Context: an optimization exercise on an open-source flow, tuned for small area, a short achievable clock period and few clock cycles per item. The choices shown serve that exercise and are no tape-out recipe. Where RTL was checked, it was by simulation tests only, not by an equivalence proof against the original. Some runs may be left out. An edit can pass the tests and still lose a function that they never use. Only the layout flow was run in runs 2 to 9; the RTL was not checked for function there.

## design/flow/design.v

```verilog
`timescale 1ns / 1ps
module collision(clk, rst, data_in_x, data_in_y, data_in_z, collision_detect, done_valid);
  input clk, rst;
  input signed [9:0] data_in_x, data_in_y, data_in_z;
  output reg collision_detect, done_valid;
  reg [29:0] r [0:7];
  reg [3:0] idx;
  reg loading;
  integer i;
  wire [29:0] w = {data_in_z, data_in_y, data_in_x};
  always @(posedge clk) begin
    r[0] <= w;
    for (i = 1; i < 8; i = i + 1) r[i] <= r[i-1];
  end
  always @(posedge clk) begin
    if (rst) begin
      idx <= 4'd15;
      loading <= 1'b1;
    end else begin
      idx <= idx + 4'd1;
      if (idx == 4'd14) loading <= 1'b0;
    end
  end
  function [11:0] add12(input [11:0] a, input [11:0] b);
    reg [11:0] gg, pp;
    integer t, d;
    begin
      gg = a & b; pp = a ^ b;
      for (d = 1; d < 12; d = d * 2)
        for (t = 11; t >= d; t = t - 1) begin
          gg[t] = gg[t] | (pp[t] & gg[t-d]);
          pp[t] = pp[t] & pp[t-d];
        end
      add12 = (a ^ b) ^ {gg[10:0], 1'b0};
    end
  endfunction
  function [18:0] add19(input [18:0] a, input [18:0] b);
    reg [18:0] gg, pp;
    integer t, d;
    begin
      gg = a & b; pp = a ^ b;
      for (d = 1; d < 19; d = d * 2)
        for (t = 18; t >= d; t = t - 1) begin
          gg[t] = gg[t] | (pp[t] & gg[t-d]);
          pp[t] = pp[t] & pp[t-d];
        end
      add19 = (a ^ b) ^ {gg[17:0], 1'b0};
    end
  endfunction
  function lt10(input [9:0] a, input [9:0] b, input pr);
    reg [9:0] aa, bb;
    reg lt, eq, am, bm;
    integer t;
    begin
      aa = {~a[9], a[8:0]};
      bb = {~b[9], b[8:0]};
      lt = 1'b0; eq = 1'b1;
      for (t = 9; t >= 0; t = t - 1) begin
        lt = lt | (eq & ~aa[t] & bb[t]);
        eq = eq & ~(aa[t] ^ bb[t]);
      end
      am = pr & (a == 10'h200);
      bm = pr & (b == 10'h200);
      lt10 = ~am & (bm | lt);
    end
  endfunction
  wire [29:0] r0 = r[0];
  wire [29:0] r7 = r[7];
  wire [3:0] widx = idx + 4'd1;
  localparam [9:0] NEG = 10'h200;
  reg [9:0] amx [0:2], am2 [0:2], bmx [0:2], bm2 [0:2], smx [0:2], sm2 [0:2];
  reg [2:0] ahs, bhs, shs;
  wire [2:0] sep_comb;
  genvar g;
  generate for (g = 0; g < 3; g = g + 1) begin : st
    wire [9:0] v = w[10*g +: 10];
    wire [9:0] u = r7[10*g +: 10];
    wire vn = (v == NEG);
    wire un = (u == NEG);
    wire ne = (u != v);
    wire c_uv = lt10(u, v, 1'b0);
    wire c_mv = lt10(smx[g], v, 1'b0);
    wire c_mu = lt10(smx[g], u, 1'b0);
    wire c_vm = ~vn & lt10(v, sm2[g], 1'b1);
    wire c_um = ~un & lt10(u, sm2[g], 1'b1);
    always @(posedge clk) begin
      if (loading) begin
        if (widx == 4'd0) begin
          amx[g] <= v; am2[g] <= v; ahs[g] <= vn;
          smx[g] <= v; sm2[g] <= v; shs[g] <= vn;
        end else if (widx < 4'd8) begin
          if (lt10(amx[g], v, 1'b0)) amx[g] <= v;
          if (~vn & lt10(v, am2[g], 1'b1)) am2[g] <= v;
          if (vn) ahs[g] <= 1'b1;
        end
        if (widx == 4'd8) begin
          bmx[g] <= v; bm2[g] <= v; bhs[g] <= vn;
        end else if (widx > 4'd8) begin
          if (lt10(bmx[g], v, 1'b0)) bmx[g] <= v;
          if (~vn & lt10(v, bm2[g], 1'b1)) bm2[g] <= v;
          if (vn) bhs[g] <= 1'b1;
          if (ne) begin
            if (c_uv & c_mv) smx[g] <= v;
            else if (!c_uv & c_mu) smx[g] <= u;
            if (c_um & (~c_vm | c_uv)) sm2[g] <= u;
            else if (c_vm) sm2[g] <= v;
            if (un | vn) shs[g] <= 1'b1;
          end
        end
      end
    end
    wire [11:0] amn = ahs[g] ? 12'hE00 : {{2{am2[g][9]}}, am2[g]};
    wire [11:0] bmn = bhs[g] ? 12'hE00 : {{2{bm2[g][9]}}, bm2[g]};
    wire [11:0] smn = shs[g] ? 12'hE00 : {{2{sm2[g][9]}}, sm2[g]};
    wire [11:0] amx12 = {{2{amx[g][9]}}, amx[g]};
    wire [11:0] bmx12 = {{2{bmx[g][9]}}, bmx[g]};
    wire [11:0] smx12 = {{2{smx[g][9]}}, smx[g]};
    wire [11:0] q0 = amx12;
    wire [11:0] q1 = bmx12;
    wire [11:0] q2 = smn;
    wire [11:0] q3 = ~amn;
    wire [11:0] q4 = ~bmn;
    wire [11:0] q5 = ~smx12;
    wire [11:0] t0s = q0 ^ q1 ^ q2;
    wire [11:0] t0c = {((q0[10:0] & q1[10:0]) | (q0[10:0] & q2[10:0]) | (q1[10:0] & q2[10:0])), 1'b1};
    wire [11:0] t1s = q3 ^ q4 ^ q5;
    wire [11:0] t1c = {((q3[10:0] & q4[10:0]) | (q3[10:0] & q5[10:0]) | (q4[10:0] & q5[10:0])), 1'b1};
    wire [11:0] t2s = t0s ^ t0c ^ t1s;
    wire [11:0] t2c = {((t0s[10:0] & t0c[10:0]) | (t0s[10:0] & t1s[10:0]) | (t0c[10:0] & t1s[10:0])), 1'b1};
    wire [11:0] t3s = t2s ^ t2c ^ t1c;
    wire [11:0] t3c = {((t2s[10:0] & t2c[10:0]) | (t2s[10:0] & t1c[10:0]) | (t2c[10:0] & t1c[10:0])), 1'b0};
    wire [11:0] dsum = add12(t3s, t3c);
    assign sep_comb[g] = dsum[11];
  end endgenerate
  reg [29:0] ev [0:2], fv [0:2];
  wire [1:0] dk = idx[1:0];
  wire [29:0] rk = (dk == 2'd1) ? r[1] : (dk == 2'd2) ? r[2] : r[3];
  wire [29:0] dd;
  assign dd[9:0]   = r0[9:0]   - rk[9:0];
  assign dd[19:10] = r0[19:10] - rk[19:10];
  assign dd[29:20] = r0[29:20] - rk[29:20];
  wire ld_ef = loading && (idx[2] == 1'b0) && (dk != 2'd0);
  always @(posedge clk) begin
    if (ld_ef) begin
      if (!idx[3]) ev[dk-2'd1] <= dd; else fv[dk-2'd1] <= dd;
    end
  end
  reg [3:0] xcnt;             
  reg [8:0] need_y, need_z;   
  reg [2:0] fast_use;         
  reg [8:0] big;              
  reg [3:0] st_s;             
  reg [3:0] sn;               
  reg [1:0] sc;               
  function [3:0] low9(input [8:0] m);
    integer t;
    begin
      low9 = 4'd0;
      for (t = 8; t >= 0; t = t - 1) if (m[t]) low9 = t[3:0];
    end
  endfunction
  wire x_go = (xcnt != 4'd0 || (idx == 4'd10 && loading)) && xcnt < 4'd9;
  wire [3:0] ny = low9(need_y);
  wire [3:0] nz = low9(need_z);
  reg iss;
  reg [3:0] in_n;
  reg [1:0] in_c;
  always @(*) begin
    iss = 1'b0; in_n = xcnt; in_c = 2'd0;
    if (st_s == 4'd1) begin
      iss = 1'b1; in_n = sn; in_c = sc;
    end else if (st_s == 4'd0) begin
      if (x_go) begin
        iss = 1'b1; in_n = xcnt; in_c = 2'd0;
      end else if (need_y != 9'd0) begin
        iss = 1'b1; in_n = ny; in_c = 2'd1;
      end else if (need_z != 9'd0) begin
        iss = 1'b1; in_n = nz; in_c = 2'd2;
      end
    end
  end
  reg [1:0] ia, ib;
  always @(*) begin
    case (in_n)
      4'd0: begin ia = 2'd0; ib = 2'd0; end
      4'd1: begin ia = 2'd1; ib = 2'd0; end
      4'd2: begin ia = 2'd2; ib = 2'd0; end
      4'd3: begin ia = 2'd0; ib = 2'd1; end
      4'd4: begin ia = 2'd1; ib = 2'd1; end
      4'd5: begin ia = 2'd2; ib = 2'd1; end
      4'd6: begin ia = 2'd0; ib = 2'd2; end
      4'd7: begin ia = 2'd1; ib = 2'd2; end
      default: begin ia = 2'd2; ib = 2'd2; end
    endcase
  end
  wire [29:0] e = ev[ia];
  wire [29:0] f = fv[ib];
  reg [9:0] s1a, s1b, s2a, s2b;
  always @(*) begin
    case (in_c)
      2'd0:    begin s1a = e[19:10]; s1b = f[29:20]; s2a = f[19:10]; s2b = e[29:20]; end
      2'd1:    begin s1a = e[29:20]; s1b = f[9:0];   s2a = f[29:20]; s2b = e[9:0];   end
      default: begin s1a = e[9:0];   s1b = f[19:10]; s2a = f[9:0];   s2b = e[19:10]; end
    endcase
  end
  reg [9:0] o1a, o1b, o2a, o2b;
  reg [18:0] ks, kc;
  reg v1, v2;
  reg [3:0] n1, n2;
  reg [1:0] c1, c2;
  wire [18:0] L0 [0:20];
  genvar gj, gi;
  generate
    for (gj = 0; gj < 10; gj = gj + 1) begin : pr
      wire [9:0] t1, t2;
      for (gi = 0; gi < 10; gi = gi + 1) begin : pb
        if ((gi == 9) != (gj == 9)) begin : inv
          assign t1[gi] = ~(o1a[gi] & o1b[gj]);
          assign t2[gi] = o2a[gi] & o2b[gj];
        end else begin : pos
          assign t1[gi] = o1a[gi] & o1b[gj];
          assign t2[gi] = ~(o2a[gi] & o2b[gj]);
        end
      end
      wire [28:0] sh1 = {19'd0, t1} << gj;
      wire [28:0] sh2 = {19'd0, t2} << gj;
      assign L0[gj] = sh1[18:0];
      assign L0[10+gj] = sh2[18:0];
    end
  endgenerate
  assign L0[20] = 19'd2047;
  function [37:0] csa(input [18:0] a, input [18:0] b, input [18:0] c);
    csa = {a ^ b ^ c, (a & b) | (a & c) | (b & c)};
  endfunction
  wire [18:0] L1 [0:13];
  wire [18:0] L2 [0:9];
  wire [18:0] L3 [0:6];
  wire [18:0] L4 [0:4];
  wire [18:0] L5 [0:3];
  wire [18:0] L6 [0:2];
  wire [18:0] L7 [0:1];
  generate
    for (gi = 0; gi < 7; gi = gi + 1) begin : c1l
      wire [37:0] x = csa(L0[3*gi], L0[3*gi+1], L0[3*gi+2]);
      assign L1[2*gi] = x[37:19];
      assign L1[2*gi+1] = {x[17:0], 1'b0};
    end
    for (gi = 0; gi < 4; gi = gi + 1) begin : c2l
      wire [37:0] x = csa(L1[3*gi], L1[3*gi+1], L1[3*gi+2]);
      assign L2[2*gi] = x[37:19];
      assign L2[2*gi+1] = {x[17:0], 1'b0};
    end
    assign L2[8] = L1[12];
    assign L2[9] = L1[13];
    for (gi = 0; gi < 3; gi = gi + 1) begin : c3l
      wire [37:0] x = csa(L2[3*gi], L2[3*gi+1], L2[3*gi+2]);
      assign L3[2*gi] = x[37:19];
      assign L3[2*gi+1] = {x[17:0], 1'b0};
    end
    assign L3[6] = L2[9];
    for (gi = 0; gi < 2; gi = gi + 1) begin : c4l
      wire [37:0] x = csa(L3[3*gi], L3[3*gi+1], L3[3*gi+2]);
      assign L4[2*gi] = x[37:19];
      assign L4[2*gi+1] = {x[17:0], 1'b0};
    end
    assign L4[4] = L3[6];
    begin : c5l
      wire [37:0] x = csa(L4[0], L4[1], L4[2]);
      assign L5[0] = x[37:19];
      assign L5[1] = {x[17:0], 1'b0};
      assign L5[2] = L4[3];
      assign L5[3] = L4[4];
    end
    begin : c6l
      wire [37:0] x = csa(L5[0], L5[1], L5[2]);
      assign L6[0] = x[37:19];
      assign L6[1] = {x[17:0], 1'b0};
      assign L6[2] = L5[3];
    end
    begin : c7l
      wire [37:0] x = csa(L6[0], L6[1], L6[2]);
      assign L7[0] = x[37:19];
      assign L7[1] = {x[17:0], 1'b0};
    end
  endgenerate
  always @(posedge clk) begin
    o1a <= s1a; o1b <= s1b; o2a <= s2a; o2b <= s2b;
    n1 <= in_n; c1 <= in_c;
    ks <= L7[0];
    kc <= L7[1];
    n2 <= n1; c2 <= c1;
  end
  wire [18:0] k = add19(ks, kc);
  wire kz = (k == 19'd0);
  wire kfast = (k[18:16] == 3'b000) || (k[18:16] == 3'b111);
  reg statfin, finished;
  wire sepany = statfin && ((sep_comb & fast_use) != 3'd0);
  wire cross_done = (xcnt == 4'd9) && need_y == 9'd0 && need_z == 9'd0 && !v1 && !v2;
  wire kneg = (k == 19'h40000);
  function [9:0] sel3(input [1:0] c, input [29:0] a);
    sel3 = (c == 2'd0) ? a[9:0] : (c == 2'd1) ? a[19:10] : a[29:20];
  endfunction
  wire [2:0] hsel = {shs[sc], bhs[sc], ahs[sc]};
  wire [9:0] xa = (kneg & hsel[0]) ? NEG : sel3(sc, {amx[2], amx[1], amx[0]});
  wire [9:0] xb = (kneg & hsel[1]) ? NEG : sel3(sc, {bmx[2], bmx[1], bmx[0]});
  wire [9:0] xc = (kneg & hsel[2]) ? NEG : sel3(sc, {smx[2], smx[1], smx[0]});
  wire [9:0] na_ = (~kneg & hsel[0]) ? NEG : sel3(sc, {am2[2], am2[1], am2[0]});
  wire [9:0] nb_ = (~kneg & hsel[1]) ? NEG : sel3(sc, {bm2[2], bm2[1], bm2[0]});
  wire [9:0] nc_ = (~kneg & hsel[2]) ? NEG : sel3(sc, {sm2[2], sm2[1], sm2[0]});
  wire [11:0] xsel = {{2{xa[9]}}, xa} - {{2{na_[9]}}, na_} + {{2{xb[9]}}, xb} - {{2{nb_[9]}}, nb_};
  wire [11:0] ysel = {{2{xc[9]}}, xc} - {{2{nc_[9]}}, nc_};
  reg [18:0] sh;
  reg neg, seen, lt;
  reg [4:0] bc;
  reg [11:0] xr, yr;
  reg [12:0] acca, accb;
  wire sb = (bc < 5'd19) && (neg ? (sh[0] ^ seen) : sh[0]);
  wire [12:0] na = acca + (sb ? {1'b0, xr} : 13'd0);
  wire [12:0] nb = accb + (sb ? {1'b0, yr} : 13'd0);
  always @(posedge clk) begin
    if (rst) begin
      xcnt <= 4'd0; need_y <= 9'd0; need_z <= 9'd0; fast_use <= 3'd0; big <= 9'd0;
      v1 <= 1'b0; v2 <= 1'b0; statfin <= 1'b0; finished <= 1'b0;
      done_valid <= 1'b0; collision_detect <= 1'b0; st_s <= 4'd0;
    end else begin
      done_valid <= 1'b0;
      if (ld_ef && dd[9:0] != 10'd0 && !(idx[3] && dk == 2'd1)) fast_use[0] <= 1'b1;
      v1 <= iss;
      v2 <= v1;
      if (st_s == 4'd0) begin
        if (x_go) xcnt <= xcnt + 4'd1;
        else if (need_y != 9'd0) need_y[ny] <= 1'b0;
        else if (need_z != 9'd0) need_z[nz] <= 1'b0;
      end
      if (v2 && st_s == 4'd0) begin
        if (kz) begin
          if (c2 == 2'd0) need_y[n2] <= 1'b1;
          else if (c2 == 2'd1) need_z[n2] <= 1'b1;
        end else if (kfast) fast_use[c2] <= 1'b1;
        else big[n2] <= 1'b1;
      end
      if (idx == 4'd14 && loading) statfin <= 1'b1;
      case (st_s)
        4'd0: if (!finished && statfin) begin
          if (sepany) begin
            done_valid <= 1'b1; collision_detect <= 1'b0; finished <= 1'b1; st_s <= 4'd10;
          end else if (cross_done) begin
            if (big == 9'd0) begin
              done_valid <= 1'b1; collision_detect <= 1'b1; finished <= 1'b1; st_s <= 4'd10;
            end else begin
              st_s <= 4'd1; sn <= low9(big); sc <= 2'd0;
            end
          end
        end
        4'd1: st_s <= 4'd2;                      
        4'd2: st_s <= 4'd3;                      
        4'd3: begin                              
          if (kz) begin
            sc <= sc + 2'd1; st_s <= 4'd1;
          end else begin
            sh <= k; neg <= k[18]; st_s <= 4'd7;
            xr <= xsel;
            yr <= ysel;
            acca <= 13'd0; accb <= 13'd0; bc <= 5'd0; seen <= 1'b0; lt <= 1'b0;
          end
        end
        4'd7: begin                              
          acca <= na >> 1;
          accb <= nb >> 1;
          sh <= sh >> 1;
          seen <= seen | sh[0];
          if (na[0] != nb[0]) lt <= (bc == 5'd27) ? na[0] : nb[0];
          bc <= bc + 5'd1;
          if (bc == 5'd27) st_s <= 4'd8;
        end
        4'd8: begin
          if (lt) begin
            done_valid <= 1'b1; collision_detect <= 1'b0; finished <= 1'b1; st_s <= 4'd10;
          end else begin
            big[sn] <= 1'b0;
            st_s <= 4'd9;
          end
        end
        4'd9: begin
          if (big == 9'd0) begin
            done_valid <= 1'b1; collision_detect <= 1'b1; finished <= 1'b1; st_s <= 4'd10;
          end else begin
            st_s <= 4'd1; sn <= low9(big); sc <= 2'd0;
          end
        end
        default: ;
      endcase
    end
  end
endmodule
```

## design/flow/run.sh

```bash
#!/bin/bash
# synth_recipe.tcl (not shown) runs the flow's synth.tcl, then flattens the netlist and writes it again
# the make line also repeats each setting of config.mk as NAME=value (left out here)
make -C /OpenROAD-flow-scripts/flow DESIGN_CONFIG=/design/flow/config.mk WORK_HOME=/design/flow/orfs CLKGATE_MAP_FILE= SYNTH_SCRIPT=/design/flow/synth_recipe.tcl finish
```

## design/flow/config.mk

```make
export PLATFORM = sky130hd
export DESIGN_NAME = collision
export DESIGN_NICKNAME = collision
export VERILOG_FILES = /design/flow/design.v
export SDC_FILE = /design/flow/constraint.sdc
export NUM_CORES = 4
export LEC_CHECK = 0
export CAP_MARGIN = 20
export CORE_MARGIN = 2
export CORE_UTILIZATION = 40
export SETUP_SLACK_MARGIN = 5
export SLEW_MARGIN = 20
```

## design/flow/constraint.sdc

```tcl
create_clock -name core_clock -period 10.0 [get_ports {clk}]
set_input_delay 2.0000 -clock core_clock [delete_from_list [all_inputs] [get_ports {clk}]]
set_output_delay 2.0000 -clock core_clock [all_outputs]
set_load 0.01 [all_outputs]
```

==> metrics list, run 1 <==
* YS warnings: 8
- Once the clock tree was built, the resizer swapped 100 gates to a different size.
* Maxcap violations: 0
- CP peak stage delay: 0.64 ns
- 3161 cells are multi-input combinational gates.
- Number of inverters outside the clock class in the layout: 549
* Cell type with the highest aggregate area in the netlist: edfxtp_1
- The slowest stage of the critical path is the or4b_4 cell.
* Vias in the first global route: 35400
* Detailed route wirelength on metal2: 66.65 mm
- Top-level port count: 34
- Clock tree from TritonCTS: yes
- By instance count, the leading cell after synthesis is inv_1.
- Cell group occupying the most layout area: multi-input combinational cells
* Core Util, Final: 45.97%
* Netlist cell types: 97
* Min Tclk post-route: 6.091 ns
- The final hold violation count came to 0.
* Number of setup violations in the final report: 0
- After detailed placement, the design holds a cell count of 6244.
* Antenna-violating nets left: 0
* ClkCell Share: 5.449%
- Summing the areas of all compound-gate instances in the mapped netlist gives 12.29% of the synthesized area.
- The cell family contributing the most delay on the critical path is compound AO/OA/AOI/OAI gates.
- The filler cells instantiated in the layout total 11230.
- Met1 wire length: 61.34 mm
* Worst Hold Depth: 0
- Remaining DRCs: 0
- Post-Synth Adder-Cell Area: 20.61%
- For met1 alone, demand over resource in global routing was 30.33%.
- In this run the worst setup path begins at ks[3].
* Synthesized flop and latch total: 825
- Once detailed placement completed, the half-perimeter wirelength came to 103.5 mm.
- The finished cells cover 0.05602 mm2.
- CTS HTree Levels: 3
* Skew-Pair Late Insertion Delay: 0.69 ns
- Async set-reset flop share out of synthesis: 0%
- Dpl ws: 3.316 ns
- After synthesis, the cell types taking the most area are edfxtp_1 (27%), dfxtp_1 (15%), fa_1 (13%).
- After clock tree synthesis, the setup repair step added 69 buffers.
- Overflow left after global routing: 0
- In this run the cell area of the synthesized design comes to 0.04917 mm2.
- The largest registers in the layout are r (240), ev (90), fv (90).
* Uppermost layer routed: met5
- Worst reg2reg startpoint: ks[3]
- In this run the vertical extent of the chip is 354.6 um.
- Buffers inserted during clock tree synthesis total 89.
* Worst Hold Margin: 0.3165 ns
* Commonest non-fill, non-tap cells in the layout: inv_1 (538), edfxtp_1 (449), dfxtp_1 (374)
* Largest family of logic cells by synthesized area: adder cells
- Portion of the layout cell area used by non-clock buffers: 3.042%
* Critical path type: reg -> reg
- Setup_tns: 0 ns
- The number of nets handed over by synthesis was 5318.
- Standard cell area after detailed placement: 0.05133 mm2
* CP Data Required Time: 10.42 ns
* Clock-pin slew on the worst setup and hold paths: 0.06 ns
- Busiest metal layer after global routing: met2
* Hold EP: r[6][28]
* Primary flip-flop cell chosen by synthesis mapping: edfxtp_1
- Wire length on met3: 10.82 mm
* Worst slew slack as a fraction of its limit: 20.13%
* Most frequent standard cell in the layout excluding fill and tap cells: inv_1
* Buffers excl. clock: 195
* Core Rows: 128
- In the synthesized netlist, mux cells make up 2.628% of the area.
* Count of cell instances traversed by the critical path: 23
- Number of antenna diodes: 2
- After floorplanning, the core was sized to cover 0.1219 mm2.
* Run status: complete, no violations
- Commonest cells in the synthesized netlist: inv_1 (546), edfxtp_1 (449), dfxtp_1 (376)
Testbench counts for the RTL of run 1, summed over its fixed seeds: cycles 4,007, items 192.
Figure 1. M1 wires (run 1).
Supply wires on this layer in grey.
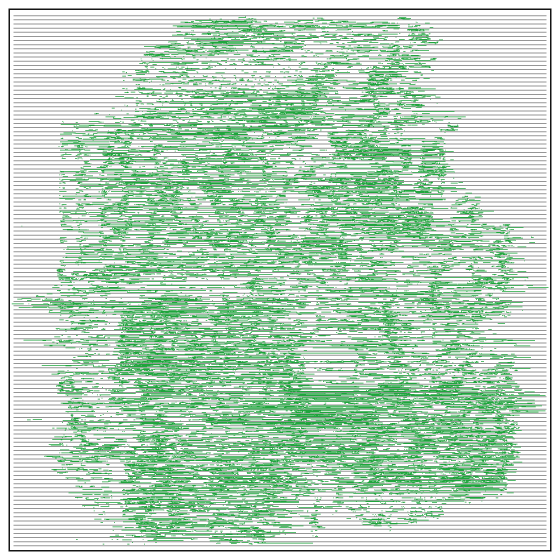
The longest straight run is 105 um. The wires run mostly horizontal. The layer carries 61.3 mm of wire.

Figure 2. Signal wires on met2 (run 1).
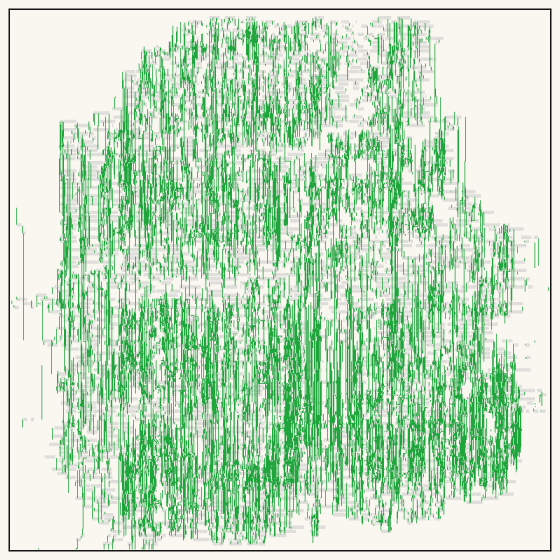
4479 nets have wire on it. The layer holds 47% of the routed length. The longest straight run is 144 um.

Figure 3. Signal wires on met3 (run 1).
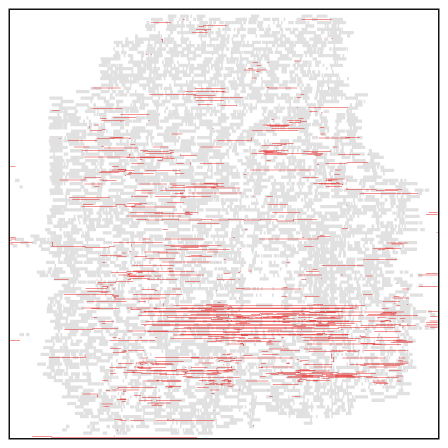
The wires run mostly horizontal. The layer holds 7.6% of the routed length. The longest straight run is 184 um. The layer carries 10800 um of wire.
Detailed Route WL: 142.8 mm
met3 capacity usage during global routing: 4.509%
DR vias: 35810

Figure 4. M4 wires (run 1).
Scale bar: 100 um. Supply wires on this layer in grey.
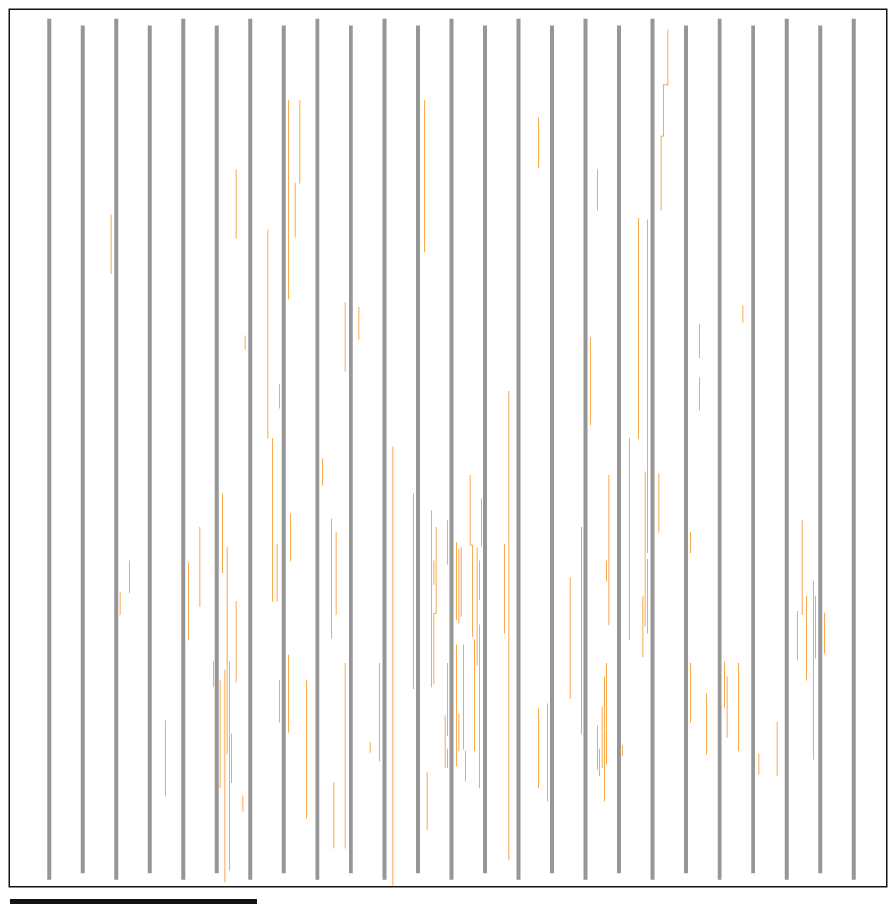
The wires run mostly vertical. The longest straight run is 190 um. The layer holds 2.8% of the routed length. 73 nets have wire on it. The layer carries 3960 um of wire.

## Run 2: files that changed since run 1, shown whole
==> design/flow/design.v <==
`timescale 1ns / 1ps
module collision(clk, rst, data_in_x, data_in_y, data_in_z, collision_detect, done_valid);
  input clk, rst;
  input signed [9:0] data_in_x, data_in_y, data_in_z;
  output reg collision_detect, done_valid;
  reg [29:0] r [0:15];
  reg [3:0] idx;
  reg loading;
  integer i;
  always @(posedge clk) begin
    r[0] <= loading ? {data_in_z, data_in_y, data_in_x} : r[15];
    for (i = 1; i < 16; i = i + 1) r[i] <= r[i-1];
  end
  always @(posedge clk) begin
    if (rst) begin
      idx <= 4'd15;
      loading <= 1'b1;
    end else begin
      idx <= idx + 4'd1;
      if (idx == 4'd14) loading <= 1'b0;
    end
  end
  function [11:0] add12(input [11:0] a, input [11:0] b);
    reg [11:0] gg, pp;
    integer t, d;
    begin
      gg = a & b; pp = a ^ b;
      for (d = 1; d < 12; d = d * 2)
        for (t = 11; t >= d; t = t - 1) begin
          gg[t] = gg[t] | (pp[t] & gg[t-d]);
          pp[t] = pp[t] & pp[t-d];
        end
      add12 = (a ^ b) ^ {gg[10:0], 1'b0};
    end
  endfunction
  function [18:0] add19(input [18:0] a, input [18:0] b);
    reg [18:0] gg, pp;
    integer t, d;
    begin
      gg = a & b; pp = a ^ b;
      for (d = 1; d < 19; d = d * 2)
        for (t = 18; t >= d; t = t - 1) begin
          gg[t] = gg[t] | (pp[t] & gg[t-d]);
          pp[t] = pp[t] & pp[t-d];
        end
      add19 = (a ^ b) ^ {gg[17:0], 1'b0};
    end
  endfunction
  reg prime;    
  function lt10(input [9:0] a, input [9:0] b, input pr);
    reg [9:0] aa, bb;
    reg lt, eq, am, bm;
    integer t;
    begin
      aa = {~a[9], a[8:0]};
      bb = {~b[9], b[8:0]};
      lt = 1'b0; eq = 1'b1;
      for (t = 9; t >= 0; t = t - 1) begin
        lt = lt | (eq & ~aa[t] & bb[t]);
        eq = eq & ~(aa[t] ^ bb[t]);
      end
      am = pr & (a == 10'h200);
      bm = pr & (b == 10'h200);
      lt10 = ~am & (bm | lt);
    end
  endfunction
  wire [29:0] w = loading ? {data_in_z, data_in_y, data_in_x} : r[15];
  wire [29:0] r0 = r[0];
  wire [29:0] r7 = r[7];
  wire [3:0] widx = idx + 4'd1;
  reg [9:0] hi [0:2], lo [0:2], smax [0:2], smin [0:2];
  reg [10:0] ra [0:2];
  wire [11:0] xs [0:2], ys [0:2];
  wire [2:0] sep_comb;
  genvar g;
  generate for (g = 0; g < 3; g = g + 1) begin : st
    wire [9:0] v = w[10*g +: 10];
    wire [9:0] u = r7[10*g +: 10];
    wire ne = (u != v);
    wire c_uv = lt10(u, v, prime);
    wire c_mv = lt10(smax[g], v, prime);
    wire c_mu = lt10(smax[g], u, prime);
    wire c_vm = lt10(v, smin[g], prime);
    wire c_um = lt10(u, smin[g], prime);
    always @(posedge clk) begin
      if (widx == 4'd0 || widx == 4'd8) begin
        hi[g] <= v; lo[g] <= v;
      end else begin
        if (lt10(hi[g], v, prime)) hi[g] <= v;
        if (lt10(v, lo[g], prime)) lo[g] <= v;
      end
      if (widx == 4'd8) ra[g] <= {hi[g][9], hi[g]} - {lo[g][9], lo[g]};
      if (widx == 4'd0) begin
        smax[g] <= v; smin[g] <= v;
      end else if (widx > 4'd8 && ne) begin
        if (c_uv & c_mv) smax[g] <= v;
        else if (!c_uv & c_mu) smax[g] <= u;
        if (c_uv & c_um) smin[g] <= u;
        else if (!c_uv & c_vm) smin[g] <= v;
      end
    end
    assign xs[g] = {ra[g][10], ra[g]} + {{2{hi[g][9]}}, hi[g]} - {{2{lo[g][9]}}, lo[g]};
    assign ys[g] = {{2{smax[g][9]}}, smax[g]} - {{2{smin[g][9]}}, smin[g]};
    wire [11:0] q0 = {ra[g][10], ra[g]};
    wire [11:0] q1 = {{2{hi[g][9]}}, hi[g]};
    wire [11:0] q2 = {{2{smin[g][9]}}, smin[g]};
    wire [11:0] q3 = ~{{2{lo[g][9]}}, lo[g]};
    wire [11:0] q4 = ~{{2{smax[g][9]}}, smax[g]};
    wire [11:0] t0s = q0 ^ q1 ^ q2;
    wire [11:0] t0c = {((q0[10:0] & q1[10:0]) | (q0[10:0] & q2[10:0]) | (q1[10:0] & q2[10:0])), 1'b0};
    wire [11:0] t1s = q3 ^ q4 ^ 12'd2;
    wire [11:0] t1c = {((q3[10:0] & q4[10:0]) | (q3[10:0] & 11'd2) | (q4[10:0] & 11'd2)), 1'b0};
    wire [11:0] t2s = t0s ^ t0c ^ t1s;
    wire [11:0] t2c = {((t0s[10:0] & t0c[10:0]) | (t0s[10:0] & t1s[10:0]) | (t0c[10:0] & t1s[10:0])), 1'b0};
    wire [11:0] t3s = t2s ^ t2c ^ t1c;
    wire [11:0] t3c = {((t2s[10:0] & t2c[10:0]) | (t2s[10:0] & t1c[10:0]) | (t2c[10:0] & t1c[10:0])), 1'b0};
    wire [11:0] dsum = add12(t3s, t3c);
    assign sep_comb[g] = dsum[11];
  end endgenerate
  reg [29:0] ev [0:2], fv [0:2];
  wire [1:0] dk = idx[1:0];
  wire [29:0] rk = (dk == 2'd1) ? r[1] : (dk == 2'd2) ? r[2] : r[3];
  wire [29:0] dd;
  assign dd[9:0]   = r0[9:0]   - rk[9:0];
  assign dd[19:10] = r0[19:10] - rk[19:10];
  assign dd[29:20] = r0[29:20] - rk[29:20];
  wire ld_ef = (idx[2] == 1'b0) && (dk != 2'd0);
  always @(posedge clk) begin
    if (ld_ef) begin
      if (!idx[3]) ev[dk-2'd1] <= dd; else fv[dk-2'd1] <= dd;
    end
  end
  reg [3:0] xcnt;             
  reg [8:0] need_y, need_z;   
  reg [2:0] fast_use;         
  reg [8:0] big;              
  reg [3:0] st_s;             
  reg [3:0] sn;               
  reg [1:0] sc;               
  function [3:0] low9(input [8:0] m);
    integer t;
    begin
      low9 = 4'd0;
      for (t = 8; t >= 0; t = t - 1) if (m[t]) low9 = t[3:0];
    end
  endfunction
  wire x_go = (xcnt != 4'd0 || (idx == 4'd10 && loading)) && xcnt < 4'd9;
  wire [3:0] ny = low9(need_y);
  wire [3:0] nz = low9(need_z);
  reg iss;
  reg [3:0] in_n;
  reg [1:0] in_c;
  always @(*) begin
    iss = 1'b0; in_n = xcnt; in_c = 2'd0;
    if (st_s == 4'd1) begin
      iss = 1'b1; in_n = sn; in_c = sc;
    end else if (st_s == 4'd0) begin
      if (x_go) begin
        iss = 1'b1; in_n = xcnt; in_c = 2'd0;
      end else if (need_y != 9'd0) begin
        iss = 1'b1; in_n = ny; in_c = 2'd1;
      end else if (need_z != 9'd0) begin
        iss = 1'b1; in_n = nz; in_c = 2'd2;
      end
    end
  end
  reg [1:0] ia, ib;
  always @(*) begin
    case (in_n)
      4'd0: begin ia = 2'd0; ib = 2'd0; end
      4'd1: begin ia = 2'd1; ib = 2'd0; end
      4'd2: begin ia = 2'd2; ib = 2'd0; end
      4'd3: begin ia = 2'd0; ib = 2'd1; end
      4'd4: begin ia = 2'd1; ib = 2'd1; end
      4'd5: begin ia = 2'd2; ib = 2'd1; end
      4'd6: begin ia = 2'd0; ib = 2'd2; end
      4'd7: begin ia = 2'd1; ib = 2'd2; end
      default: begin ia = 2'd2; ib = 2'd2; end
    endcase
  end
  wire [29:0] e = ev[ia];
  wire [29:0] f = fv[ib];
  reg [9:0] s1a, s1b, s2a, s2b;
  always @(*) begin
    case (in_c)
      2'd0:    begin s1a = e[19:10]; s1b = f[29:20]; s2a = f[19:10]; s2b = e[29:20]; end
      2'd1:    begin s1a = e[29:20]; s1b = f[9:0];   s2a = f[29:20]; s2b = e[9:0];   end
      default: begin s1a = e[9:0];   s1b = f[19:10]; s2a = f[9:0];   s2b = e[19:10]; end
    endcase
  end
  reg [9:0] o1a, o1b, o2a, o2b;
  reg [18:0] ks, kc;
  reg v1, v2;
  reg [3:0] n1, n2;
  reg [1:0] c1, c2;
  wire [18:0] L0 [0:20];
  genvar gj, gi;
  generate
    for (gj = 0; gj < 10; gj = gj + 1) begin : pr
      wire [9:0] t1, t2;
      for (gi = 0; gi < 10; gi = gi + 1) begin : pb
        if ((gi == 9) != (gj == 9)) begin : inv
          assign t1[gi] = ~(o1a[gi] & o1b[gj]);
          assign t2[gi] = o2a[gi] & o2b[gj];
        end else begin : pos
          assign t1[gi] = o1a[gi] & o1b[gj];
          assign t2[gi] = ~(o2a[gi] & o2b[gj]);
        end
      end
      wire [28:0] sh1 = {19'd0, t1} << gj;
      wire [28:0] sh2 = {19'd0, t2} << gj;
      assign L0[gj] = sh1[18:0];
      assign L0[10+gj] = sh2[18:0];
    end
  endgenerate
  assign L0[20] = 19'd2047;
  function [37:0] csa(input [18:0] a, input [18:0] b, input [18:0] c);
    csa = {a ^ b ^ c, (a & b) | (a & c) | (b & c)};
  endfunction
  wire [18:0] L1 [0:13];
  wire [18:0] L2 [0:9];
  wire [18:0] L3 [0:6];
  wire [18:0] L4 [0:4];
  wire [18:0] L5 [0:3];
  wire [18:0] L6 [0:2];
  wire [18:0] L7 [0:1];
  generate
    for (gi = 0; gi < 7; gi = gi + 1) begin : c1l
      wire [37:0] x = csa(L0[3*gi], L0[3*gi+1], L0[3*gi+2]);
      assign L1[2*gi] = x[37:19];
      assign L1[2*gi+1] = {x[17:0], 1'b0};
    end
    for (gi = 0; gi < 4; gi = gi + 1) begin : c2l
      wire [37:0] x = csa(L1[3*gi], L1[3*gi+1], L1[3*gi+2]);
      assign L2[2*gi] = x[37:19];
      assign L2[2*gi+1] = {x[17:0], 1'b0};
    end
    assign L2[8] = L1[12];
    assign L2[9] = L1[13];
    for (gi = 0; gi < 3; gi = gi + 1) begin : c3l
      wire [37:0] x = csa(L2[3*gi], L2[3*gi+1], L2[3*gi+2]);
      assign L3[2*gi] = x[37:19];
      assign L3[2*gi+1] = {x[17:0], 1'b0};
    end
    assign L3[6] = L2[9];
    for (gi = 0; gi < 2; gi = gi + 1) begin : c4l
      wire [37:0] x = csa(L3[3*gi], L3[3*gi+1], L3[3*gi+2]);
      assign L4[2*gi] = x[37:19];
      assign L4[2*gi+1] = {x[17:0], 1'b0};
    end
    assign L4[4] = L3[6];
    begin : c5l
      wire [37:0] x = csa(L4[0], L4[1], L4[2]);
      assign L5[0] = x[37:19];
      assign L5[1] = {x[17:0], 1'b0};
      assign L5[2] = L4[3];
      assign L5[3] = L4[4];
    end
    begin : c6l
      wire [37:0] x = csa(L5[0], L5[1], L5[2]);
      assign L6[0] = x[37:19];
      assign L6[1] = {x[17:0], 1'b0};
      assign L6[2] = L5[3];
    end
    begin : c7l
      wire [37:0] x = csa(L6[0], L6[1], L6[2]);
      assign L7[0] = x[37:19];
      assign L7[1] = {x[17:0], 1'b0};
    end
  endgenerate
  always @(posedge clk) begin
    o1a <= s1a; o1b <= s1b; o2a <= s2a; o2b <= s2b;
    n1 <= in_n; c1 <= in_c;
    ks <= L7[0];
    kc <= L7[1];
    n2 <= n1; c2 <= c1;
  end
  wire [18:0] k = add19(ks, kc);
  wire kz = (k == 19'd0);
  wire kfast = (k[18:16] == 3'b000) || (k[18:16] == 3'b111);
  reg statfin, stats_rdy, finished;
  reg [2:0] sepreg;
  wire [2:0] sep_use = stats_rdy ? sepreg : sep_comb;
  wire sepany = statfin && ((sep_use & fast_use) != 3'd0);
  wire cross_done = (xcnt == 4'd9) && need_y == 9'd0 && need_z == 9'd0 && !v1 && !v2;
  reg [18:0] sh;
  reg neg, seen, lt;
  reg [4:0] bc;
  reg [11:0] xr, yr;
  reg [12:0] acca, accb;
  wire sb = (bc < 5'd19) && (neg ? (sh[0] ^ seen) : sh[0]);
  wire [12:0] na = acca + (sb ? {1'b0, xr} : 13'd0);
  wire [12:0] nb = accb + (sb ? {1'b0, yr} : 13'd0);
  always @(posedge clk) begin
    if (rst) begin
      xcnt <= 4'd0; need_y <= 9'd0; need_z <= 9'd0; fast_use <= 3'd0; big <= 9'd0;
      v1 <= 1'b0; v2 <= 1'b0; statfin <= 1'b0; stats_rdy <= 1'b0; finished <= 1'b0;
      done_valid <= 1'b0; collision_detect <= 1'b0; st_s <= 4'd0; prime <= 1'b0;
      sepreg <= 3'd0;
    end else begin
      done_valid <= 1'b0;
      if (ld_ef && dd[9:0] != 10'd0 && !(idx[3] && dk == 2'd1)) fast_use[0] <= 1'b1;
      v1 <= iss;
      v2 <= v1;
      if (st_s == 4'd0) begin
        if (x_go) xcnt <= xcnt + 4'd1;
        else if (need_y != 9'd0) need_y[ny] <= 1'b0;
        else if (need_z != 9'd0) need_z[nz] <= 1'b0;
      end
      if (v2 && st_s == 4'd0) begin
        if (kz) begin
          if (c2 == 2'd0) need_y[n2] <= 1'b1;
          else if (c2 == 2'd1) need_z[n2] <= 1'b1;
        end else if (kfast) fast_use[c2] <= 1'b1;
        else big[n2] <= 1'b1;
      end
      if (idx == 4'd14 && loading) statfin <= 1'b1;
      if (statfin && !stats_rdy) begin
        stats_rdy <= 1'b1;
        sepreg <= sep_comb;
      end
      case (st_s)
        4'd0: if (!finished && statfin) begin
          if (sepany) begin
            done_valid <= 1'b1; collision_detect <= 1'b0; finished <= 1'b1; st_s <= 4'd10;
          end else if (cross_done) begin
            if (big == 9'd0) begin
              done_valid <= 1'b1; collision_detect <= 1'b1; finished <= 1'b1; st_s <= 4'd10;
            end else begin
              st_s <= 4'd1; sn <= low9(big); sc <= 2'd0;
            end
          end
        end
        4'd1: st_s <= 4'd2;                      
        4'd2: st_s <= 4'd3;                      
        4'd3: begin                              
          if (kz) begin
            sc <= sc + 2'd1; st_s <= 4'd1;
          end else begin
            sh <= k; neg <= k[18]; st_s <= 4'd4;
          end
        end
        4'd4: if (idx == 4'd14) begin            
          prime <= (sh == 19'h40000);
          st_s <= 4'd5;
        end
        4'd5: if (idx == 4'd14) st_s <= 4'd6;    
        4'd6: begin                              
          prime <= 1'b0;
          xr <= (sc == 2'd0) ? xs[0] : (sc == 2'd1) ? xs[1] : xs[2];
          yr <= (sc == 2'd0) ? ys[0] : (sc == 2'd1) ? ys[1] : ys[2];
          acca <= 13'd0; accb <= 13'd0; bc <= 5'd0; seen <= 1'b0; lt <= 1'b0;
          st_s <= 4'd7;
        end
        4'd7: begin                              
          acca <= na >> 1;
          accb <= nb >> 1;
          sh <= sh >> 1;
          seen <= seen | sh[0];
          if (na[0] != nb[0]) lt <= (bc == 5'd27) ? na[0] : nb[0];
          bc <= bc + 5'd1;
          if (bc == 5'd27) st_s <= 4'd8;
        end
        4'd8: begin
          if (lt) begin
            done_valid <= 1'b1; collision_detect <= 1'b0; finished <= 1'b1; st_s <= 4'd10;
          end else begin
            big[sn] <= 1'b0;
            st_s <= 4'd9;
          end
        end
        4'd9: begin
          if (big == 9'd0) begin
            done_valid <= 1'b1; collision_detect <= 1'b1; finished <= 1'b1; st_s <= 4'd10;
          end else begin
            st_s <= 4'd1; sn <= low9(big); sc <= 2'd0;
          end
        end
        default: ;
      endcase
    end
  end
endmodule
==> run 2 against run 1 <==
Synthesized area rose by 10%. Design area rose by 8.5%. Synthesized cell count up 5.8%. Sequential share of layout area up 3.4 points. Global-route usage is 3.1 points lower. Worst hold slack got worse by 0.021 ns. Critical path depth down 12. Critical endpoint is now smin[2][8].
==> metrics list, run 2 <==
- Hold EP: r[10][8]
- The later pin in the worst-skew pair is clocked with a latency of 0.75 ns.
- Global routing used 2.883% of the available met3 tracks.
- Summed over all nets, the half-perimeter wirelength after detailed placement is 99.88 mm.
* Commonest non-fill, non-tap cells in the layout: inv_1 (719), dfxtp_1 (620), edfxtp_1 (413)
* Synthesized flop and latch total: 1034
* Portion of the layout cell area used by non-clock buffers: 1.291%
- In this run the remaining antenna-violating nets after routing total 0.
* Critical path type: in -> reg
- Across all hold checks on the routed design, the worst slack comes to 0.2952 ns.
- The most used flip-flop cell after synthesis is dfxtp_1.
- Syn Nets: 5677
- Number of setup violations in the final report: 0
* Netlist cell types: 105
* Cell with the largest stage delay on the worst path: o21bai_1
- Worst Hold Depth: 0
- Leading post-synthesis cells by cell area: dfxtp_1 (23%), edfxtp_1 (23%), fa_1 (11%)
- Worst Setup SP: data_in_z[9]
- 0 antenna diodes ended up in the layout.
* Vertical die dimension: 372.5 um
* CP Data Required Time: 10.35 ns
* Post-Synth Adder-Cell Area: 19.90%
- Busiest metal layer after global routing: met2
* Number of resized instances in the post-cts repair step: 8
* ClkCell Share: 6.320%
* Commonest cells in the synthesized netlist: inv_1 (721), dfxtp_1 (621), edfxtp_1 (413)
- The flow ran to the end and the layout has no timing, DRC or antenna violations.
* Most frequent standard cell in the layout excluding fill and tap cells: inv_1
- The synthesized netlist devotes 10.90% of its cell area to compound gates.
- In the routed design, unresolved DRC markers number 0.
- Post-CTS Repair Setup Buffers: 2
- Signal routing reaches up to met4.
* CP delay by family, top: compound AO/OA/AOI/OAI gates
- The congestion estimate from routability-driven global placement came to 0.8949.
* Dpl ws: 4.154 ns
* Cell group occupying the most layout area: multi-input combinational cells
- Core Util, Final: 44.98%
- Sequential cells were found to cover 45.72% of the synthesized design area.
* Largest family of logic cells by synthesized area: adder cells
- The routed design uses 60.87 mm of met2 wire.
* Final Hold Vio Count: 0
* Clock-pin slew on the worst setup and hold paths: 0.07 ns
- The worst register-to-register path begins at hi[1][5].
- Biggest registers after layout: r (480), ev (90), fv (90)
- The initialized floorplan defines 135 standard-cell rows.
- CTS Buf Count: 107
* CP peak stage delay: 0.47 ns
* Pin count of the biggest net entering global routing: 60
- Summed over all layers, the global routing overflow is 0.
* Setup_tns: 0 ns
* Count of multi-input combinational gates: 3104
* Met1 usage in global routing: 27.42%
* Buffers excl. clock: 92
- Async set-reset flop share out of synthesis: 0%
- The detailed router put a total of 62.54 mm of wire on met1.
* Number of filler cells placed in the layout: 12510
* Maxcap violations: 0
- Non-clock inverters in the final layout number 727.
- The finished cells cover 0.06078 mm2.
* Standard cell area after detailed placement: 0.05666 mm2
* Mux cell area share after synthesis: 3.985%
- # placed instances: 6724
* Top-level port count: 34
Figure 5. Worst path highlighted (run 2).
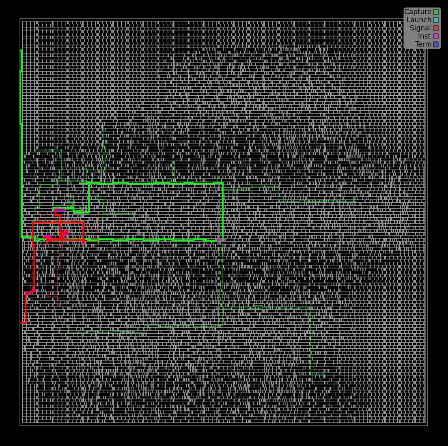
min Tclk post-route: 4.897 ns
count of non-filler cells in the finished layout: 6941
setup slack of the critical path after layout: 5.103 ns

Figure 6. M4 wires (run 2).
Scale bar: 100 um. Supply wires on this layer in grey.
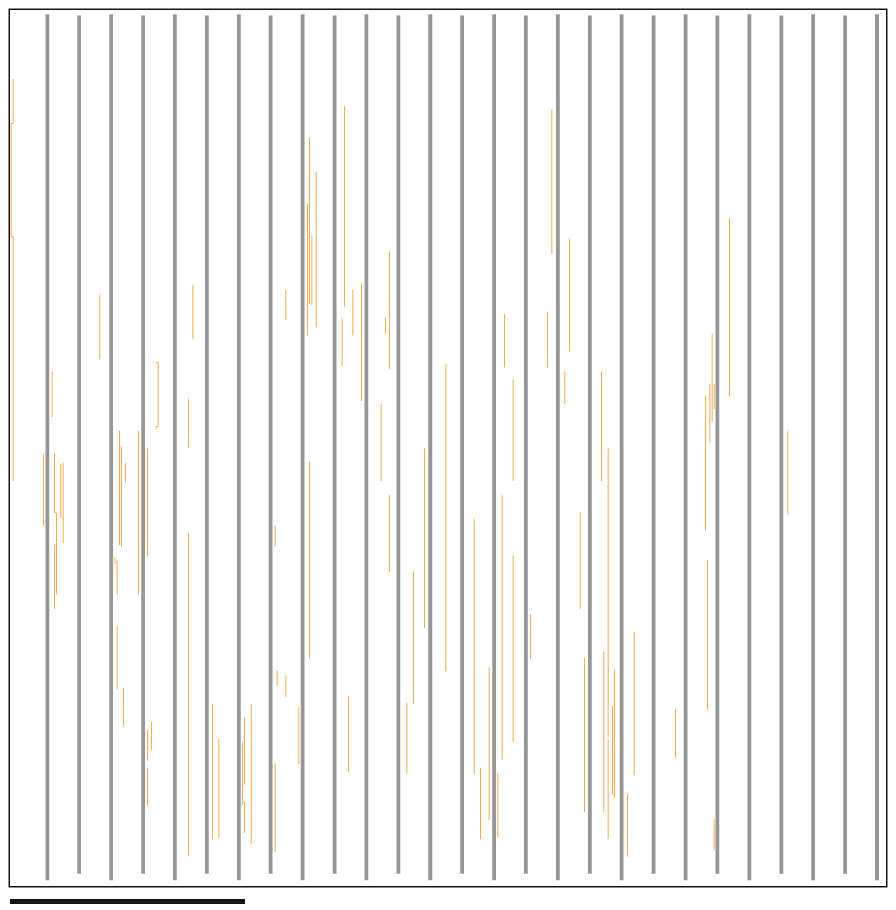
The longest straight run is 137 um. The wires run mostly vertical. 53 nets have wire on it. The layer holds 2.8% of the routed length. The layer carries 3710 um of wire.
Detailed Route WL: 134.4 mm
DR vias: 36380

Figure 7. Signal wires on met2 (run 2).
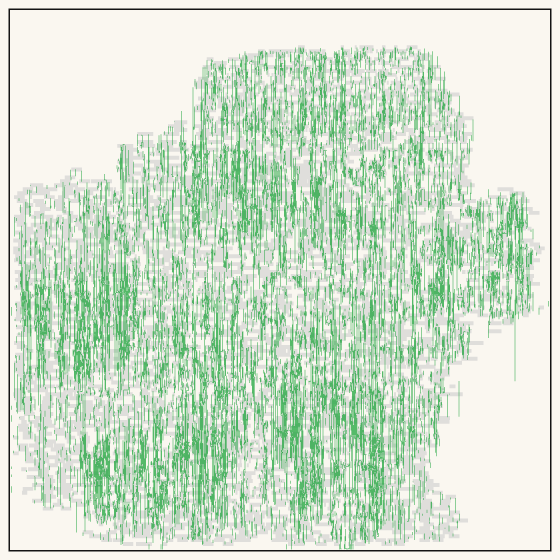
The layer holds 45% of the routed length. The wires run mostly vertical. 4807 nets have wire on it. The longest straight run is 121 um.
met2 Track Usage GR: 30.98%

==> inputs of run 3 (changes only) <==
--- a/design/flow/config.mk
+++ b/design/flow/config.mk
@@ -10,3 +10,2 @@
 export CORE_UTILIZATION = 40
-export SETUP_SLACK_MARGIN = 5
 export SLEW_MARGIN = 20
==> run 3 against run 2 <==
Still clean on timing, DRC and antenna. Critical path type is now reg -> reg. Critical endpoint is now sn[0]. Flip-flop and latch count unchanged. Clock skew decreased by 0.019 ns. Wire length decreased by 0.30%. Sequential share of layout area increased by 0.38 points.
==> metrics list, run 3 <==
* Netlist cell types: 105
* Clock tree from TritonCTS: yes
* Top-level port count: 34
* CTS HTree Levels: 3
- Worst Hold Margin: 0.2956 ns
* Async set-reset flop share out of synthesis: 0%
- Final Hold Vio Count: 0
- Met2 Track Usage GR: 31.11%
- Mux cell area share after synthesis: 3.985%
- Wire length on met3: 6.619 mm
- Along the worst hold path, the cell count comes to 0.
* Leading post-synthesis cells by cell area: dfxtp_1 (23%), edfxtp_1 (23%), fa_1 (11%)
- Critical path type: reg -> reg
- The non-clock inverters instantiated in the layout total 727.
* Synthesized flop and latch total: 1034
* Most numerous cell in the Yosys netlist: inv_1
- Pin count of the biggest net entering global routing: 61
- Setup violations remaining at the end of the flow were counted as 0.
- Overflow left after global routing: 0
- Commonest cells in the synthesized netlist: inv_1 (721), dfxtp_1 (621), edfxtp_1 (413)
* Uppermost layer routed: met5
* Portion of the layout cell area used by non-clock buffers: 1.097%
- Once layout is done, the placed cells without fillers occupy 0.06022 mm2.
- Setup slack of the critical path after layout: 4.463 ns
- The number of gates resized after CTS was 0.
* Detailed route wirelength on metal2: 61.51 mm
- The run finished with no timing, DRC or antenna violations.
- Worst reg2reg startpoint: hi[1][9]
* Dpl ws: 4.120 ns
- For the worst-skew pair, the clock arrives at the later sink with an insertion delay of 0.74 ns.
- In this run the vertical extent of the chip is 372.5 um.
* ClkCell Share: 5.866%
- Synthesis produced a netlist with a net count of 5677.
- By area, the combinational part of the netlist is dominated by adder cells.
- Core Util, Final: 44.56%
- Hold EP: r[6][9]
- Once detailed placement completed, the half-perimeter wirelength came to 100.0 mm.
- Cell group occupying the most layout area: multi-input combinational cells
- The worst pin sits at a relative slew slack of 24.44%.
- Vias in the first global route: 36010
* Post-CTS Repair Setup Buffers: 0
- In the layout the commonest cells are inv_1 (721), dfxtp_1 (620), edfxtp_1 (413).
* Busiest metal layer after global routing: met2
- The synthesized netlist devotes 19.90% of its cell area to adder and majority cells.
- After detailed placement, the design holds a cell count of 6723.
- The synthesized netlist occupies a cell area of 0.05432 mm2.
Figure 8. M4 wires (run 3).
Scale bar: 100 um. Supply wires on this layer in grey.
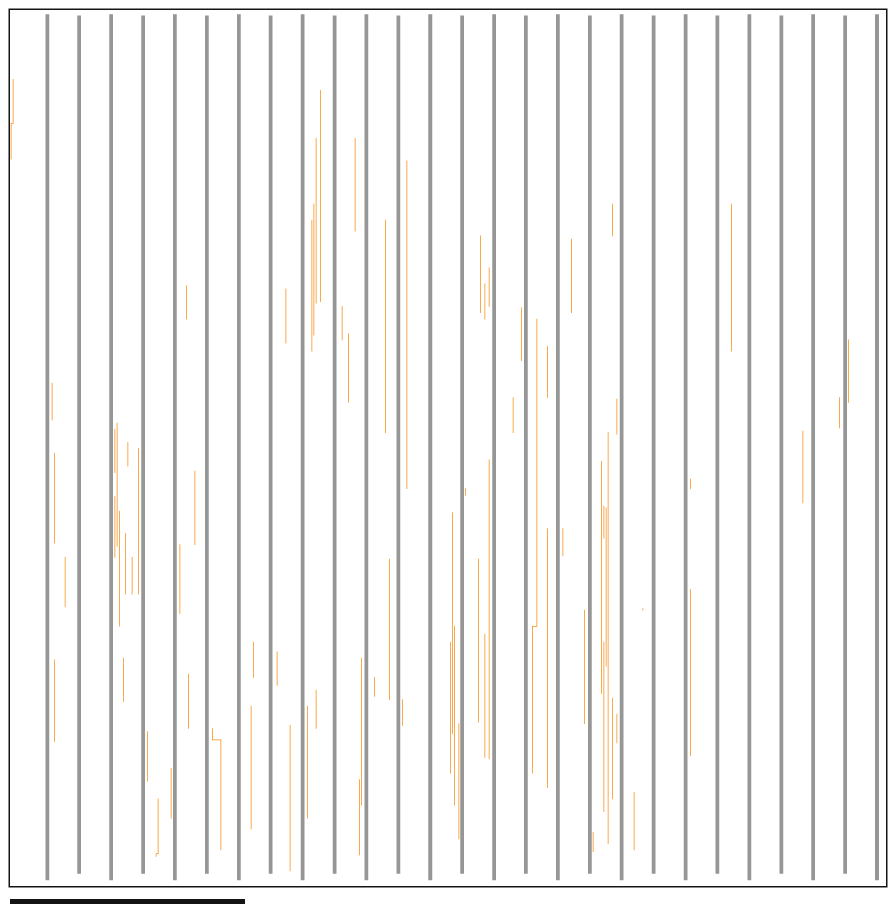
The layer carries 3430 um of wire. The longest straight run is 175 um.
DR vias: 36230
Detailed Route WL: 134.0 mm

Figure 9. Worst path highlighted (run 3).
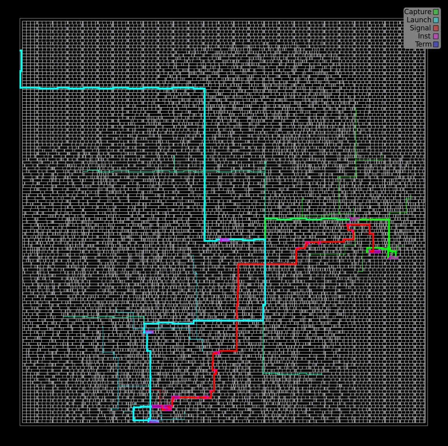
count of non-filler cells in the finished layout: 6924
setup_tns: 0 ns

Figure 10. M1 wires (run 3).
Supply wires on this layer in grey.
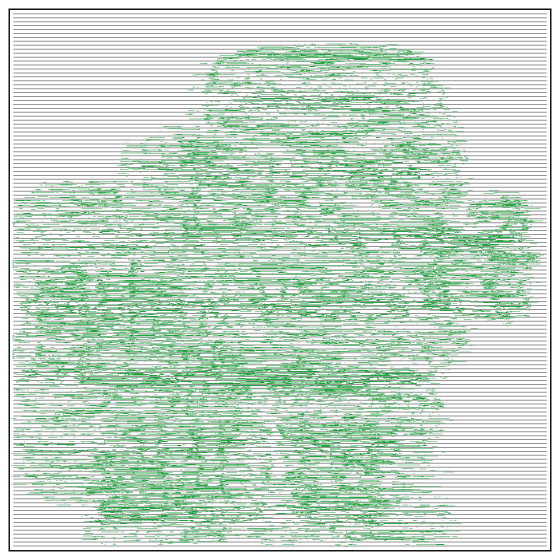
5461 nets have wire on it. The longest straight run is 85.1 um. The layer holds 47% of the routed length. The layer carries 62.4 mm of wire. The wires run mostly horizontal.

--- run 4 (changed files replaced; the others as in run 3) ---
==> design/flow/design.v <==
`timescale 1ns / 1ps
module collision(clk, rst, data_in_x, data_in_y, data_in_z, collision_detect, done_valid);
  input clk, rst;
  input signed [9:0] data_in_x, data_in_y, data_in_z;
  output reg collision_detect, done_valid;
  reg [29:0] r [0:15];
  reg [3:0] idx;
  reg loading;
  integer i;
  always @(posedge clk) begin
    r[0] <= loading ? {data_in_z, data_in_y, data_in_x} : r[15];
    for (i = 1; i < 16; i = i + 1) r[i] <= r[i-1];
  end
  always @(posedge clk) begin
    if (rst) begin
      idx <= 4'd15;
      loading <= 1'b1;
    end else begin
      idx <= idx + 4'd1;
      if (idx == 4'd14) loading <= 1'b0;
    end
  end
  reg prime;    
  function lt10(input [9:0] a, input [9:0] b, input pr);
    reg am, bm;
    begin
      am = (a == 10'h200);
      bm = (b == 10'h200);
      if (pr) lt10 = (bm & ~am) | (~am & ~bm & ($signed(a) < $signed(b)));
      else    lt10 = $signed(a) < $signed(b);
    end
  endfunction
  reg [9:0] amax [0:2], amin [0:2], bmax [0:2], bmin [0:2], smax [0:2], smin [0:2];
  wire [29:0] r0 = r[0];
  wire [29:0] r8 = r[8];
  genvar g;
  generate for (g = 0; g < 3; g = g + 1) begin : st
    wire [9:0] v = r0[10*g +: 10];
    wire [9:0] u = r8[10*g +: 10];
    wire uv = lt10(u, v, prime);
    wire [9:0] hi = uv ? v : u;
    wire [9:0] lo = uv ? u : v;
    always @(posedge clk) begin
      if (idx == 4'd0) begin
        amax[g] <= v; amin[g] <= v;
        smax[g] <= v; smin[g] <= v;
      end else if (idx < 4'd8) begin
        if (lt10(amax[g], v, prime)) amax[g] <= v;
        if (lt10(v, amin[g], prime)) amin[g] <= v;
      end
      if (idx == 4'd8) begin
        bmax[g] <= v; bmin[g] <= v;
      end else if (idx > 4'd8) begin
        if (lt10(bmax[g], v, prime)) bmax[g] <= v;
        if (lt10(v, bmin[g], prime)) bmin[g] <= v;
        if (u != v) begin
          if (lt10(smax[g], hi, prime)) smax[g] <= hi;
          if (lt10(lo, smin[g], prime)) smin[g] <= lo;
        end
      end
    end
    wire [11:0] xs = {{2{amax[g][9]}}, amax[g]} - {{2{amin[g][9]}}, amin[g]}
                   + {{2{bmax[g][9]}}, bmax[g]} - {{2{bmin[g][9]}}, bmin[g]};
    wire [11:0] ys = {{2{smax[g][9]}}, smax[g]} - {{2{smin[g][9]}}, smin[g]};
  end endgenerate
  wire [2:0] sep_comb;
  assign sep_comb[0] = $signed(st[0].xs) < $signed(st[0].ys);
  assign sep_comb[1] = $signed(st[1].xs) < $signed(st[1].ys);
  assign sep_comb[2] = $signed(st[2].xs) < $signed(st[2].ys);
  reg [29:0] ev [0:2], fv [0:2];
  wire [1:0] dk = idx[1:0];
  wire [29:0] rk = (dk == 2'd1) ? r[1] : (dk == 2'd2) ? r[2] : r[3];
  wire [29:0] dd;
  assign dd[9:0]   = r0[9:0]   - rk[9:0];
  assign dd[19:10] = r0[19:10] - rk[19:10];
  assign dd[29:20] = r0[29:20] - rk[29:20];
  wire ld_ef = (idx[2:0] != 3'd0) && (idx[2] == 1'b0) && (dk != 2'd0);
  always @(posedge clk) begin
    if (ld_ef) begin
      if (!idx[3]) ev[dk-2'd1] <= dd; else fv[dk-2'd1] <= dd;
    end
  end
  reg [3:0] xcnt;             
  reg [8:0] need_y, need_z;   
  reg [2:0] fast_use;         
  reg [8:0] big;              
  reg [3:0] st_s;             
  reg [3:0] sn;               
  reg [1:0] sc;               
  function [3:0] low9(input [8:0] m);
    integer t;
    begin
      low9 = 4'd0;
      for (t = 8; t >= 0; t = t - 1) if (m[t]) low9 = t[3:0];
    end
  endfunction
  wire x_go = (xcnt != 4'd0 || (idx == 4'd10 && loading)) && xcnt < 4'd9;
  wire [3:0] ny = low9(need_y);
  wire [3:0] nz = low9(need_z);
  reg iss;
  reg [3:0] in_n;
  reg [1:0] in_c;
  always @(*) begin
    iss = 1'b0; in_n = xcnt; in_c = 2'd0;
    if (st_s == 4'd1) begin
      iss = 1'b1; in_n = sn; in_c = sc;
    end else if (st_s == 4'd0) begin
      if (x_go) begin
        iss = 1'b1; in_n = xcnt; in_c = 2'd0;
      end else if (need_y != 9'd0) begin
        iss = 1'b1; in_n = ny; in_c = 2'd1;
      end else if (need_z != 9'd0) begin
        iss = 1'b1; in_n = nz; in_c = 2'd2;
      end
    end
  end
  reg [1:0] ia, ib;
  always @(*) begin
    case (in_n)
      4'd0: begin ia = 2'd0; ib = 2'd0; end
      4'd1: begin ia = 2'd1; ib = 2'd0; end
      4'd2: begin ia = 2'd2; ib = 2'd0; end
      4'd3: begin ia = 2'd0; ib = 2'd1; end
      4'd4: begin ia = 2'd1; ib = 2'd1; end
      4'd5: begin ia = 2'd2; ib = 2'd1; end
      4'd6: begin ia = 2'd0; ib = 2'd2; end
      4'd7: begin ia = 2'd1; ib = 2'd2; end
      default: begin ia = 2'd2; ib = 2'd2; end
    endcase
  end
  wire [29:0] e = ev[ia];
  wire [29:0] f = fv[ib];
  reg signed [9:0] m1a, m1b, m2a, m2b;
  always @(*) begin
    case (in_c)
      2'd0:    begin m1a = e[19:10]; m1b = f[29:20]; m2a = f[19:10]; m2b = e[29:20]; end
      2'd1:    begin m1a = e[29:20]; m1b = f[9:0];   m2a = f[29:20]; m2b = e[9:0];   end
      default: begin m1a = e[9:0];   m1b = f[19:10]; m2a = f[9:0];   m2b = e[19:10]; end
    endcase
  end
  reg [18:0] p1, p2;
  reg rv;
  reg [3:0] rn;
  reg [1:0] rc;
  always @(posedge clk) begin
    p1 <= m1a * m1b;
    p2 <= m2a * m2b;
    rn <= in_n;
    rc <= in_c;
  end
  wire [18:0] k = p1 - p2;
  wire kz = (k == 19'd0);
  wire kfast = (k[18:16] == 3'b000) || (k[18:16] == 3'b111);
  reg statfin, stats_rdy, finished;
  reg [2:0] sepreg;
  wire [2:0] sep_use = stats_rdy ? sepreg : sep_comb;
  wire sepany = statfin && ((sep_use & fast_use) != 3'd0);
  wire cross_done = (xcnt == 4'd9) && need_y == 9'd0 && need_z == 9'd0 && !rv;
  reg [18:0] sh;
  reg neg, seen, lt;
  reg [4:0] bc;
  reg [11:0] xr, yr;
  reg [12:0] acca, accb;
  wire sb = (bc < 5'd19) && (neg ? (sh[0] ^ seen) : sh[0]);
  wire [12:0] na = acca + (sb ? {1'b0, xr} : 13'd0);
  wire [12:0] nb = accb + (sb ? {1'b0, yr} : 13'd0);
  always @(posedge clk) begin
    if (rst) begin
      xcnt <= 4'd0; need_y <= 9'd0; need_z <= 9'd0; fast_use <= 3'd0; big <= 9'd0;
      rv <= 1'b0; statfin <= 1'b0; stats_rdy <= 1'b0; finished <= 1'b0;
      done_valid <= 1'b0; collision_detect <= 1'b0; st_s <= 4'd0; prime <= 1'b0;
      sepreg <= 3'd0;
    end else begin
      done_valid <= 1'b0;
      if (ld_ef && dd[9:0] != 10'd0 && !(idx[3] && dk == 2'd1)) fast_use[0] <= 1'b1;
      rv <= iss;
      if (st_s == 4'd0) begin
        if (x_go) xcnt <= xcnt + 4'd1;
        else if (need_y != 9'd0) need_y[ny] <= 1'b0;
        else if (need_z != 9'd0) need_z[nz] <= 1'b0;
      end
      if (rv && st_s == 4'd0) begin
        if (kz) begin
          if (rc == 2'd0) need_y[rn] <= 1'b1;
          else if (rc == 2'd1) need_z[rn] <= 1'b1;
        end else if (kfast) fast_use[rc] <= 1'b1;
        else big[rn] <= 1'b1;
      end
      if (idx == 4'd15 && !loading) statfin <= 1'b1;
      if (statfin && !stats_rdy) begin
        stats_rdy <= 1'b1;
        sepreg <= sep_comb;
      end
      case (st_s)
        4'd0: if (!finished && statfin) begin
          if (sepany) begin
            done_valid <= 1'b1; collision_detect <= 1'b0; finished <= 1'b1;
          end else if (cross_done) begin
            if (big == 9'd0) begin
              done_valid <= 1'b1; collision_detect <= 1'b1; finished <= 1'b1;
            end else begin
              st_s <= 4'd1; sn <= low9(big); sc <= 2'd0;
            end
          end
        end
        4'd1: st_s <= 4'd2;                      
        4'd2: begin                              
          if (kz) begin
            sc <= sc + 2'd1; st_s <= 4'd1;
          end else begin
            sh <= k; neg <= k[18]; st_s <= 4'd3;
          end
        end
        4'd3: if (idx == 4'd15) begin            
          prime <= (sh == 19'h40000);
          st_s <= 4'd4;
        end
        4'd4: if (idx == 4'd15) st_s <= 4'd5;    
        4'd5: begin                              
          prime <= 1'b0;
          xr <= (sc == 2'd0) ? st[0].xs : (sc == 2'd1) ? st[1].xs : st[2].xs;
          yr <= (sc == 2'd0) ? st[0].ys : (sc == 2'd1) ? st[1].ys : st[2].ys;
          acca <= 13'd0; accb <= 13'd0; bc <= 5'd0; seen <= 1'b0; lt <= 1'b0;
          st_s <= 4'd6;
        end
        4'd6: begin                              
          acca <= na >> 1;
          accb <= nb >> 1;
          sh <= sh >> 1;
          seen <= seen | sh[0];
          if (na[0] != nb[0]) lt <= (bc == 5'd27) ? na[0] : nb[0];
          bc <= bc + 5'd1;
          if (bc == 5'd27) st_s <= 4'd7;
        end
        4'd7: begin
          if (lt) begin
            done_valid <= 1'b1; collision_detect <= 1'b0; finished <= 1'b1; st_s <= 4'd8;
          end else begin
            big[sn] <= 1'b0;
            st_s <= 4'd9;
          end
        end
        4'd9: begin
          if (big == 9'd0) begin
            done_valid <= 1'b1; collision_detect <= 1'b1; finished <= 1'b1; st_s <= 4'd8;
          end else begin
            st_s <= 4'd1; sn <= low9(big); sc <= 2'd0;
          end
        end
        default: ;
      endcase
    end
  end
endmodule
==> run 4 against run 3 <==
Still clean. Clock-buffer cell count is 11 lower. Via count is 1.8% lower. Die area is 2.1% lower. Synthesized cell count is 1.3% lower. Design area is 0.55% lower. Flip-flop and latch count is 17 lower. Sequential share of layout area is 0.90 points lower. Maximum frequency is 41% lower. Critical path type unchanged.
==> metrics list, run 4 <==
* Worst Setup SP: need_z[2]
* Setup repair after global routing missed its margin: false
- Most frequent standard cell in the layout excluding fill and tap cells: dfxtp_1
* Syn Nets: 5702
- The die is 368.7 um wide.
- The number of antenna violations at the first check in global routing was 3.
- Top-level port count: 34
- ClkCell Share: 6.427%
- Cell with the largest stage delay on the worst path: a21oi_1
* Hold EP: r[5][3]
- Hold wc startpoint: r[4][3]
- Core Util, Final: 45.44%
- After clock tree synthesis, the setup repair step added 0 buffers.
* Post-detailed-placement half-perimeter wirelength: 98.09 mm
* Synth Area in Simple Gates: 10.99%
- Die area: 0.1359 mm2
* Biggest registers after layout: r (480), ev (90), fv (90)
- Met1 wire length: 60.69 mm
- Synthesized flop and latch total: 1017
- CP peak stage delay: 0.69 ns
* Cell group occupying the most layout area: multi-input combinational cells
* Min Tclk post-route: 9.308 ns
- Number of antenna diodes: 0
* Dpl ws: 0.4572 ns
* Met1 usage in global routing: 26.72%
- YS warnings: 8
- Mux cell area share after synthesis: 4.417%
- Number of max-slew violations in the final report: 0
* Most numerous cell in the Yosys netlist: dfxtp_1
- Counting instances in the post-synthesis netlist gives the leading cell types as dfxtp_1 (637), inv_1 (533), ha_1 (488).
* Initial Utilization: 40.36%
- During placement, the flow inserted port buffers numbering 33.
- Setup slack on the critical path of the routed design comes to 0.6916 ns.
- Share of final-layout standard cells stronger than drive strength 1: 8.820%
- The congestion estimate from routability-driven global placement came to 0.9063.
- On the critical path the largest part of the delay comes from adder cells.
* Buffer type at the clock tree root: clkbuf_16
* Netlist cell types: 86
* Number of resized instances in the post-cts repair step: 0
* Wire length on met3: 6.520 mm
* Complex-gate fraction of the synthesized area: 10.93%
- Skew-Pair Late Insertion Delay: 0.73 ns
* Run status: complete, no violations
- After detailed placement, the design holds a cell count of 6690.
- Setup violations remaining at the end of the flow were counted as 0.
- Counting buffers and inverters, the worst setup path is 38 cells deep.
- After synthesis, the largest family of logic cells by area is adder cells.
- Fin area: 0.05989 mm2
* Maxcap violations: 0
- In this run the tightest slew margin relative to its limit is 20.32%.
* Post-Synth Adder-Cell Area: 20.74%
- The critical path ends at p2[17].
* Remaining DRCs: 0
- Detailed routing placed a total of 61.39 mm of wire on met2.
- Worst Hold Margin: 0.3185 ns
- Clock-pin slew was measured on the worst setup and hold paths at 0.06 ns.
- The layout has 122 buffers outside the clock class.
* Syn_area_per_cell: 10.78 um2
* Pin count of the biggest net entering global routing: 69
- CP Data Required Time: 10.63 ns
- Kind of end point of the critical path: flop
- Primary flip-flop cell chosen by synthesis mapping: dfxtp_1
* CTS Buf Count: 106
- Number of cells on the worst reg-to-reg path: 38
- In the routed layout, each cell is associated on average with a via count of 5.163.
- Clock tree from TritonCTS: yes
- Worst Hold Depth: 0
- The worst register-to-register path begins at need_z[2].
- The detailed router finished its first iteration with 2529 violations.
- The placed instances occupy a cell area of 0.05601 mm2.
- In this run the remaining antenna-violating nets after routing total 0.
- The first global-routing pass estimated 206.8 mm of wire.
- Tap insertion was completed with 1755 tapcells.
- The via count of the first global-routing pass is 35620.
* Final Hold Vio Count: 0
- Critical path type: reg -> reg
- Excluding fillers, the count of instances in the completed layout stands at 6891.
- Core footprint: 0.1318 mm2
- By area the synthesized netlist is led by dfxtp_1 (24%), edfxtp_1 (21%), ha_1 (11%).
- Leaving out fill and tap cells, the most frequent cells in the layout are dfxtp_1 (636), inv_1 (533), ha_1 (486).
- In the finished layout, the clock tree contains a buffer count of 132.
- Netlist Area Pre-Place: 0.05319 mm2
* CTS HTree Levels: 3
- Cell type with the highest aggregate area in the netlist: dfxtp_1
* Number of filler cells placed in the layout: 12350
- Setup_tns: 0 ns
* Vertical die dimension: 368.7 um
- After global routing the overflow that remains totals 0.
- met2 is the most crowded layer.
* Portion of the layout cell area used by non-clock buffers: 1.722%
* Core Rows: 133
- Count of multi-input combinational gates: 3261
* Async set-reset flop share out of synthesis: 0%
* Met2 Track Usage GR: 32.08%
* Number of inverters outside the clock class in the layout: 535
- The highest metal layer carrying signal wires in the routed design is met4.
* Fraction of the yosys area taken by sequential cells: 45.42%
Figure 11. M4 wires (run 4).
Scale bar: 100 um. Supply wires on this layer in grey.
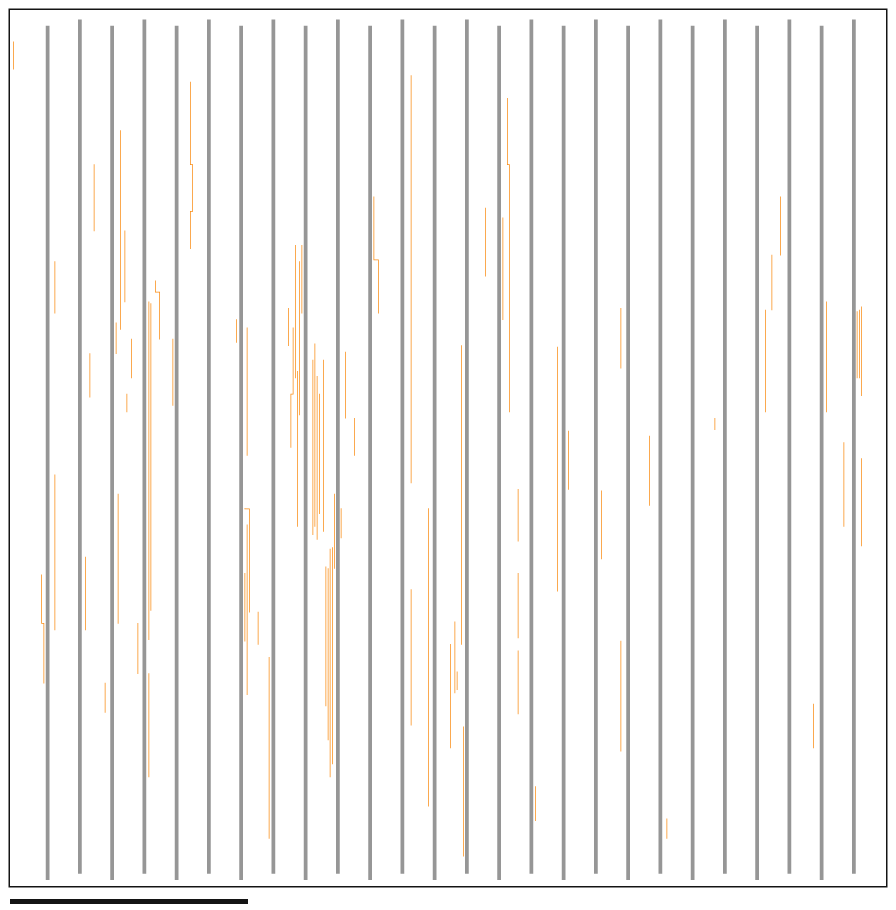
Detailed Route WL: 132.4 mm
DR vias: 35580

Figure 12. M1 wires (run 4).
Supply wires on this layer in grey.
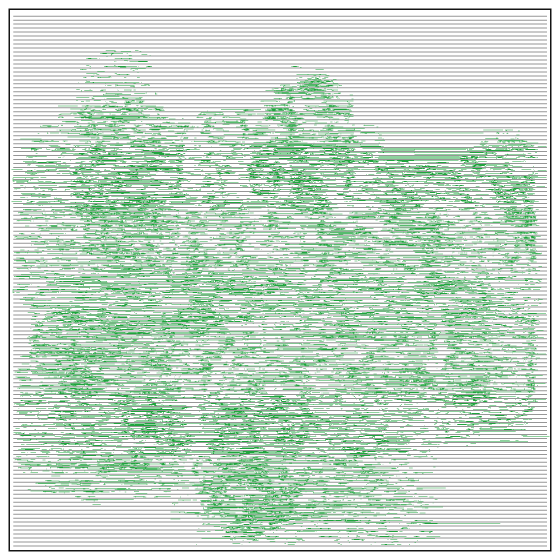
The wires run mostly horizontal. The longest straight run is 83.3 um. The layer carries 60.7 mm of wire.

Figure 13. Signal wires on met3 (run 4).
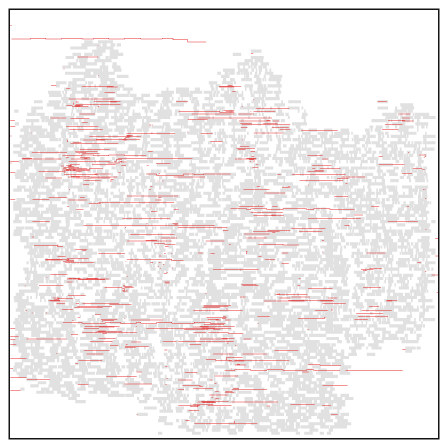
met3 capacity usage during global routing: 2.691%

## Run 5: files that changed since run 4, shown whole
==> design/flow/design.v <==
`timescale 1ns / 1ps
module collision(clk, rst, data_in_x, data_in_y, data_in_z, collision_detect, done_valid);
  input clk, rst;
  input signed [9:0]data_in_x, data_in_y, data_in_z;
  output reg collision_detect, done_valid;
  reg [3:0]state_next;
  wire [3:0]state;
  reg [4:0]input_cnt_reg;
  wire [4:0]counter;
  reg [4:0]separate_cnt_reg;
  wire [4:0]separate_cnt;
  reg signed [9:0]crossx_A, crossx_B;
  reg signed [9:0]crossy_A, crossy_B;
  reg signed [9:0]crossz_A, crossz_B;
  reg signed [9:0]x_point[0:15];
  reg signed [9:0]y_point[0:15];
  reg signed [9:0]z_point[0:15];
  reg signed [18:0]separate;
  reg [4:0]max_min_cnt_reg;
  wire [4:0]max_min_cnt;
  wire signed [27:0]max1, max2, min1, min2, max_all, min_all;
  reg signed [27:0]max1_reg, max2_reg, min1_reg, min2_reg, max_all_reg, min_all_reg;
  reg signed [27:0]proj1,proj2;
  reg [1:0]t;
always @(posedge clk) begin
    if(rst)begin
        state_next <= 0;
        input_cnt_reg <= 0;
        separate_cnt_reg <= 0;
        collision_detect <= 0;
        separate <= 0;
        max_min_cnt_reg <= 0;
        t <= 0;
        done_valid <= 0;
    end
    else begin
    case(state)
        4'b0000:begin
            if(counter < 16)begin
                x_point[counter] <= data_in_x;
                y_point[counter] <= data_in_y;
                z_point[counter] <= data_in_z;
                input_cnt_reg <= input_cnt_reg +1;
                state_next <= 4'b0000;
            end
            else begin
                state_next <= 4'b0001;
            end
        end
        4'b0001: begin  
            if(separate_cnt < 3)begin
                separate <= (x_point[separate_cnt +1] - x_point[0]);           
            end
            else if((separate_cnt < 6)&&(separate_cnt > 3)) begin
                separate <= (x_point[separate_cnt +6] - x_point[8]);
            end
            state_next <= 4'b0101;
        end
        4'b0010: begin  
            if(separate_cnt < 9)begin
                crossx_A <= x_point[1] - x_point[0];
                crossy_A <= y_point[1] - y_point[0];
                crossz_A <= z_point[1] - z_point[0];
                crossx_B <= x_point[separate_cnt +3] - x_point[8];
                crossy_B <= y_point[separate_cnt +3] - y_point[8];
                crossz_B <= z_point[separate_cnt +3] - z_point[8];
            end
            else if(separate_cnt < 12)begin
                crossx_A <= x_point[2] - x_point[0];
                crossy_A <= y_point[2] - y_point[0];
                crossz_A <= z_point[2] - z_point[0];
                crossx_B <= x_point[separate_cnt] - x_point[8];
                crossy_B <= y_point[separate_cnt] - y_point[8];
                crossz_B <= z_point[separate_cnt] - z_point[8];
            end
            else begin
                crossx_A <= x_point[3] - x_point[0];
                crossy_A <= y_point[3] - y_point[0];
                crossz_A <= z_point[3] - z_point[0];
                crossx_B <= x_point[separate_cnt -3] - x_point[8];
                crossy_B <= y_point[separate_cnt -3] - y_point[8];
                crossz_B <= z_point[separate_cnt -3] - z_point[8];
            end
            t <= 0;
            state_next <= 4'b0011;
        end
        4'b0011: begin
            case(t)
            0:begin
            	separate <= (crossy_A * crossz_B) - (crossy_B * crossz_A);
            	state_next <= 4'b0100;
            	end
            1:begin
                separate <= (crossz_A * crossx_B) - (crossz_B * crossx_A);
                state_next <= 4'b0100;
                end
            2:begin
		        separate <= (crossx_A * crossy_B) - (crossx_B * crossy_A);
		        state_next <= 4'b0100;
		        end
            3: begin
  		        state_next <= 4'b1001;
                separate_cnt_reg <= separate_cnt_reg + 1;
            end
            endcase
        end
        4'b0100: begin
           if(separate == 0) begin
               state_next <= 4'b0011;
               t <= t + 1;	  
           end
           else state_next <= 5+t;
        end
        4'b0101: begin
            if(max_min_cnt == 0)begin
                max1_reg <= separate * x_point[0];                    
                max2_reg <= separate * x_point[8];  
                min1_reg <= separate * x_point[0];
                min2_reg <= separate * x_point[8];
                max_all_reg <= separate * x_point[0];
                min_all_reg <= separate * x_point[0];
                max_min_cnt_reg <= max_min_cnt_reg +1;
            end
            else begin
                proj1 <= separate * x_point[max_min_cnt];
                proj2 <= separate * x_point[max_min_cnt +8];  
                state_next <= 4'b1000;                       
            end
        end
	    4'b0110: begin
            if(max_min_cnt == 0)begin
                max1_reg <= separate * y_point[0];                    
                max2_reg <= separate * y_point[8];  
                min1_reg <= separate * y_point[0];
                min2_reg <= separate * y_point[8];
                max_all_reg <= separate * y_point[0];
                min_all_reg <= separate * y_point[0];
                max_min_cnt_reg <= max_min_cnt_reg +1;
            end
            else begin
                proj1 <= separate * y_point[max_min_cnt];
                proj2 <= separate * y_point[max_min_cnt +8];  
                state_next <= 4'b1000;                       
            end
        end
	    4'b0111: begin
            if(max_min_cnt == 0)begin
                max1_reg <= separate * z_point[0];                    
                max2_reg <= separate * z_point[8];  
                min1_reg <= separate * z_point[0];
                min2_reg <= separate * z_point[8];
                max_all_reg <= separate * z_point[0];
                min_all_reg <= separate * z_point[0];
                max_min_cnt_reg <= max_min_cnt_reg +1;
            end
            else begin
                proj1 <= separate * z_point[max_min_cnt];
                proj2 <= separate * z_point[max_min_cnt +8];  
                state_next <= 4'b1000;                       
            end
        end
        4'b1000: begin
            if(max_min_cnt < 8)begin
                if(proj1 > max1) max1_reg <= proj1;
                if(proj1 < min1) min1_reg <= proj1;
                if(proj2 > max2) max2_reg <= proj2;
                if(proj2 < min2) min2_reg <= proj2;
                if((proj1 > max_all)&&(proj1 > proj2))  max_all_reg <= proj1;                  
                else if((proj2 > max_all)&&(proj2 > proj1))  max_all_reg <= proj2;
                if((proj1 < min_all)&&(proj1 < proj2))  min_all_reg <= proj1;
                else if((proj2 < min_all)&&(proj2 < proj1))  min_all_reg <= proj2;
                max_min_cnt_reg <= max_min_cnt_reg +1;
                if(max_min_cnt < 7) state_next <= 4'b0101 + t;
            end
            else begin
                if((max1_reg + max2_reg - min1_reg - min2_reg) < (max_all_reg - min_all_reg))begin
                   state_next <= 4'b1010;
                end
                else state_next <= 4'b1001;
                separate_cnt_reg <= separate_cnt_reg +1;
                max_min_cnt_reg <= 0;
            end                                              
        end
        4'b1001: begin
            if((done_valid == 0)&&(separate_cnt < 6))begin
                state_next <= 4'b0001;
            end
            else if((done_valid == 0)&&(separate_cnt >= 6)&&(separate_cnt < 15)) begin
                state_next <= 4'b0010;
            end
            else begin
                state_next <= 4'b1011;
            end  
        end
        4'b1010: begin
            done_valid <= 1;
            collision_detect <= 0;
            state_next <= 4'b1100;
        end
        4'b1011: begin
            done_valid <= 1;
            collision_detect <= 1;
            state_next <= 4'b1100;
        end      
        default: begin
            done_valid <= 0;
            collision_detect <= 0;
            state_next <= 4'b1100;
            end
    endcase   
end
end
assign counter = input_cnt_reg;
assign separate_cnt = separate_cnt_reg;
assign max_min_cnt = max_min_cnt_reg;
assign state = state_next;
assign max1 = max1_reg;
assign max2 = max2_reg;
assign min1 = min1_reg;
assign min2 = min2_reg;
assign max_all = max_all_reg;
assign min_all = min_all_reg;
endmodule
==> run 5 against run 4 <==
Still clean on timing, DRC and antenna. Clock skew grew 0.038 ns. Non-clock buffer count grew 224. Synthesized cell count grew to 3.3 times the previous value. First-iteration DRC count grew to 4.8 times the previous value. Core utilization shrank 2.9 points. Die area grew to 3.1 times the previous value. Global-route usage grew 6.6 points. Critical path type unchanged.
==> metrics list, run 5 <==
* Run status: complete, no violations
- After synthesis, the largest family of logic cells by area is adder cells.
- Uppermost layer routed: met5
- During tapcell insertion the tool placed 5474 well taps.
- TritonCTS built the clock tree.
- Netlist cell types: 105
- Die extent in x: 647.1 um
- For this run, global-route usage on met3 was measured as 6.414%.
* Number of max-slew violations in the final report: 0
- Worst Setup SP: max_min_cnt_reg[0]
- Timing analysis after detailed placement gives a worst setup slack of 1.440 ns.
* Worst slew slack as a fraction of its limit: 15.31%
* Maxcap violations: 0
* Hold wc startpoint: max_min_cnt_reg[4]
- In this run the core area contains 236 standard-cell rows.
- Critical path type: reg -> reg
- Setup total negative slack on the finished layout was measured at 0 ns.
- Top-level port count: 34
- ClkCell Share: 1.906%
- In this run the clock root is driven by a clkbuf_16.
* Hold EP: max_min_cnt_reg[4]
- Standard cell area after detailed placement: 0.1720 mm2
* Busiest metal layer after global routing: met2
- Cell type with the highest aggregate area in the netlist: fa_1
- Syn_area_per_cell: 10.11 um2
- Cell group occupying the most layout area: multi-input combinational cells
* Min-delay worst type: reg -> reg
- The synthesized netlist devotes 42.19% of its cell area to adder and majority cells.
- Of the total standard cell area in the layout, the sequential portion is 13.70%.
- Drt via density: 5.687
- End of the critical path: proj2[27]
- The congestion estimate from routability-driven global placement came to 0.9386.
* CP delay by family, top: adder cells
* Mux cell area share after synthesis: 11.96%
- For the worst setup path, the data required time is 10.48 ns.
- Commonest non-fill, non-tap cells in the layout: inv_1 (3269), fa_1 (2592), nand2_1 (1690)
- In this run the vertical extent of the chip is 647.1 um.
* Leading post-synthesis cells by cell area: fa_1 (31%), edfxtp_1 (14%), ha_1 (11%)
- The fraction of final cell area spent on non-clock buffers in this run is 1.665%.
* Met1 wire length: 216.0 mm
- Detailed route wirelength on metal2: 240.7 mm
- After layout, the clock buffer instance count stands at 108.
- Complex-gate fraction of the synthesized area: 6.578%
* Antenna-violating nets left: 0
- The largest individual stage delay along the critical path comes from the cell dfxtp_4.
- Pin count of the biggest net entering global routing: 126
- Of all nets on the critical path, the largest fanout is 43.
- Global routing used 34.77% of the available met1 tracks.
* CTS HTree Levels: 3
- Skew-Pair Late Insertion Delay: 0.78 ns
- Global routing used 26.12% of the available tracks.
- Share of final-layout standard cells stronger than drive strength 1: 8.972%
- The largest registers in the layout are x_point (160), y_point (160), z_point (160).
- CTS Buf Count: 97
* Setup repair after global routing missed its margin: false
- Once the clock tree was built, the resizer swapped 0 gates to a different size.
- Core footprint: 0.4125 mm2
- Leaving out the clock tree, the finished layout contains an inverter count of 3278.
* Fin area: 0.1755 mm2
- Post-detailed-placement half-perimeter wirelength: 415.4 mm
- Kind of end point of the critical path: flop
* Synth Area in Simple Gates: 12.26%
- Number of filler cells placed in the layout: 39410
- The via count of the first global-routing pass is 124100.
- Summing all multi-input logic gate instances after layout gives 0.1260 mm2.
* Async set-reset flop share out of synthesis: 0%
- Clock-pin slew was measured on the worst setup and hold paths at 0.07 ns.
* Worst reg2reg startpoint: max_min_cnt_reg[0]
- Post-CTS Repair Setup Buffers: 0
* Commonest cells in the synthesized netlist: inv_1 (3271), fa_1 (2592), nand2_1 (1692)
- The cell area that synthesis handed to floorplanning was 0.1654 mm2.
- Number of cells on the worst reg-to-reg path: 22
- The library cell used most frequently in the layout, excluding fill and tap cells, is inv_1.
- Wire length on met3: 58.36 mm
- Worst Hold Depth: 1
- Counting buffers and inverters, the worst setup path is 22 cells deep.
- Syn Nets: 20410
* CP peak stage delay: 0.97 ns
- Number of setup violations in the final report: 0
* Primary flip-flop cell chosen by synthesis mapping: edfxtp_1
* Worst Hold Margin: 0.4775 ns
- Remaining DRCs: 0
- Met2 Track Usage GR: 40.14%
- Synthesized flop and latch total: 814
* Detailed router's first-iteration violation count: 12160
- # placed instances: 21310
- The worst path meets setup with 1.398 ns of slack.
* Number of antenna diodes: 16
- For this run, the number of Yosys warnings is 1.
- Initial antenna violation count: 41
- Port buffering added 33 buffers.
- The number of multi-input combinational cells in the layout is 11400.
Figure 14. M4 wires (run 5).
Scale bar: 200 um. Supply wires on this layer in grey.
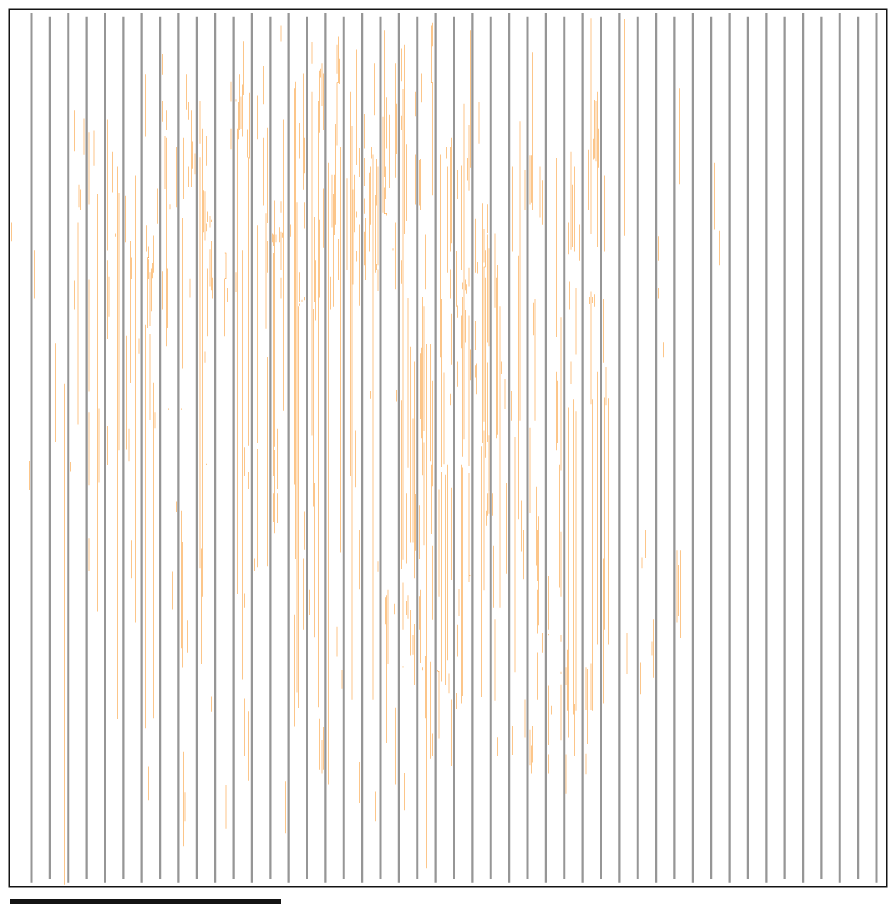
The layer carries 29.4 mm of wire. The layer holds 5.4% of the routed length.
Detailed Route WL: 544.6 mm
DR vias: 122300

Figure 15. Signal wires on met2 (run 5).
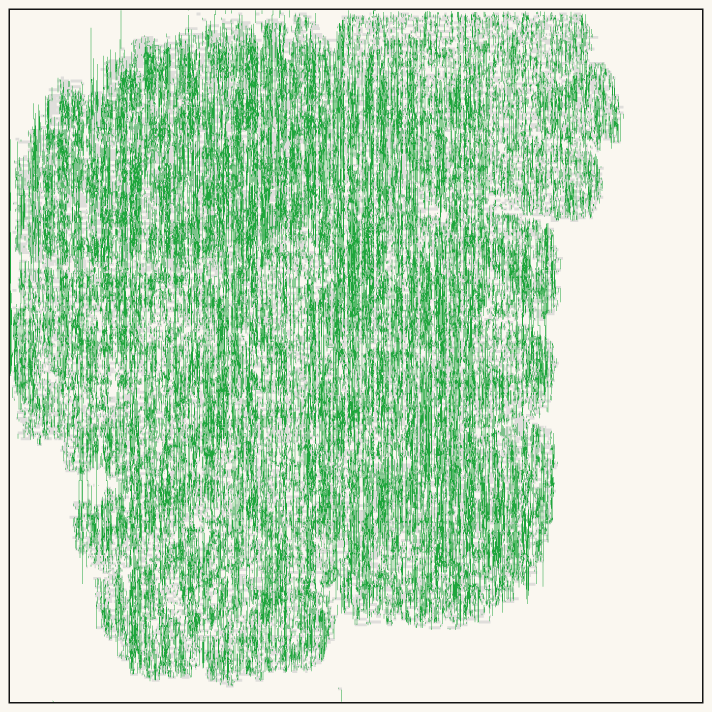
The longest straight run is 171 um. The layer carries 241 mm of wire.

Figure 16. Worst path highlighted (run 5).
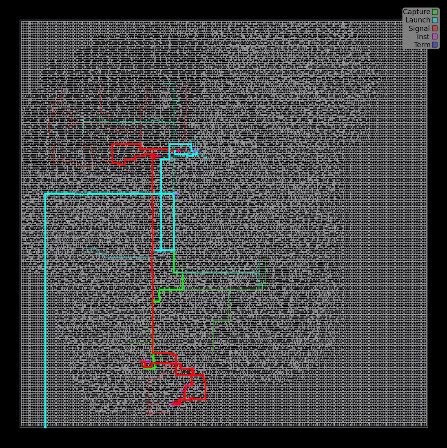
Core Util, Final: 42.55%
count of non-filler cells in the finished layout: 21510

--- run 6: outline of the changes from run 5 ---
design/flow/design.v: 223 -> 414 lines; modules unchanged: 0
  collision: edited, 222 -> 413 lines
--- a/design/flow/config.mk
+++ b/design/flow/config.mk
@@ -9,3 +9,4 @@
 export CORE_MARGIN = 2
 export CORE_UTILIZATION = 40
+export SETUP_SLACK_MARGIN = 5
 export SLEW_MARGIN = 20
==> run 6 against run 5 <==
Clock-buffer cell count up 14. Critical path depth increased by 3. Design area shrank 68%. Maximum frequency is 48% higher. Largest cell class unchanged. Still clean on timing, DRC and antenna. Register-to-register slack better by 2.8 ns. Global-route usage decreased by 3.6 points. Sequential share of layout area increased by 25 points. Wire length down 74%. Flip-flop and latch count increased by 60. Clock skew fell by 0.0084 ns.
==> metrics list, run 6 <==
- The run finished with no timing, DRC or antenna violations.
* Initial Utilization: 40.27%
- The floorplan step set the die width to 356.8 um.
- After Yosys synthesis, and, or, nand and nor cells account for 13.21% of the synthesized area.
- DR vias: 35550
- After routing the design area is 0.05637 mm2.
- For this block, the initial DRC count from the detailed router was 3252.
* Largest family of logic cells by synthesized area: adder cells
* Skew-Pair Late Insertion Delay: 0.74 ns
* Clock tree from TritonCTS: yes
- Biggest registers after layout: r (270), ev (90), fv (90)
- Summing every instance area after synthesis gives 0.04979 mm2.
- Routability-driven placement finished with a final weighted congestion of 0.9953.
- Buffers excl. clock: 135
- Number of setup violations in the final report: 0
* Tapcells: 1637
* Overflow left after global routing: 0
* Netlist cell types: 93
- Number of cells on the worst reg-to-reg path: 25
* Commonest non-fill, non-tap cells in the layout: inv_1 (551), edfxtp_1 (449), nand2_1 (442)
- CTS HTree Levels: 3
- In this run the worst setup path begins at kc[3].
- In the global route stage, met2 resource usage came out at 35.28%.
- Largest driver fanout on the critical path: 7
- Across every metal layer, demand over resource in global routing totals 22.48%.
- Entering global routing, the biggest net connects 108 pins.
- The floorplan has 129 rows.
- Top-level port count: 34
- Synthesized flop and latch total: 874
- CP Data Required Time: 10.42 ns
- Met1 wire length: 63.31 mm
* Worst Hold Margin: 0.3147 ns
- The multi-input combinational cells in the finished layout cover a total of 0.02557 mm2.
- Busiest metal layer after global routing: met2
- Initial antenna violation count: 2
- Leaving out fill and tap cells, the most frequent cell in the layout is inv_1.
- The highest layer touched by signal routing is met5.
- Number of max-slew violations in the final report: 0
- Of all cell types, the one taking the most synthesized area is edfxtp_1.
- Syn Nets: 5310
- Once placement completed, the tool counted placed cells totaling 6261.
- Summing all placed instances gives a cell area of 0.05211 mm2.
- During synthesis, Yosys emitted a total of 8 warnings.
- Measured against its own limit, the worst slew margin works out to 21.34%.
- The worst register-to-register path begins at kc[3].
Figure 17. M1 wires (run 6).
Supply wires on this layer in grey.
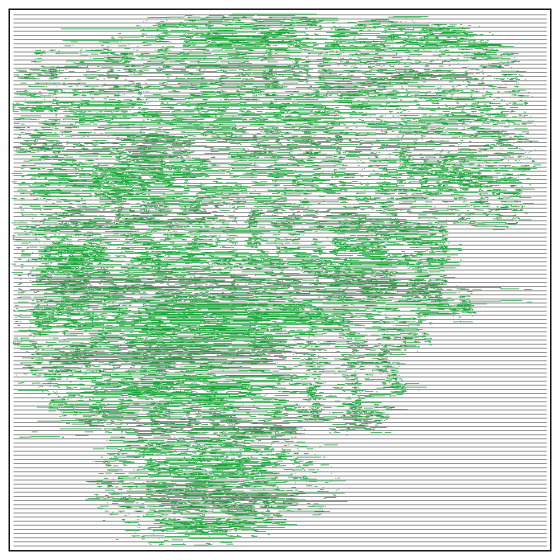
The longest straight run is 85.9 um. The layer carries 63.3 mm of wire. The wires run mostly horizontal. The layer holds 44% of the routed length.

Figure 18. M4 wires (run 6).
Scale bar: 100 um. Supply wires on this layer in grey.
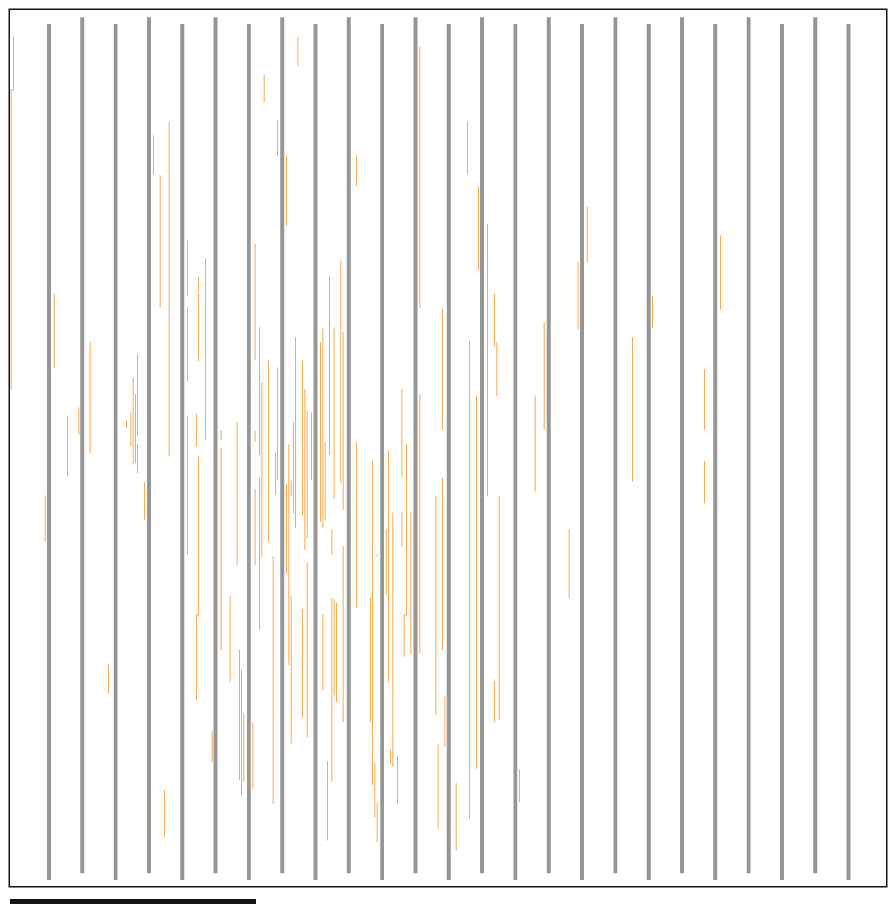
The layer holds 3.9% of the routed length. The wires run mostly vertical. The longest straight run is 195 um. The layer carries 5530 um of wire.

Figure 19. Worst path highlighted (run 6).
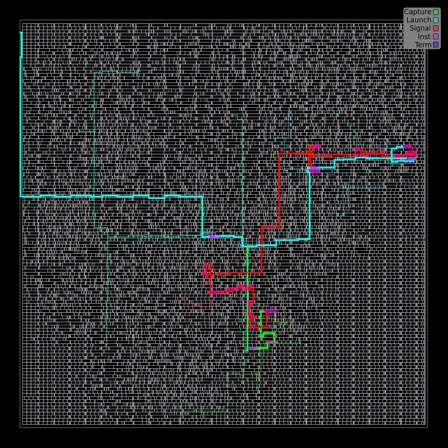
setup slack of the critical path after layout: 4.204 ns
count of non-filler cells in the finished layout: 6482
Core Util, Final: 45.59%
min Tclk post-route: 5.796 ns

==> inputs of run 7 (changes only) <==
--- a/design/flow/design.v
+++ b/design/flow/design.v
@@ -229,33 +229,64 @@
   reg [1:0] c1, c2;
-  wire [18:0] L0 [0:20];
-  genvar gj, gi;
+  localparam [18:0] KB = 19'd350208;
+  wire [18:0] B [0:10];
+  wire [4:0] ng1, ng2;
+  genvar gm, gi;
   generate
-    for (gj = 0; gj < 10; gj = gj + 1) begin : pr
-      wire [9:0] t1, t2;
-      for (gi = 0; gi < 10; gi = gi + 1) begin : pb
-        if ((gi == 9) != (gj == 9)) begin : inv
-          assign t1[gi] = ~(o1a[gi] & o1b[gj]);
-          assign t2[gi] = o2a[gi] & o2b[gj];
-        end else begin : pos
-          assign t1[gi] = o1a[gi] & o1b[gj];
-          assign t2[gi] = ~(o2a[gi] & o2b[gj]);
+    for (gm = 0; gm < 5; gm = gm + 1) begin : bo
+      wire p2 = o1b[2*gm+1], p1 = o1b[2*gm];
+      wire q2 = o2b[2*gm+1], q1 = o2b[2*gm];
+      wire p0, q0;
+      if (gm == 0) begin : lsb
+        assign p0 = 1'b0; assign q0 = 1'b0;
+      end else begin : mid
+        assign p0 = o1b[2*gm-1]; assign q0 = o2b[2*gm-1];
+      end
+      wire one1 = p1 ^ p0;
+      wire two1 = (p2 & ~p1 & ~p0) | (~p2 & p1 & p0);
+      wire one2 = q1 ^ q0;
+      wire two2 = (q2 & ~q1 & ~q0) | (~q2 & q1 & q0);
+      assign ng1[gm] = p2;
+      assign ng2[gm] = ~q2;
+      wire [10:0] ae = {o1a[9], o1a};
+      wire [10:0] ce = {o2a[9], o2a};
+      wire [10:0] x1, x2;
+      for (gi = 0; gi < 11; gi = gi + 1) begin : bb
+        wire m1, m2;
+        if (gi == 0) begin : b0
+          assign m1 = one1 & ae[0];
+          assign m2 = one2 & ce[0];
+        end else begin : bn
+          assign m1 = (one1 & ae[gi]) | (two1 & ae[gi-1]);
+          assign m2 = (one2 & ce[gi]) | (two2 & ce[gi-1]);
+        end
+        if (gi == 10) begin : top
+          assign x1[gi] = ~(m1 ^ ng1[gm]);
+          assign x2[gi] = ~(m2 ^ ng2[gm]);
+        end else begin : low
+          assign x1[gi] = m1 ^ ng1[gm];
+          assign x2[gi] = m2 ^ ng2[gm];
         end
       end
-      wire [28:0] sh1 = {19'd0, t1} << gj;
-      wire [28:0] sh2 = {19'd0, t2} << gj;
-      assign L0[gj] = sh1[18:0];
-      assign L0[10+gj] = sh2[18:0];
+      wire [28:0] w1 = {18'd0, x1} << (2*gm);
+      wire [28:0] w2 = {18'd0, x2} << (2*gm);
+      if (gm == 0) begin : r0
+        assign B[0] = w1[18:0];
+        assign B[1] = w2[18:0];
+      end else begin : rn
+        wire [28:0] c1_ = {28'd0, ng1[gm-1]} << (2*gm-2);
+        wire [28:0] c2_ = {28'd0, ng2[gm-1]} << (2*gm-2);
+        assign B[2*gm] = w1[18:0] | c1_[18:0];
+        assign B[2*gm+1] = w2[18:0] | c2_[18:0];
+      end
     end
   endgenerate
-  assign L0[20] = 19'd2047;
-  wire [18:0] L1 [0:13];
-  wire [18:0] L2 [0:9];
-  wire [18:0] L3 [0:6];
-  wire [18:0] L4 [0:4];
-  wire [18:0] L5 [0:3];
-  wire [18:0] L6 [0:2];
-  wire [18:0] L7 [0:1];
+  assign B[10] = KB | {9'd0, ng1[4] & ng2[4], ng1[4] ^ ng2[4], 8'd0};
+  wire [18:0] L1 [0:7];
+  wire [18:0] L2 [0:5];
+  wire [18:0] L3 [0:3];
+  wire [18:0] L4 [0:2];
+  wire [18:0] L5 [0:1];
   generate
-    for (gi = 0; gi < 7; gi = gi + 1) begin : c1l
-      wire [37:0] x = csa(L0[3*gi], L0[3*gi+1], L0[3*gi+2]);
+    for (gi = 0; gi < 3; gi = gi + 1) begin : c1l
+      wire [37:0] x = csa(B[3*gi], B[3*gi+1], B[3*gi+2]);
       assign L1[2*gi] = x[37:19];
@@ -263,3 +294,5 @@
     end
-    for (gi = 0; gi < 4; gi = gi + 1) begin : c2l
+    assign L1[6] = B[9];
+    assign L1[7] = B[10];
+    for (gi = 0; gi < 2; gi = gi + 1) begin : c2l
       wire [37:0] x = csa(L1[3*gi], L1[3*gi+1], L1[3*gi+2]);
@@ -268,5 +301,5 @@
     end
-    assign L2[8] = L1[12];
-    assign L2[9] = L1[13];
-    for (gi = 0; gi < 3; gi = gi + 1) begin : c3l
+    assign L2[4] = L1[6];
+    assign L2[5] = L1[7];
+    for (gi = 0; gi < 2; gi = gi + 1) begin : c3l
       wire [37:0] x = csa(L2[3*gi], L2[3*gi+1], L2[3*gi+2]);
@@ -275,9 +308,8 @@
     end
-    assign L3[6] = L2[9];
-    for (gi = 0; gi < 2; gi = gi + 1) begin : c4l
-      wire [37:0] x = csa(L3[3*gi], L3[3*gi+1], L3[3*gi+2]);
-      assign L4[2*gi] = x[37:19];
-      assign L4[2*gi+1] = {x[17:0], 1'b0};
+    begin : c4l
+      wire [37:0] x = csa(L3[0], L3[1], L3[2]);
+      assign L4[0] = x[37:19];
+      assign L4[1] = {x[17:0], 1'b0};
+      assign L4[2] = L3[3];
     end
-    assign L4[4] = L3[6];
     begin : c5l
@@ -286,15 +318,2 @@
       assign L5[1] = {x[17:0], 1'b0};
-      assign L5[2] = L4[3];
-      assign L5[3] = L4[4];
-    end
-    begin : c6l
-      wire [37:0] x = csa(L5[0], L5[1], L5[2]);
-      assign L6[0] = x[37:19];
-      assign L6[1] = {x[17:0], 1'b0};
-      assign L6[2] = L5[3];
-    end
-    begin : c7l
-      wire [37:0] x = csa(L6[0], L6[1], L6[2]);
-      assign L7[0] = x[37:19];
-      assign L7[1] = {x[17:0], 1'b0};
     end
@@ -304,4 +323,4 @@
     n1 <= n0; c1 <= c0;
-    ks <= L7[0];
-    kc <= L7[1];
+    ks <= L5[0];
+    kc <= L5[1];
     n2 <= n1; c2 <= c1;
@@ -314,3 +333,3 @@
   wire cross_done = (xcnt == 4'd9) && need_y == 9'd0 && need_z == 9'd0 && !v0 && !v1 && !v2;
-  wire kneg = (k == 19'h40000);
+  wire kneg = (sh == 19'h40000);
   function [9:0] sel3(input [1:0] c, input [29:0] a);
@@ -379,8 +398,11 @@
           end else begin
-            sh <= k; neg <= k[18]; st_s <= 4'd7;
-            xr <= xsel;
-            yr <= ysel;
-            acca <= 13'd0; accb <= 13'd0; bc <= 5'd0; seen <= 1'b0; lt <= 1'b0;
+            sh <= k; neg <= k[18]; st_s <= 4'd5;
           end
         end
+        4'd5: begin                              
+          xr <= xsel;
+          yr <= ysel;
+          acca <= 13'd0; accb <= 13'd0; bc <= 5'd0; seen <= 1'b0; lt <= 1'b0;
+          st_s <= 4'd7;
+        end
         4'd7: begin                              
==> run 7 against run 6 <==
Critical path depth shrank 8. Flip-flop and latch count is 1 lower.
==> metrics list, run 7 <==
- ClkCell Share: 5.753%
- TritonCTS built the clock tree.
- Setup repair after global routing could not meet its margin everywhere.
- The repair_antennas step left the layout with diodes totalling 0.
- In this run the vertical extent of the chip is 356.4 um.
* Worst Setup SP: bm2[0][2]
* Fin area: 0.05513 mm2
* Post-CTS Repair Setup Buffers: 2
- Async set-reset flop share out of synthesis: 0%
- Hold EP: r[8][3]
- Met3 capacity usage during global routing: 4.072%
- Buffers excl. clock: 125
- In this run the count of I/O pins placed on the die edge is 34.
* Primary flip-flop cell chosen by synthesis mapping: edfxtp_1
- Broken down by cell family, the worst path's largest delay share belongs to adder cells.
* Number of inverters outside the clock class in the layout: 432
* Run status: complete, no violations
- Syn Nets: 5401
- Global routing finished with a remaining overflow of 0.
- Cell type with the highest aggregate area in the netlist: edfxtp_1
- Skew-Pair Late Insertion Delay: 0.73 ns
* CTS Buf Count: 89
- Setup violations remaining at the end of the flow were counted as 0.
- Most frequent standard cell in the layout excluding fill and tap cells: nand2_1
- Met1 usage in global routing: 32.07%
* Busiest metal layer after global routing: met2
* Proportion of cell area occupied by registers: 39.87%
- Post-detailed-placement half-perimeter wirelength: 106.1 mm
- Remaining DRCs: 0
* Cell with the largest stage delay on the worst path: fa_1
- The critical path is of the reg -> reg type.
- Commonest non-fill, non-tap cells in the layout: nand2_1 (466), edfxtp_1 (449), inv_1 (419)
- Setup_tns: 0 ns
* Number of filler cells placed in the layout: 11590
* Antenna-violating nets left: 0
- First-pass GRT wire length: 221.4 mm
* Kind of end point of the critical path: flop
- The largest single stage delay on the critical path is 0.53 ns.
* Worst slew slack as a fraction of its limit: 28.00%
- Leading post-synthesis cells by cell area: edfxtp_1 (27%), dfxtp_1 (17%), fa_1 (9.1%)
* Met1 wire length: 63.80 mm
- The floorplan has 129 rows.
- In this run the clock root is driven by a clkbuf_16.
- Mux cell area share after synthesis: 2.416%
- The post-route netlist has 6.816% of its cells at a drive strength greater than 1.
- Counting distinct cell types in the post-synthesis netlist gives 82.
* CTS HTree Levels: 3
- Summing all placed instances gives a cell area of 0.05158 mm2.
- In this run, post-CTS repair resized a total of 12 instances.
- For this run, the number of Yosys warnings is 8.
- Biggest registers after layout: r (270), ev (90), fv (90)
- OpenSTA, run right after detailed placement, puts the worst setup slack at 4.212 ns.
* CP Data Required Time: 10.60 ns
- Die extent in x: 356.4 um
- Global routing consumed, over all layers together, 22.93% of the routing resources.
- Core footprint: 0.1235 mm2
Figure 20. Signal wires on met3 (run 7).
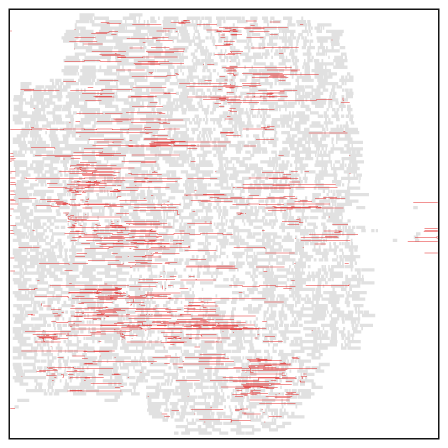
The longest straight run is 161 um. The layer holds 8.3% of the routed length. The layer carries 12200 um of wire. 501 nets have wire on it. The wires run mostly horizontal.

Figure 21. Signal wires on met2 (run 7).
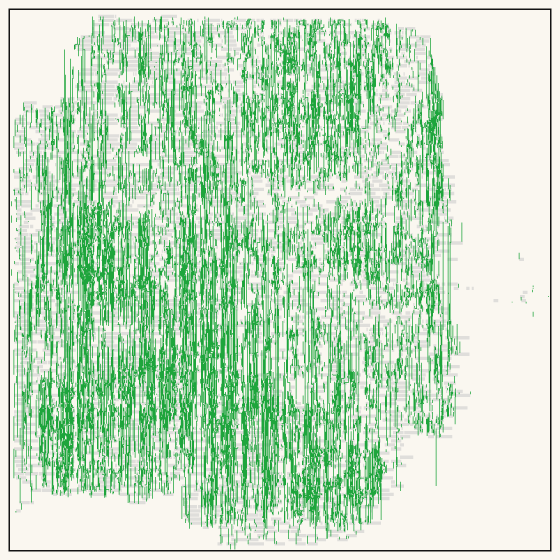
DR vias: 37190
met2 Track Usage GR: 34.76%
Detailed Route WL: 147.3 mm

Figure 22. Worst path highlighted (run 7).
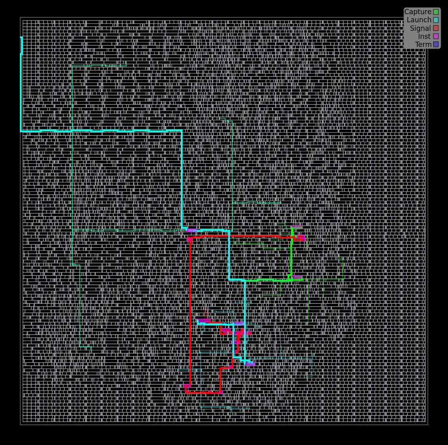
setup slack of the critical path after layout: 5.195 ns
min Tclk post-route: 4.805 ns
Core Util, Final: 44.65%
count of non-filler cells in the finished layout: 6581

==> inputs of run 8 (changes only) <==
==> design/flow/flow/run.sh (new file) <==
#!/bin/bash
set -o pipefail
bash standard.sh SETUP_SLACK_MARGIN=6.5 finish > flow_make.log 2>&1
==> design/flow/standard.sh (new file) <==
#!/bin/bash
# synth_recipe.tcl (not shown) runs the flow's synth.tcl, then flattens the netlist and writes it again
# the make line also repeats each setting of config.mk as NAME=value (left out here)
make -C /OpenROAD-flow-scripts/flow DESIGN_CONFIG=/design/flow/config.mk WORK_HOME=/design/flow/orfs CLKGATE_MAP_FILE= SYNTH_SCRIPT=/design/flow/synth_recipe.tcl "${@:-finish}"
--- a/design/flow/config.mk
+++ b/design/flow/config.mk
@@ -10,3 +10,2 @@
 export CORE_UTILIZATION = 40
-export SETUP_SLACK_MARGIN = 5
 export SLEW_MARGIN = 20
removed: design/flow/run.sh
==> run 8 against run 7 <==
Sequential share of layout area down 3.1 points. Wire length up 6.0%. Synthesized area unchanged. First-iteration DRC count up 8.7%. Still clean. Clock skew up 0.014 ns. Highest routed layer unchanged. Design area up 9.1%. Maximum frequency up 4.7%. Critical path type unchanged. Synthesized cell count unchanged.
==> metrics list, run 8 <==
- Grouping stages by cell kind, the critical path spends the most delay in compound AO/OA/AOI/OAI gates.
* Worst Setup SP: sh[5]
* Die extent in x: 356.4 um
- Summing all placed instances gives a cell area of 0.05175 mm2.
- Proportion of cell area occupied by registers: 36.75%
* Uppermost layer routed: met4
- Overflow left after global routing: 0
* Maxcap violations: 0
- The routed design uses 12.20 mm of met3 wire.
- After synthesis, the share of cell area in mux cells is 2.416%.
* Worst reg2reg startpoint: sh[5]
* Kind of end point of the critical path: flop
* Detailed router's first-iteration violation count: 4058
- Entering global routing, the biggest net connects 116 pins.
- In this run, CTS created clock tree buffers numbering 93.
- Setup repair after global routing missed its margin: true
* Post-CTS Repair Setup Buffers: 173
* Post-Synth Adder-Cell Area: 17.26%
- For this configuration, the core starts out at a cell density of 40.23%.
- Number of setup violations in the final report: 0
- The number of max-slew violations in the final report was 0.
* Complex-gate fraction of the synthesized area: 14.86%
- Most numerous cell in the Yosys netlist: nand2_1
- Number of antenna diodes: 1
- Most frequent standard cell in the layout excluding fill and tap cells: nand2_1
- 34 I/O pins were placed.
- CTS HTree Levels: 3
* Share of final-layout standard cells stronger than drive strength 1: 18.97%
* Met1 usage in global routing: 33.45%
* Netlist cell types: 82
* Cell type with the highest aggregate area in the netlist: edfxtp_1
- For this run, global-route usage on met3 was measured as 3.417%.
- Clock-pin slew on the worst setup and hold paths: 0.06 ns
- The first global-routing pass estimated 229.4 mm of wire.
* Initial antenna violation count: 0
- Final Hold Vio Count: 0
* Netlist Area Pre-Place: 0.04967 mm2
- Vertical die dimension: 356.4 um
* Skew-Pair Late Insertion Delay: 0.72 ns
- The plain and repair buffers instantiated in the layout total 389.
- In this run the standard cell core region covers 0.1235 mm2.
- The flow ran to the end and the layout has no timing, DRC or antenna violations.
- The critical path in this run is classified as reg -> reg.
- CTS placed an instance of clkbuf_16 at the clock tree root.
Figure 23. Worst path highlighted (run 8).
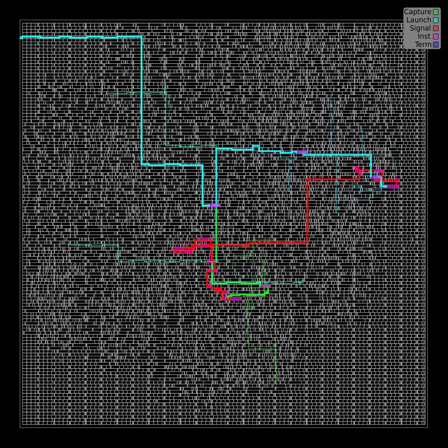
Core Util, Final: 48.73%
setup slack of the critical path after layout: 5.411 ns
count of non-filler cells in the finished layout: 6857
min Tclk post-route: 4.589 ns

Figure 24. Signal wires on met2 (run 8).
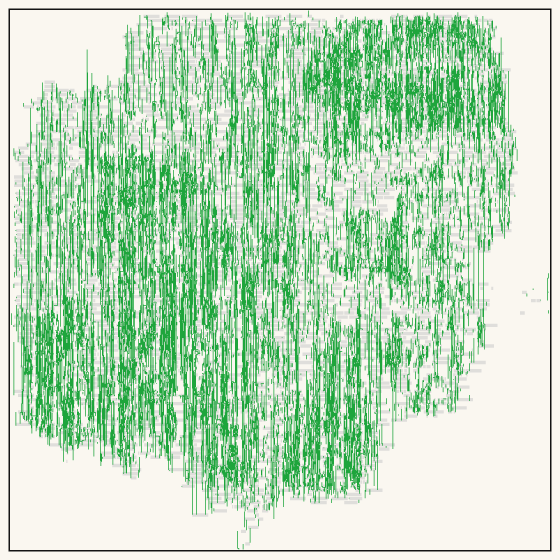
DR vias: 38930
met2 Track Usage GR: 36.39%
Detailed Route WL: 156.1 mm

Figure 25. Signal wires on met3 (run 8).
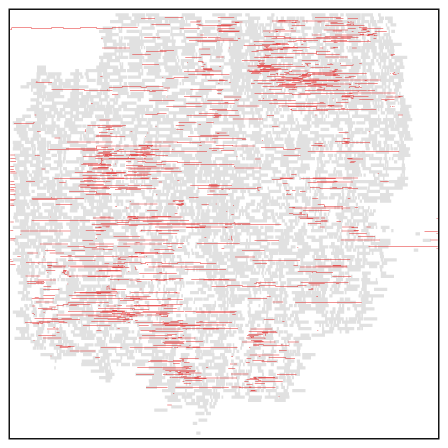
584 nets have wire on it. The longest straight run is 131 um. The layer carries 12200 um of wire.

==> inputs of run 9 (changes only) <==
--- a/design/flow/design.v
+++ b/design/flow/design.v
@@ -154,2 +154,3 @@
   reg [29:0] ev [0:2], fv [0:2];
+  reg [1:0] ph;
   wire [1:0] dk = idx[1:0];
@@ -162,5 +163,10 @@
   always @(posedge clk) begin
-    if (ld_ef) begin
-      if (!idx[3]) ev[dk-2'd1] <= dd; else fv[dk-2'd1] <= dd;
-    end
+    ev[0] <= (ld_ef && !idx[3]) ? dd : ev[2];
+    ev[1] <= ev[0];
+    ev[2] <= ev[1];
+    fv[0] <= (ld_ef && idx[3]) ? dd : fv[2];
+    fv[1] <= fv[0];
+    fv[2] <= fv[1];
+    if (rst) ph <= 2'd1;
+    else ph <= (ph == 2'd2) ? 2'd0 : ph + 2'd1;
   end
@@ -204,13 +210,26 @@
   reg [1:0] c0;
-  always @(posedge clk) begin
+  reg [1:0] am3, bm3;         
+  always @(*) begin
     case (in_n)
-      4'd0, 4'd3, 4'd6: sa <= 3'b001;
-      4'd1, 4'd4, 4'd7: sa <= 3'b010;
-      default:          sa <= 3'b100;
+      4'd0, 4'd3, 4'd6: am3 = 2'd1;
+      4'd1, 4'd4, 4'd7: am3 = 2'd2;
+      default:          am3 = 2'd0;
     endcase
     case (in_n)
-      4'd0, 4'd1, 4'd2: sb_ <= 3'b001;
-      4'd3, 4'd4, 4'd5: sb_ <= 3'b010;
-      default:          sb_ <= 3'b100;
+      4'd0, 4'd1, 4'd2: bm3 = 2'd1;
+      4'd3, 4'd4, 4'd5: bm3 = 2'd2;
+      default:          bm3 = 2'd0;
     endcase
+  end
+  function [2:0] pos3(input [1:0] p, input [1:0] off, input [1:0] m);
+    reg [3:0] t;
+    begin
+      t = {2'd0, p} + {2'd0, off} + 4'd3 - {2'd0, m};
+      t = (t >= 4'd6) ? t - 4'd6 : (t >= 4'd3) ? t - 4'd3 : t;
+      pos3 = (t == 4'd0) ? 3'b001 : (t == 4'd1) ? 3'b010 : 3'b100;
+    end
+  endfunction
+  always @(posedge clk) begin
+    sa <= pos3(ph, 2'd1, am3);
+    sb_ <= pos3(ph, 2'd2, bm3);
     scm <= (in_c == 2'd0) ? 3'b001 : (in_c == 2'd1) ? 3'b010 : 3'b100;
==> design/flow/run.sh (new file) <==
#!/bin/bash
# synth_recipe.tcl (not shown) runs the flow's synth.tcl, then flattens the netlist and writes it again
# the make line also repeats each setting of config.mk as NAME=value (left out here)
make -C /OpenROAD-flow-scripts/flow DESIGN_CONFIG=/design/flow/config.mk WORK_HOME=/design/flow/orfs CLKGATE_MAP_FILE= SYNTH_SCRIPT=/design/flow/synth_recipe.tcl finish
--- a/design/flow/config.mk
+++ b/design/flow/config.mk
@@ -10,2 +10,3 @@
 export CORE_UTILIZATION = 40
+export SETUP_SLACK_MARGIN = 5
 export SLEW_MARGIN = 20
removed: design/flow/flow/run.sh
removed: design/flow/standard.sh
==> run 9 against run 8 <==
Still clean on timing, DRC and antenna. Final cell count decreased by 1.2%. Global-route usage fell by 1.3 points. Worst setup slack got worse by 0.30 ns. Design area fell by 9.9%. Largest cell class unchanged.
==> metrics list, run 9 <==
- From bottom edge to top edge, the die measures 354.1 um.
- Worst Hold Depth: 0
* CP peak stage delay: 0.55 ns
- Synthesized flop and latch total: 875
- The clock reaches the later pin of the worst-skew pair after 0.71 ns.
- Number of setup violations in the final report: 0
* Antenna-violating nets left: 0
* Min-delay worst type: reg -> reg
* Number of resized instances in the post-cts repair step: 12
- Uppermost layer routed: met4
- I/O Buffers: 33
* Syn Nets: 5639
- Maxcap violations: 0
* Synth Area in Simple Gates: 13.89%
- The most critical setup path has its endpoint at xr[11].
* Most frequent standard cell in the layout excluding fill and tap cells: dfxtp_1
- In the final layout, the registers with the most flip-flops are r (270), ev (90), fv (90).
- Met3 capacity usage during global routing: 3.342%
- Proportion of cell area occupied by registers: 37.28%
* Run status: complete, no violations
- Post-Synth Adder-Cell Area: 16.89%
- The cell area that synthesis handed to floorplanning was 0.04904 mm2.
* Hold wc startpoint: c1[0]
Figure 26. M4 wires (run 9).
Scale bar: 100 um. Supply wires on this layer in grey.
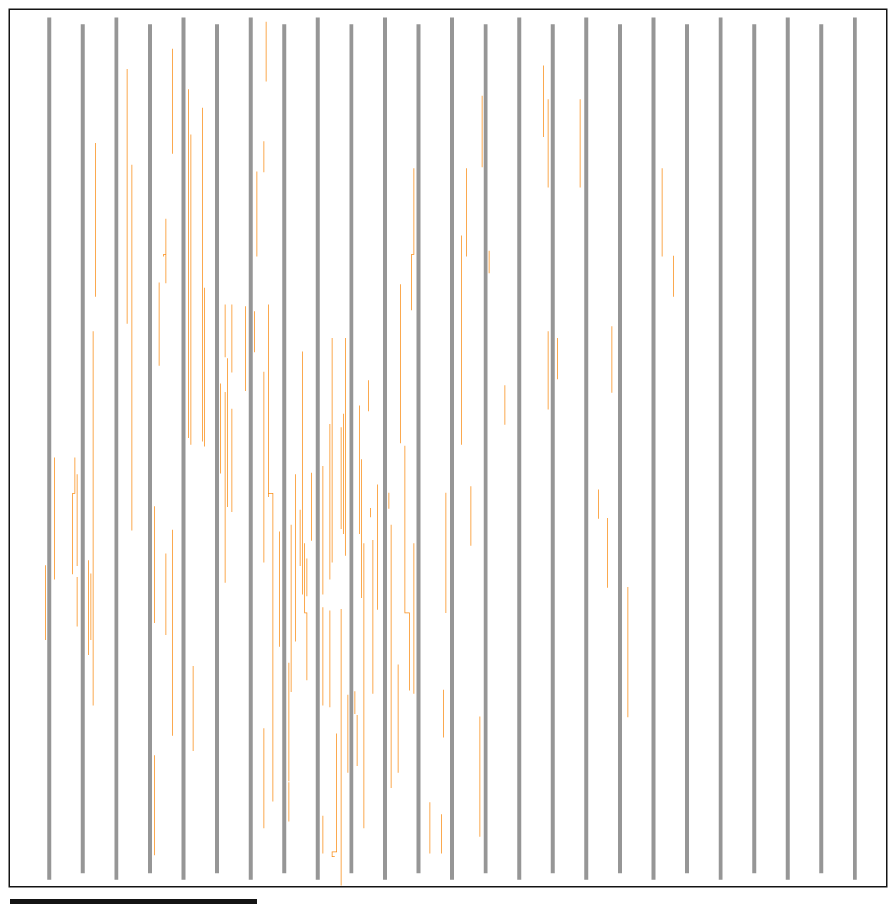
Detailed Route WL: 142.6 mm
DR vias: 37830

Figure 27. Worst path highlighted (run 9).
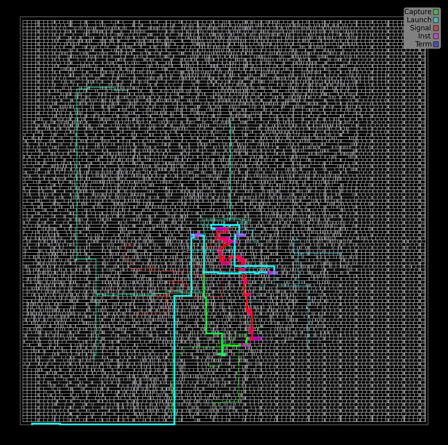
min Tclk post-route: 4.892 ns
count of non-filler cells in the finished layout: 6772
setup slack of the critical path after layout: 5.108 ns

Figure 28. Signal wires on met2 (run 9).
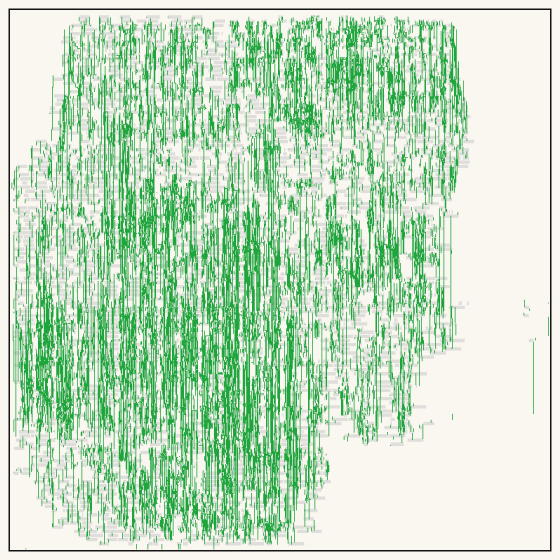
met2 Track Usage GR: 34.36%


==> notes/layouts.md <==
Pictures saved along the way, in no particular order.

Signal wires on met2.
shot_01.png
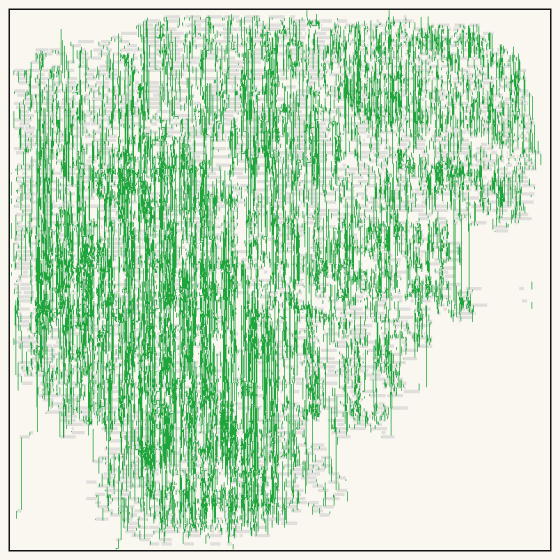
shot_02.png
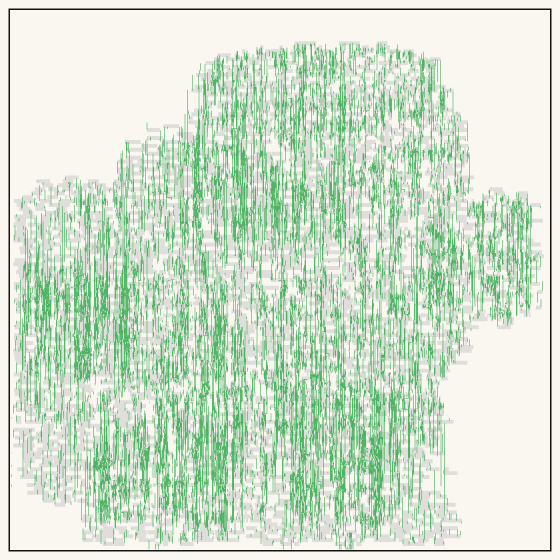
shot_03.png
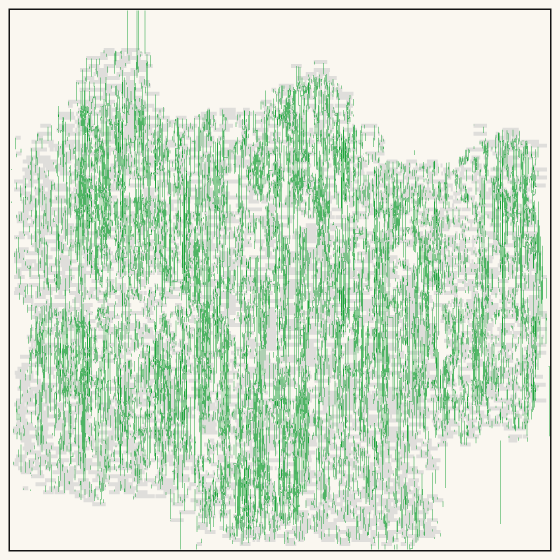
For run 6, see shot_01.png.
For run 4, see shot_03.png.
For run 3, see shot_02.png.

Key to shot_02.png:
4782 nets have wire on it. The wires run mostly vertical.


==> gallery <==
M1 wires.
Supply wires on this layer in grey.
picture 1
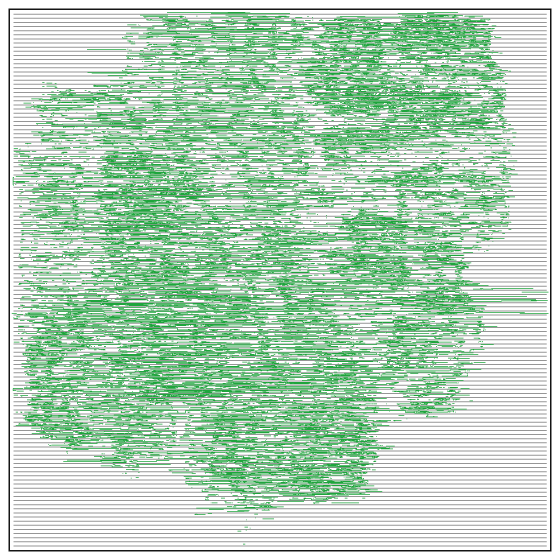
picture 2
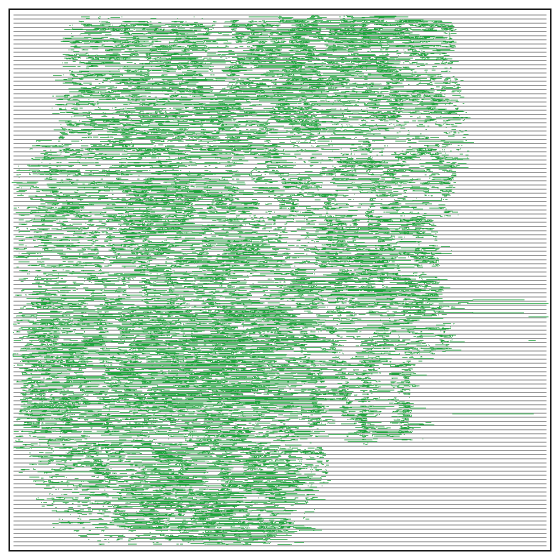
picture 3
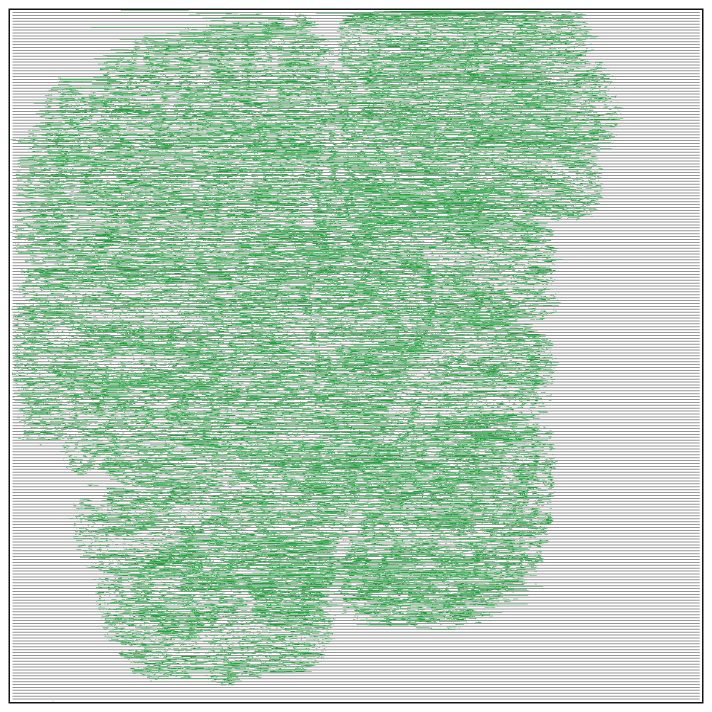
picture 4
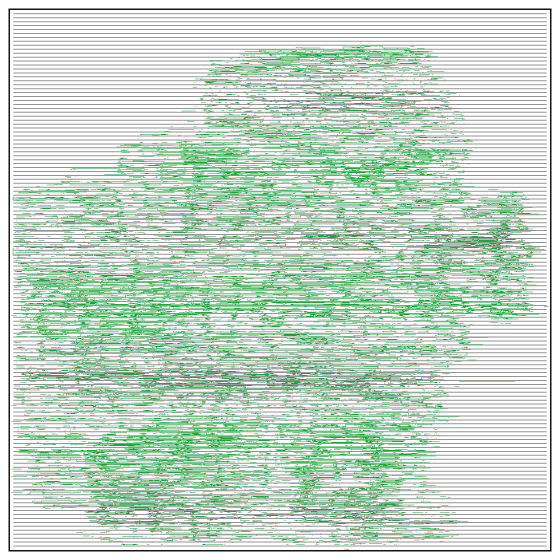
Run 2 is picture 4.
Run 8 is picture 1.
Run 9 is picture 2.
Run 5 is picture 3.

Key to picture 4:
5483 nets have wire on it. The longest straight run is 112 um. The layer holds 47% of the routed length.

-- separate check: timing with driven ports --
In the flow no input, the clock included, has a driving cell. The finished layouts below were timed again as built, in two steps. Step 1 (the two cells are an assumption about what drives the block):
set clk [get_ports {clk}]
set_driving_cell -lib_cell sky130_fd_sc_hd__clkbuf_16 $clk
set_driving_cell -lib_cell sky130_fd_sc_hd__buf_2 [delete_from_list [all_inputs] $clk]
Step 2 moves the port delays by t, midway between the first and last clock arrival at a register: inputs arrive t later, outputs are due t later. That takes back most of the time a late clock gives input paths. Slacks: ideal / step 1 / step 2; pairs: ideal / step 1.
run | t (ns) | slack for setup (ns) | worst slew at a driven data input, ns
run 1 | 0.746 | 3.909 / 3.909 / 3.909 | 0.10
run 2 | 0.791 | 5.103 / 5.144 / 4.353 | 0.04
run 3 | 0.794 | 4.463 / 4.463 / 4.160 | 0.04
run 4 | 0.792 | 0.692 / 0.692 / 0.692 | 0.05
run 5 | 0.850 | 1.398 / 1.398 / 1.398 | 0.24
run 6 | 0.778 | 4.204 / 4.204 / 4.204 | 0.07
run 7 | 0.780 | 5.195 / 5.195 / 5.195 | 0.07
run 8 | 0.754 | 5.411 / 5.411 / 5.411 | 0.04
run 9 | 0.751 | 5.108 / 5.108 / 5.108 | 0.05
After both steps every run listed still meets setup and hold. For run 2, which loses most, drivers alone change the setup slack by +0.041 ns; drivers and shift together by -0.750 ns.
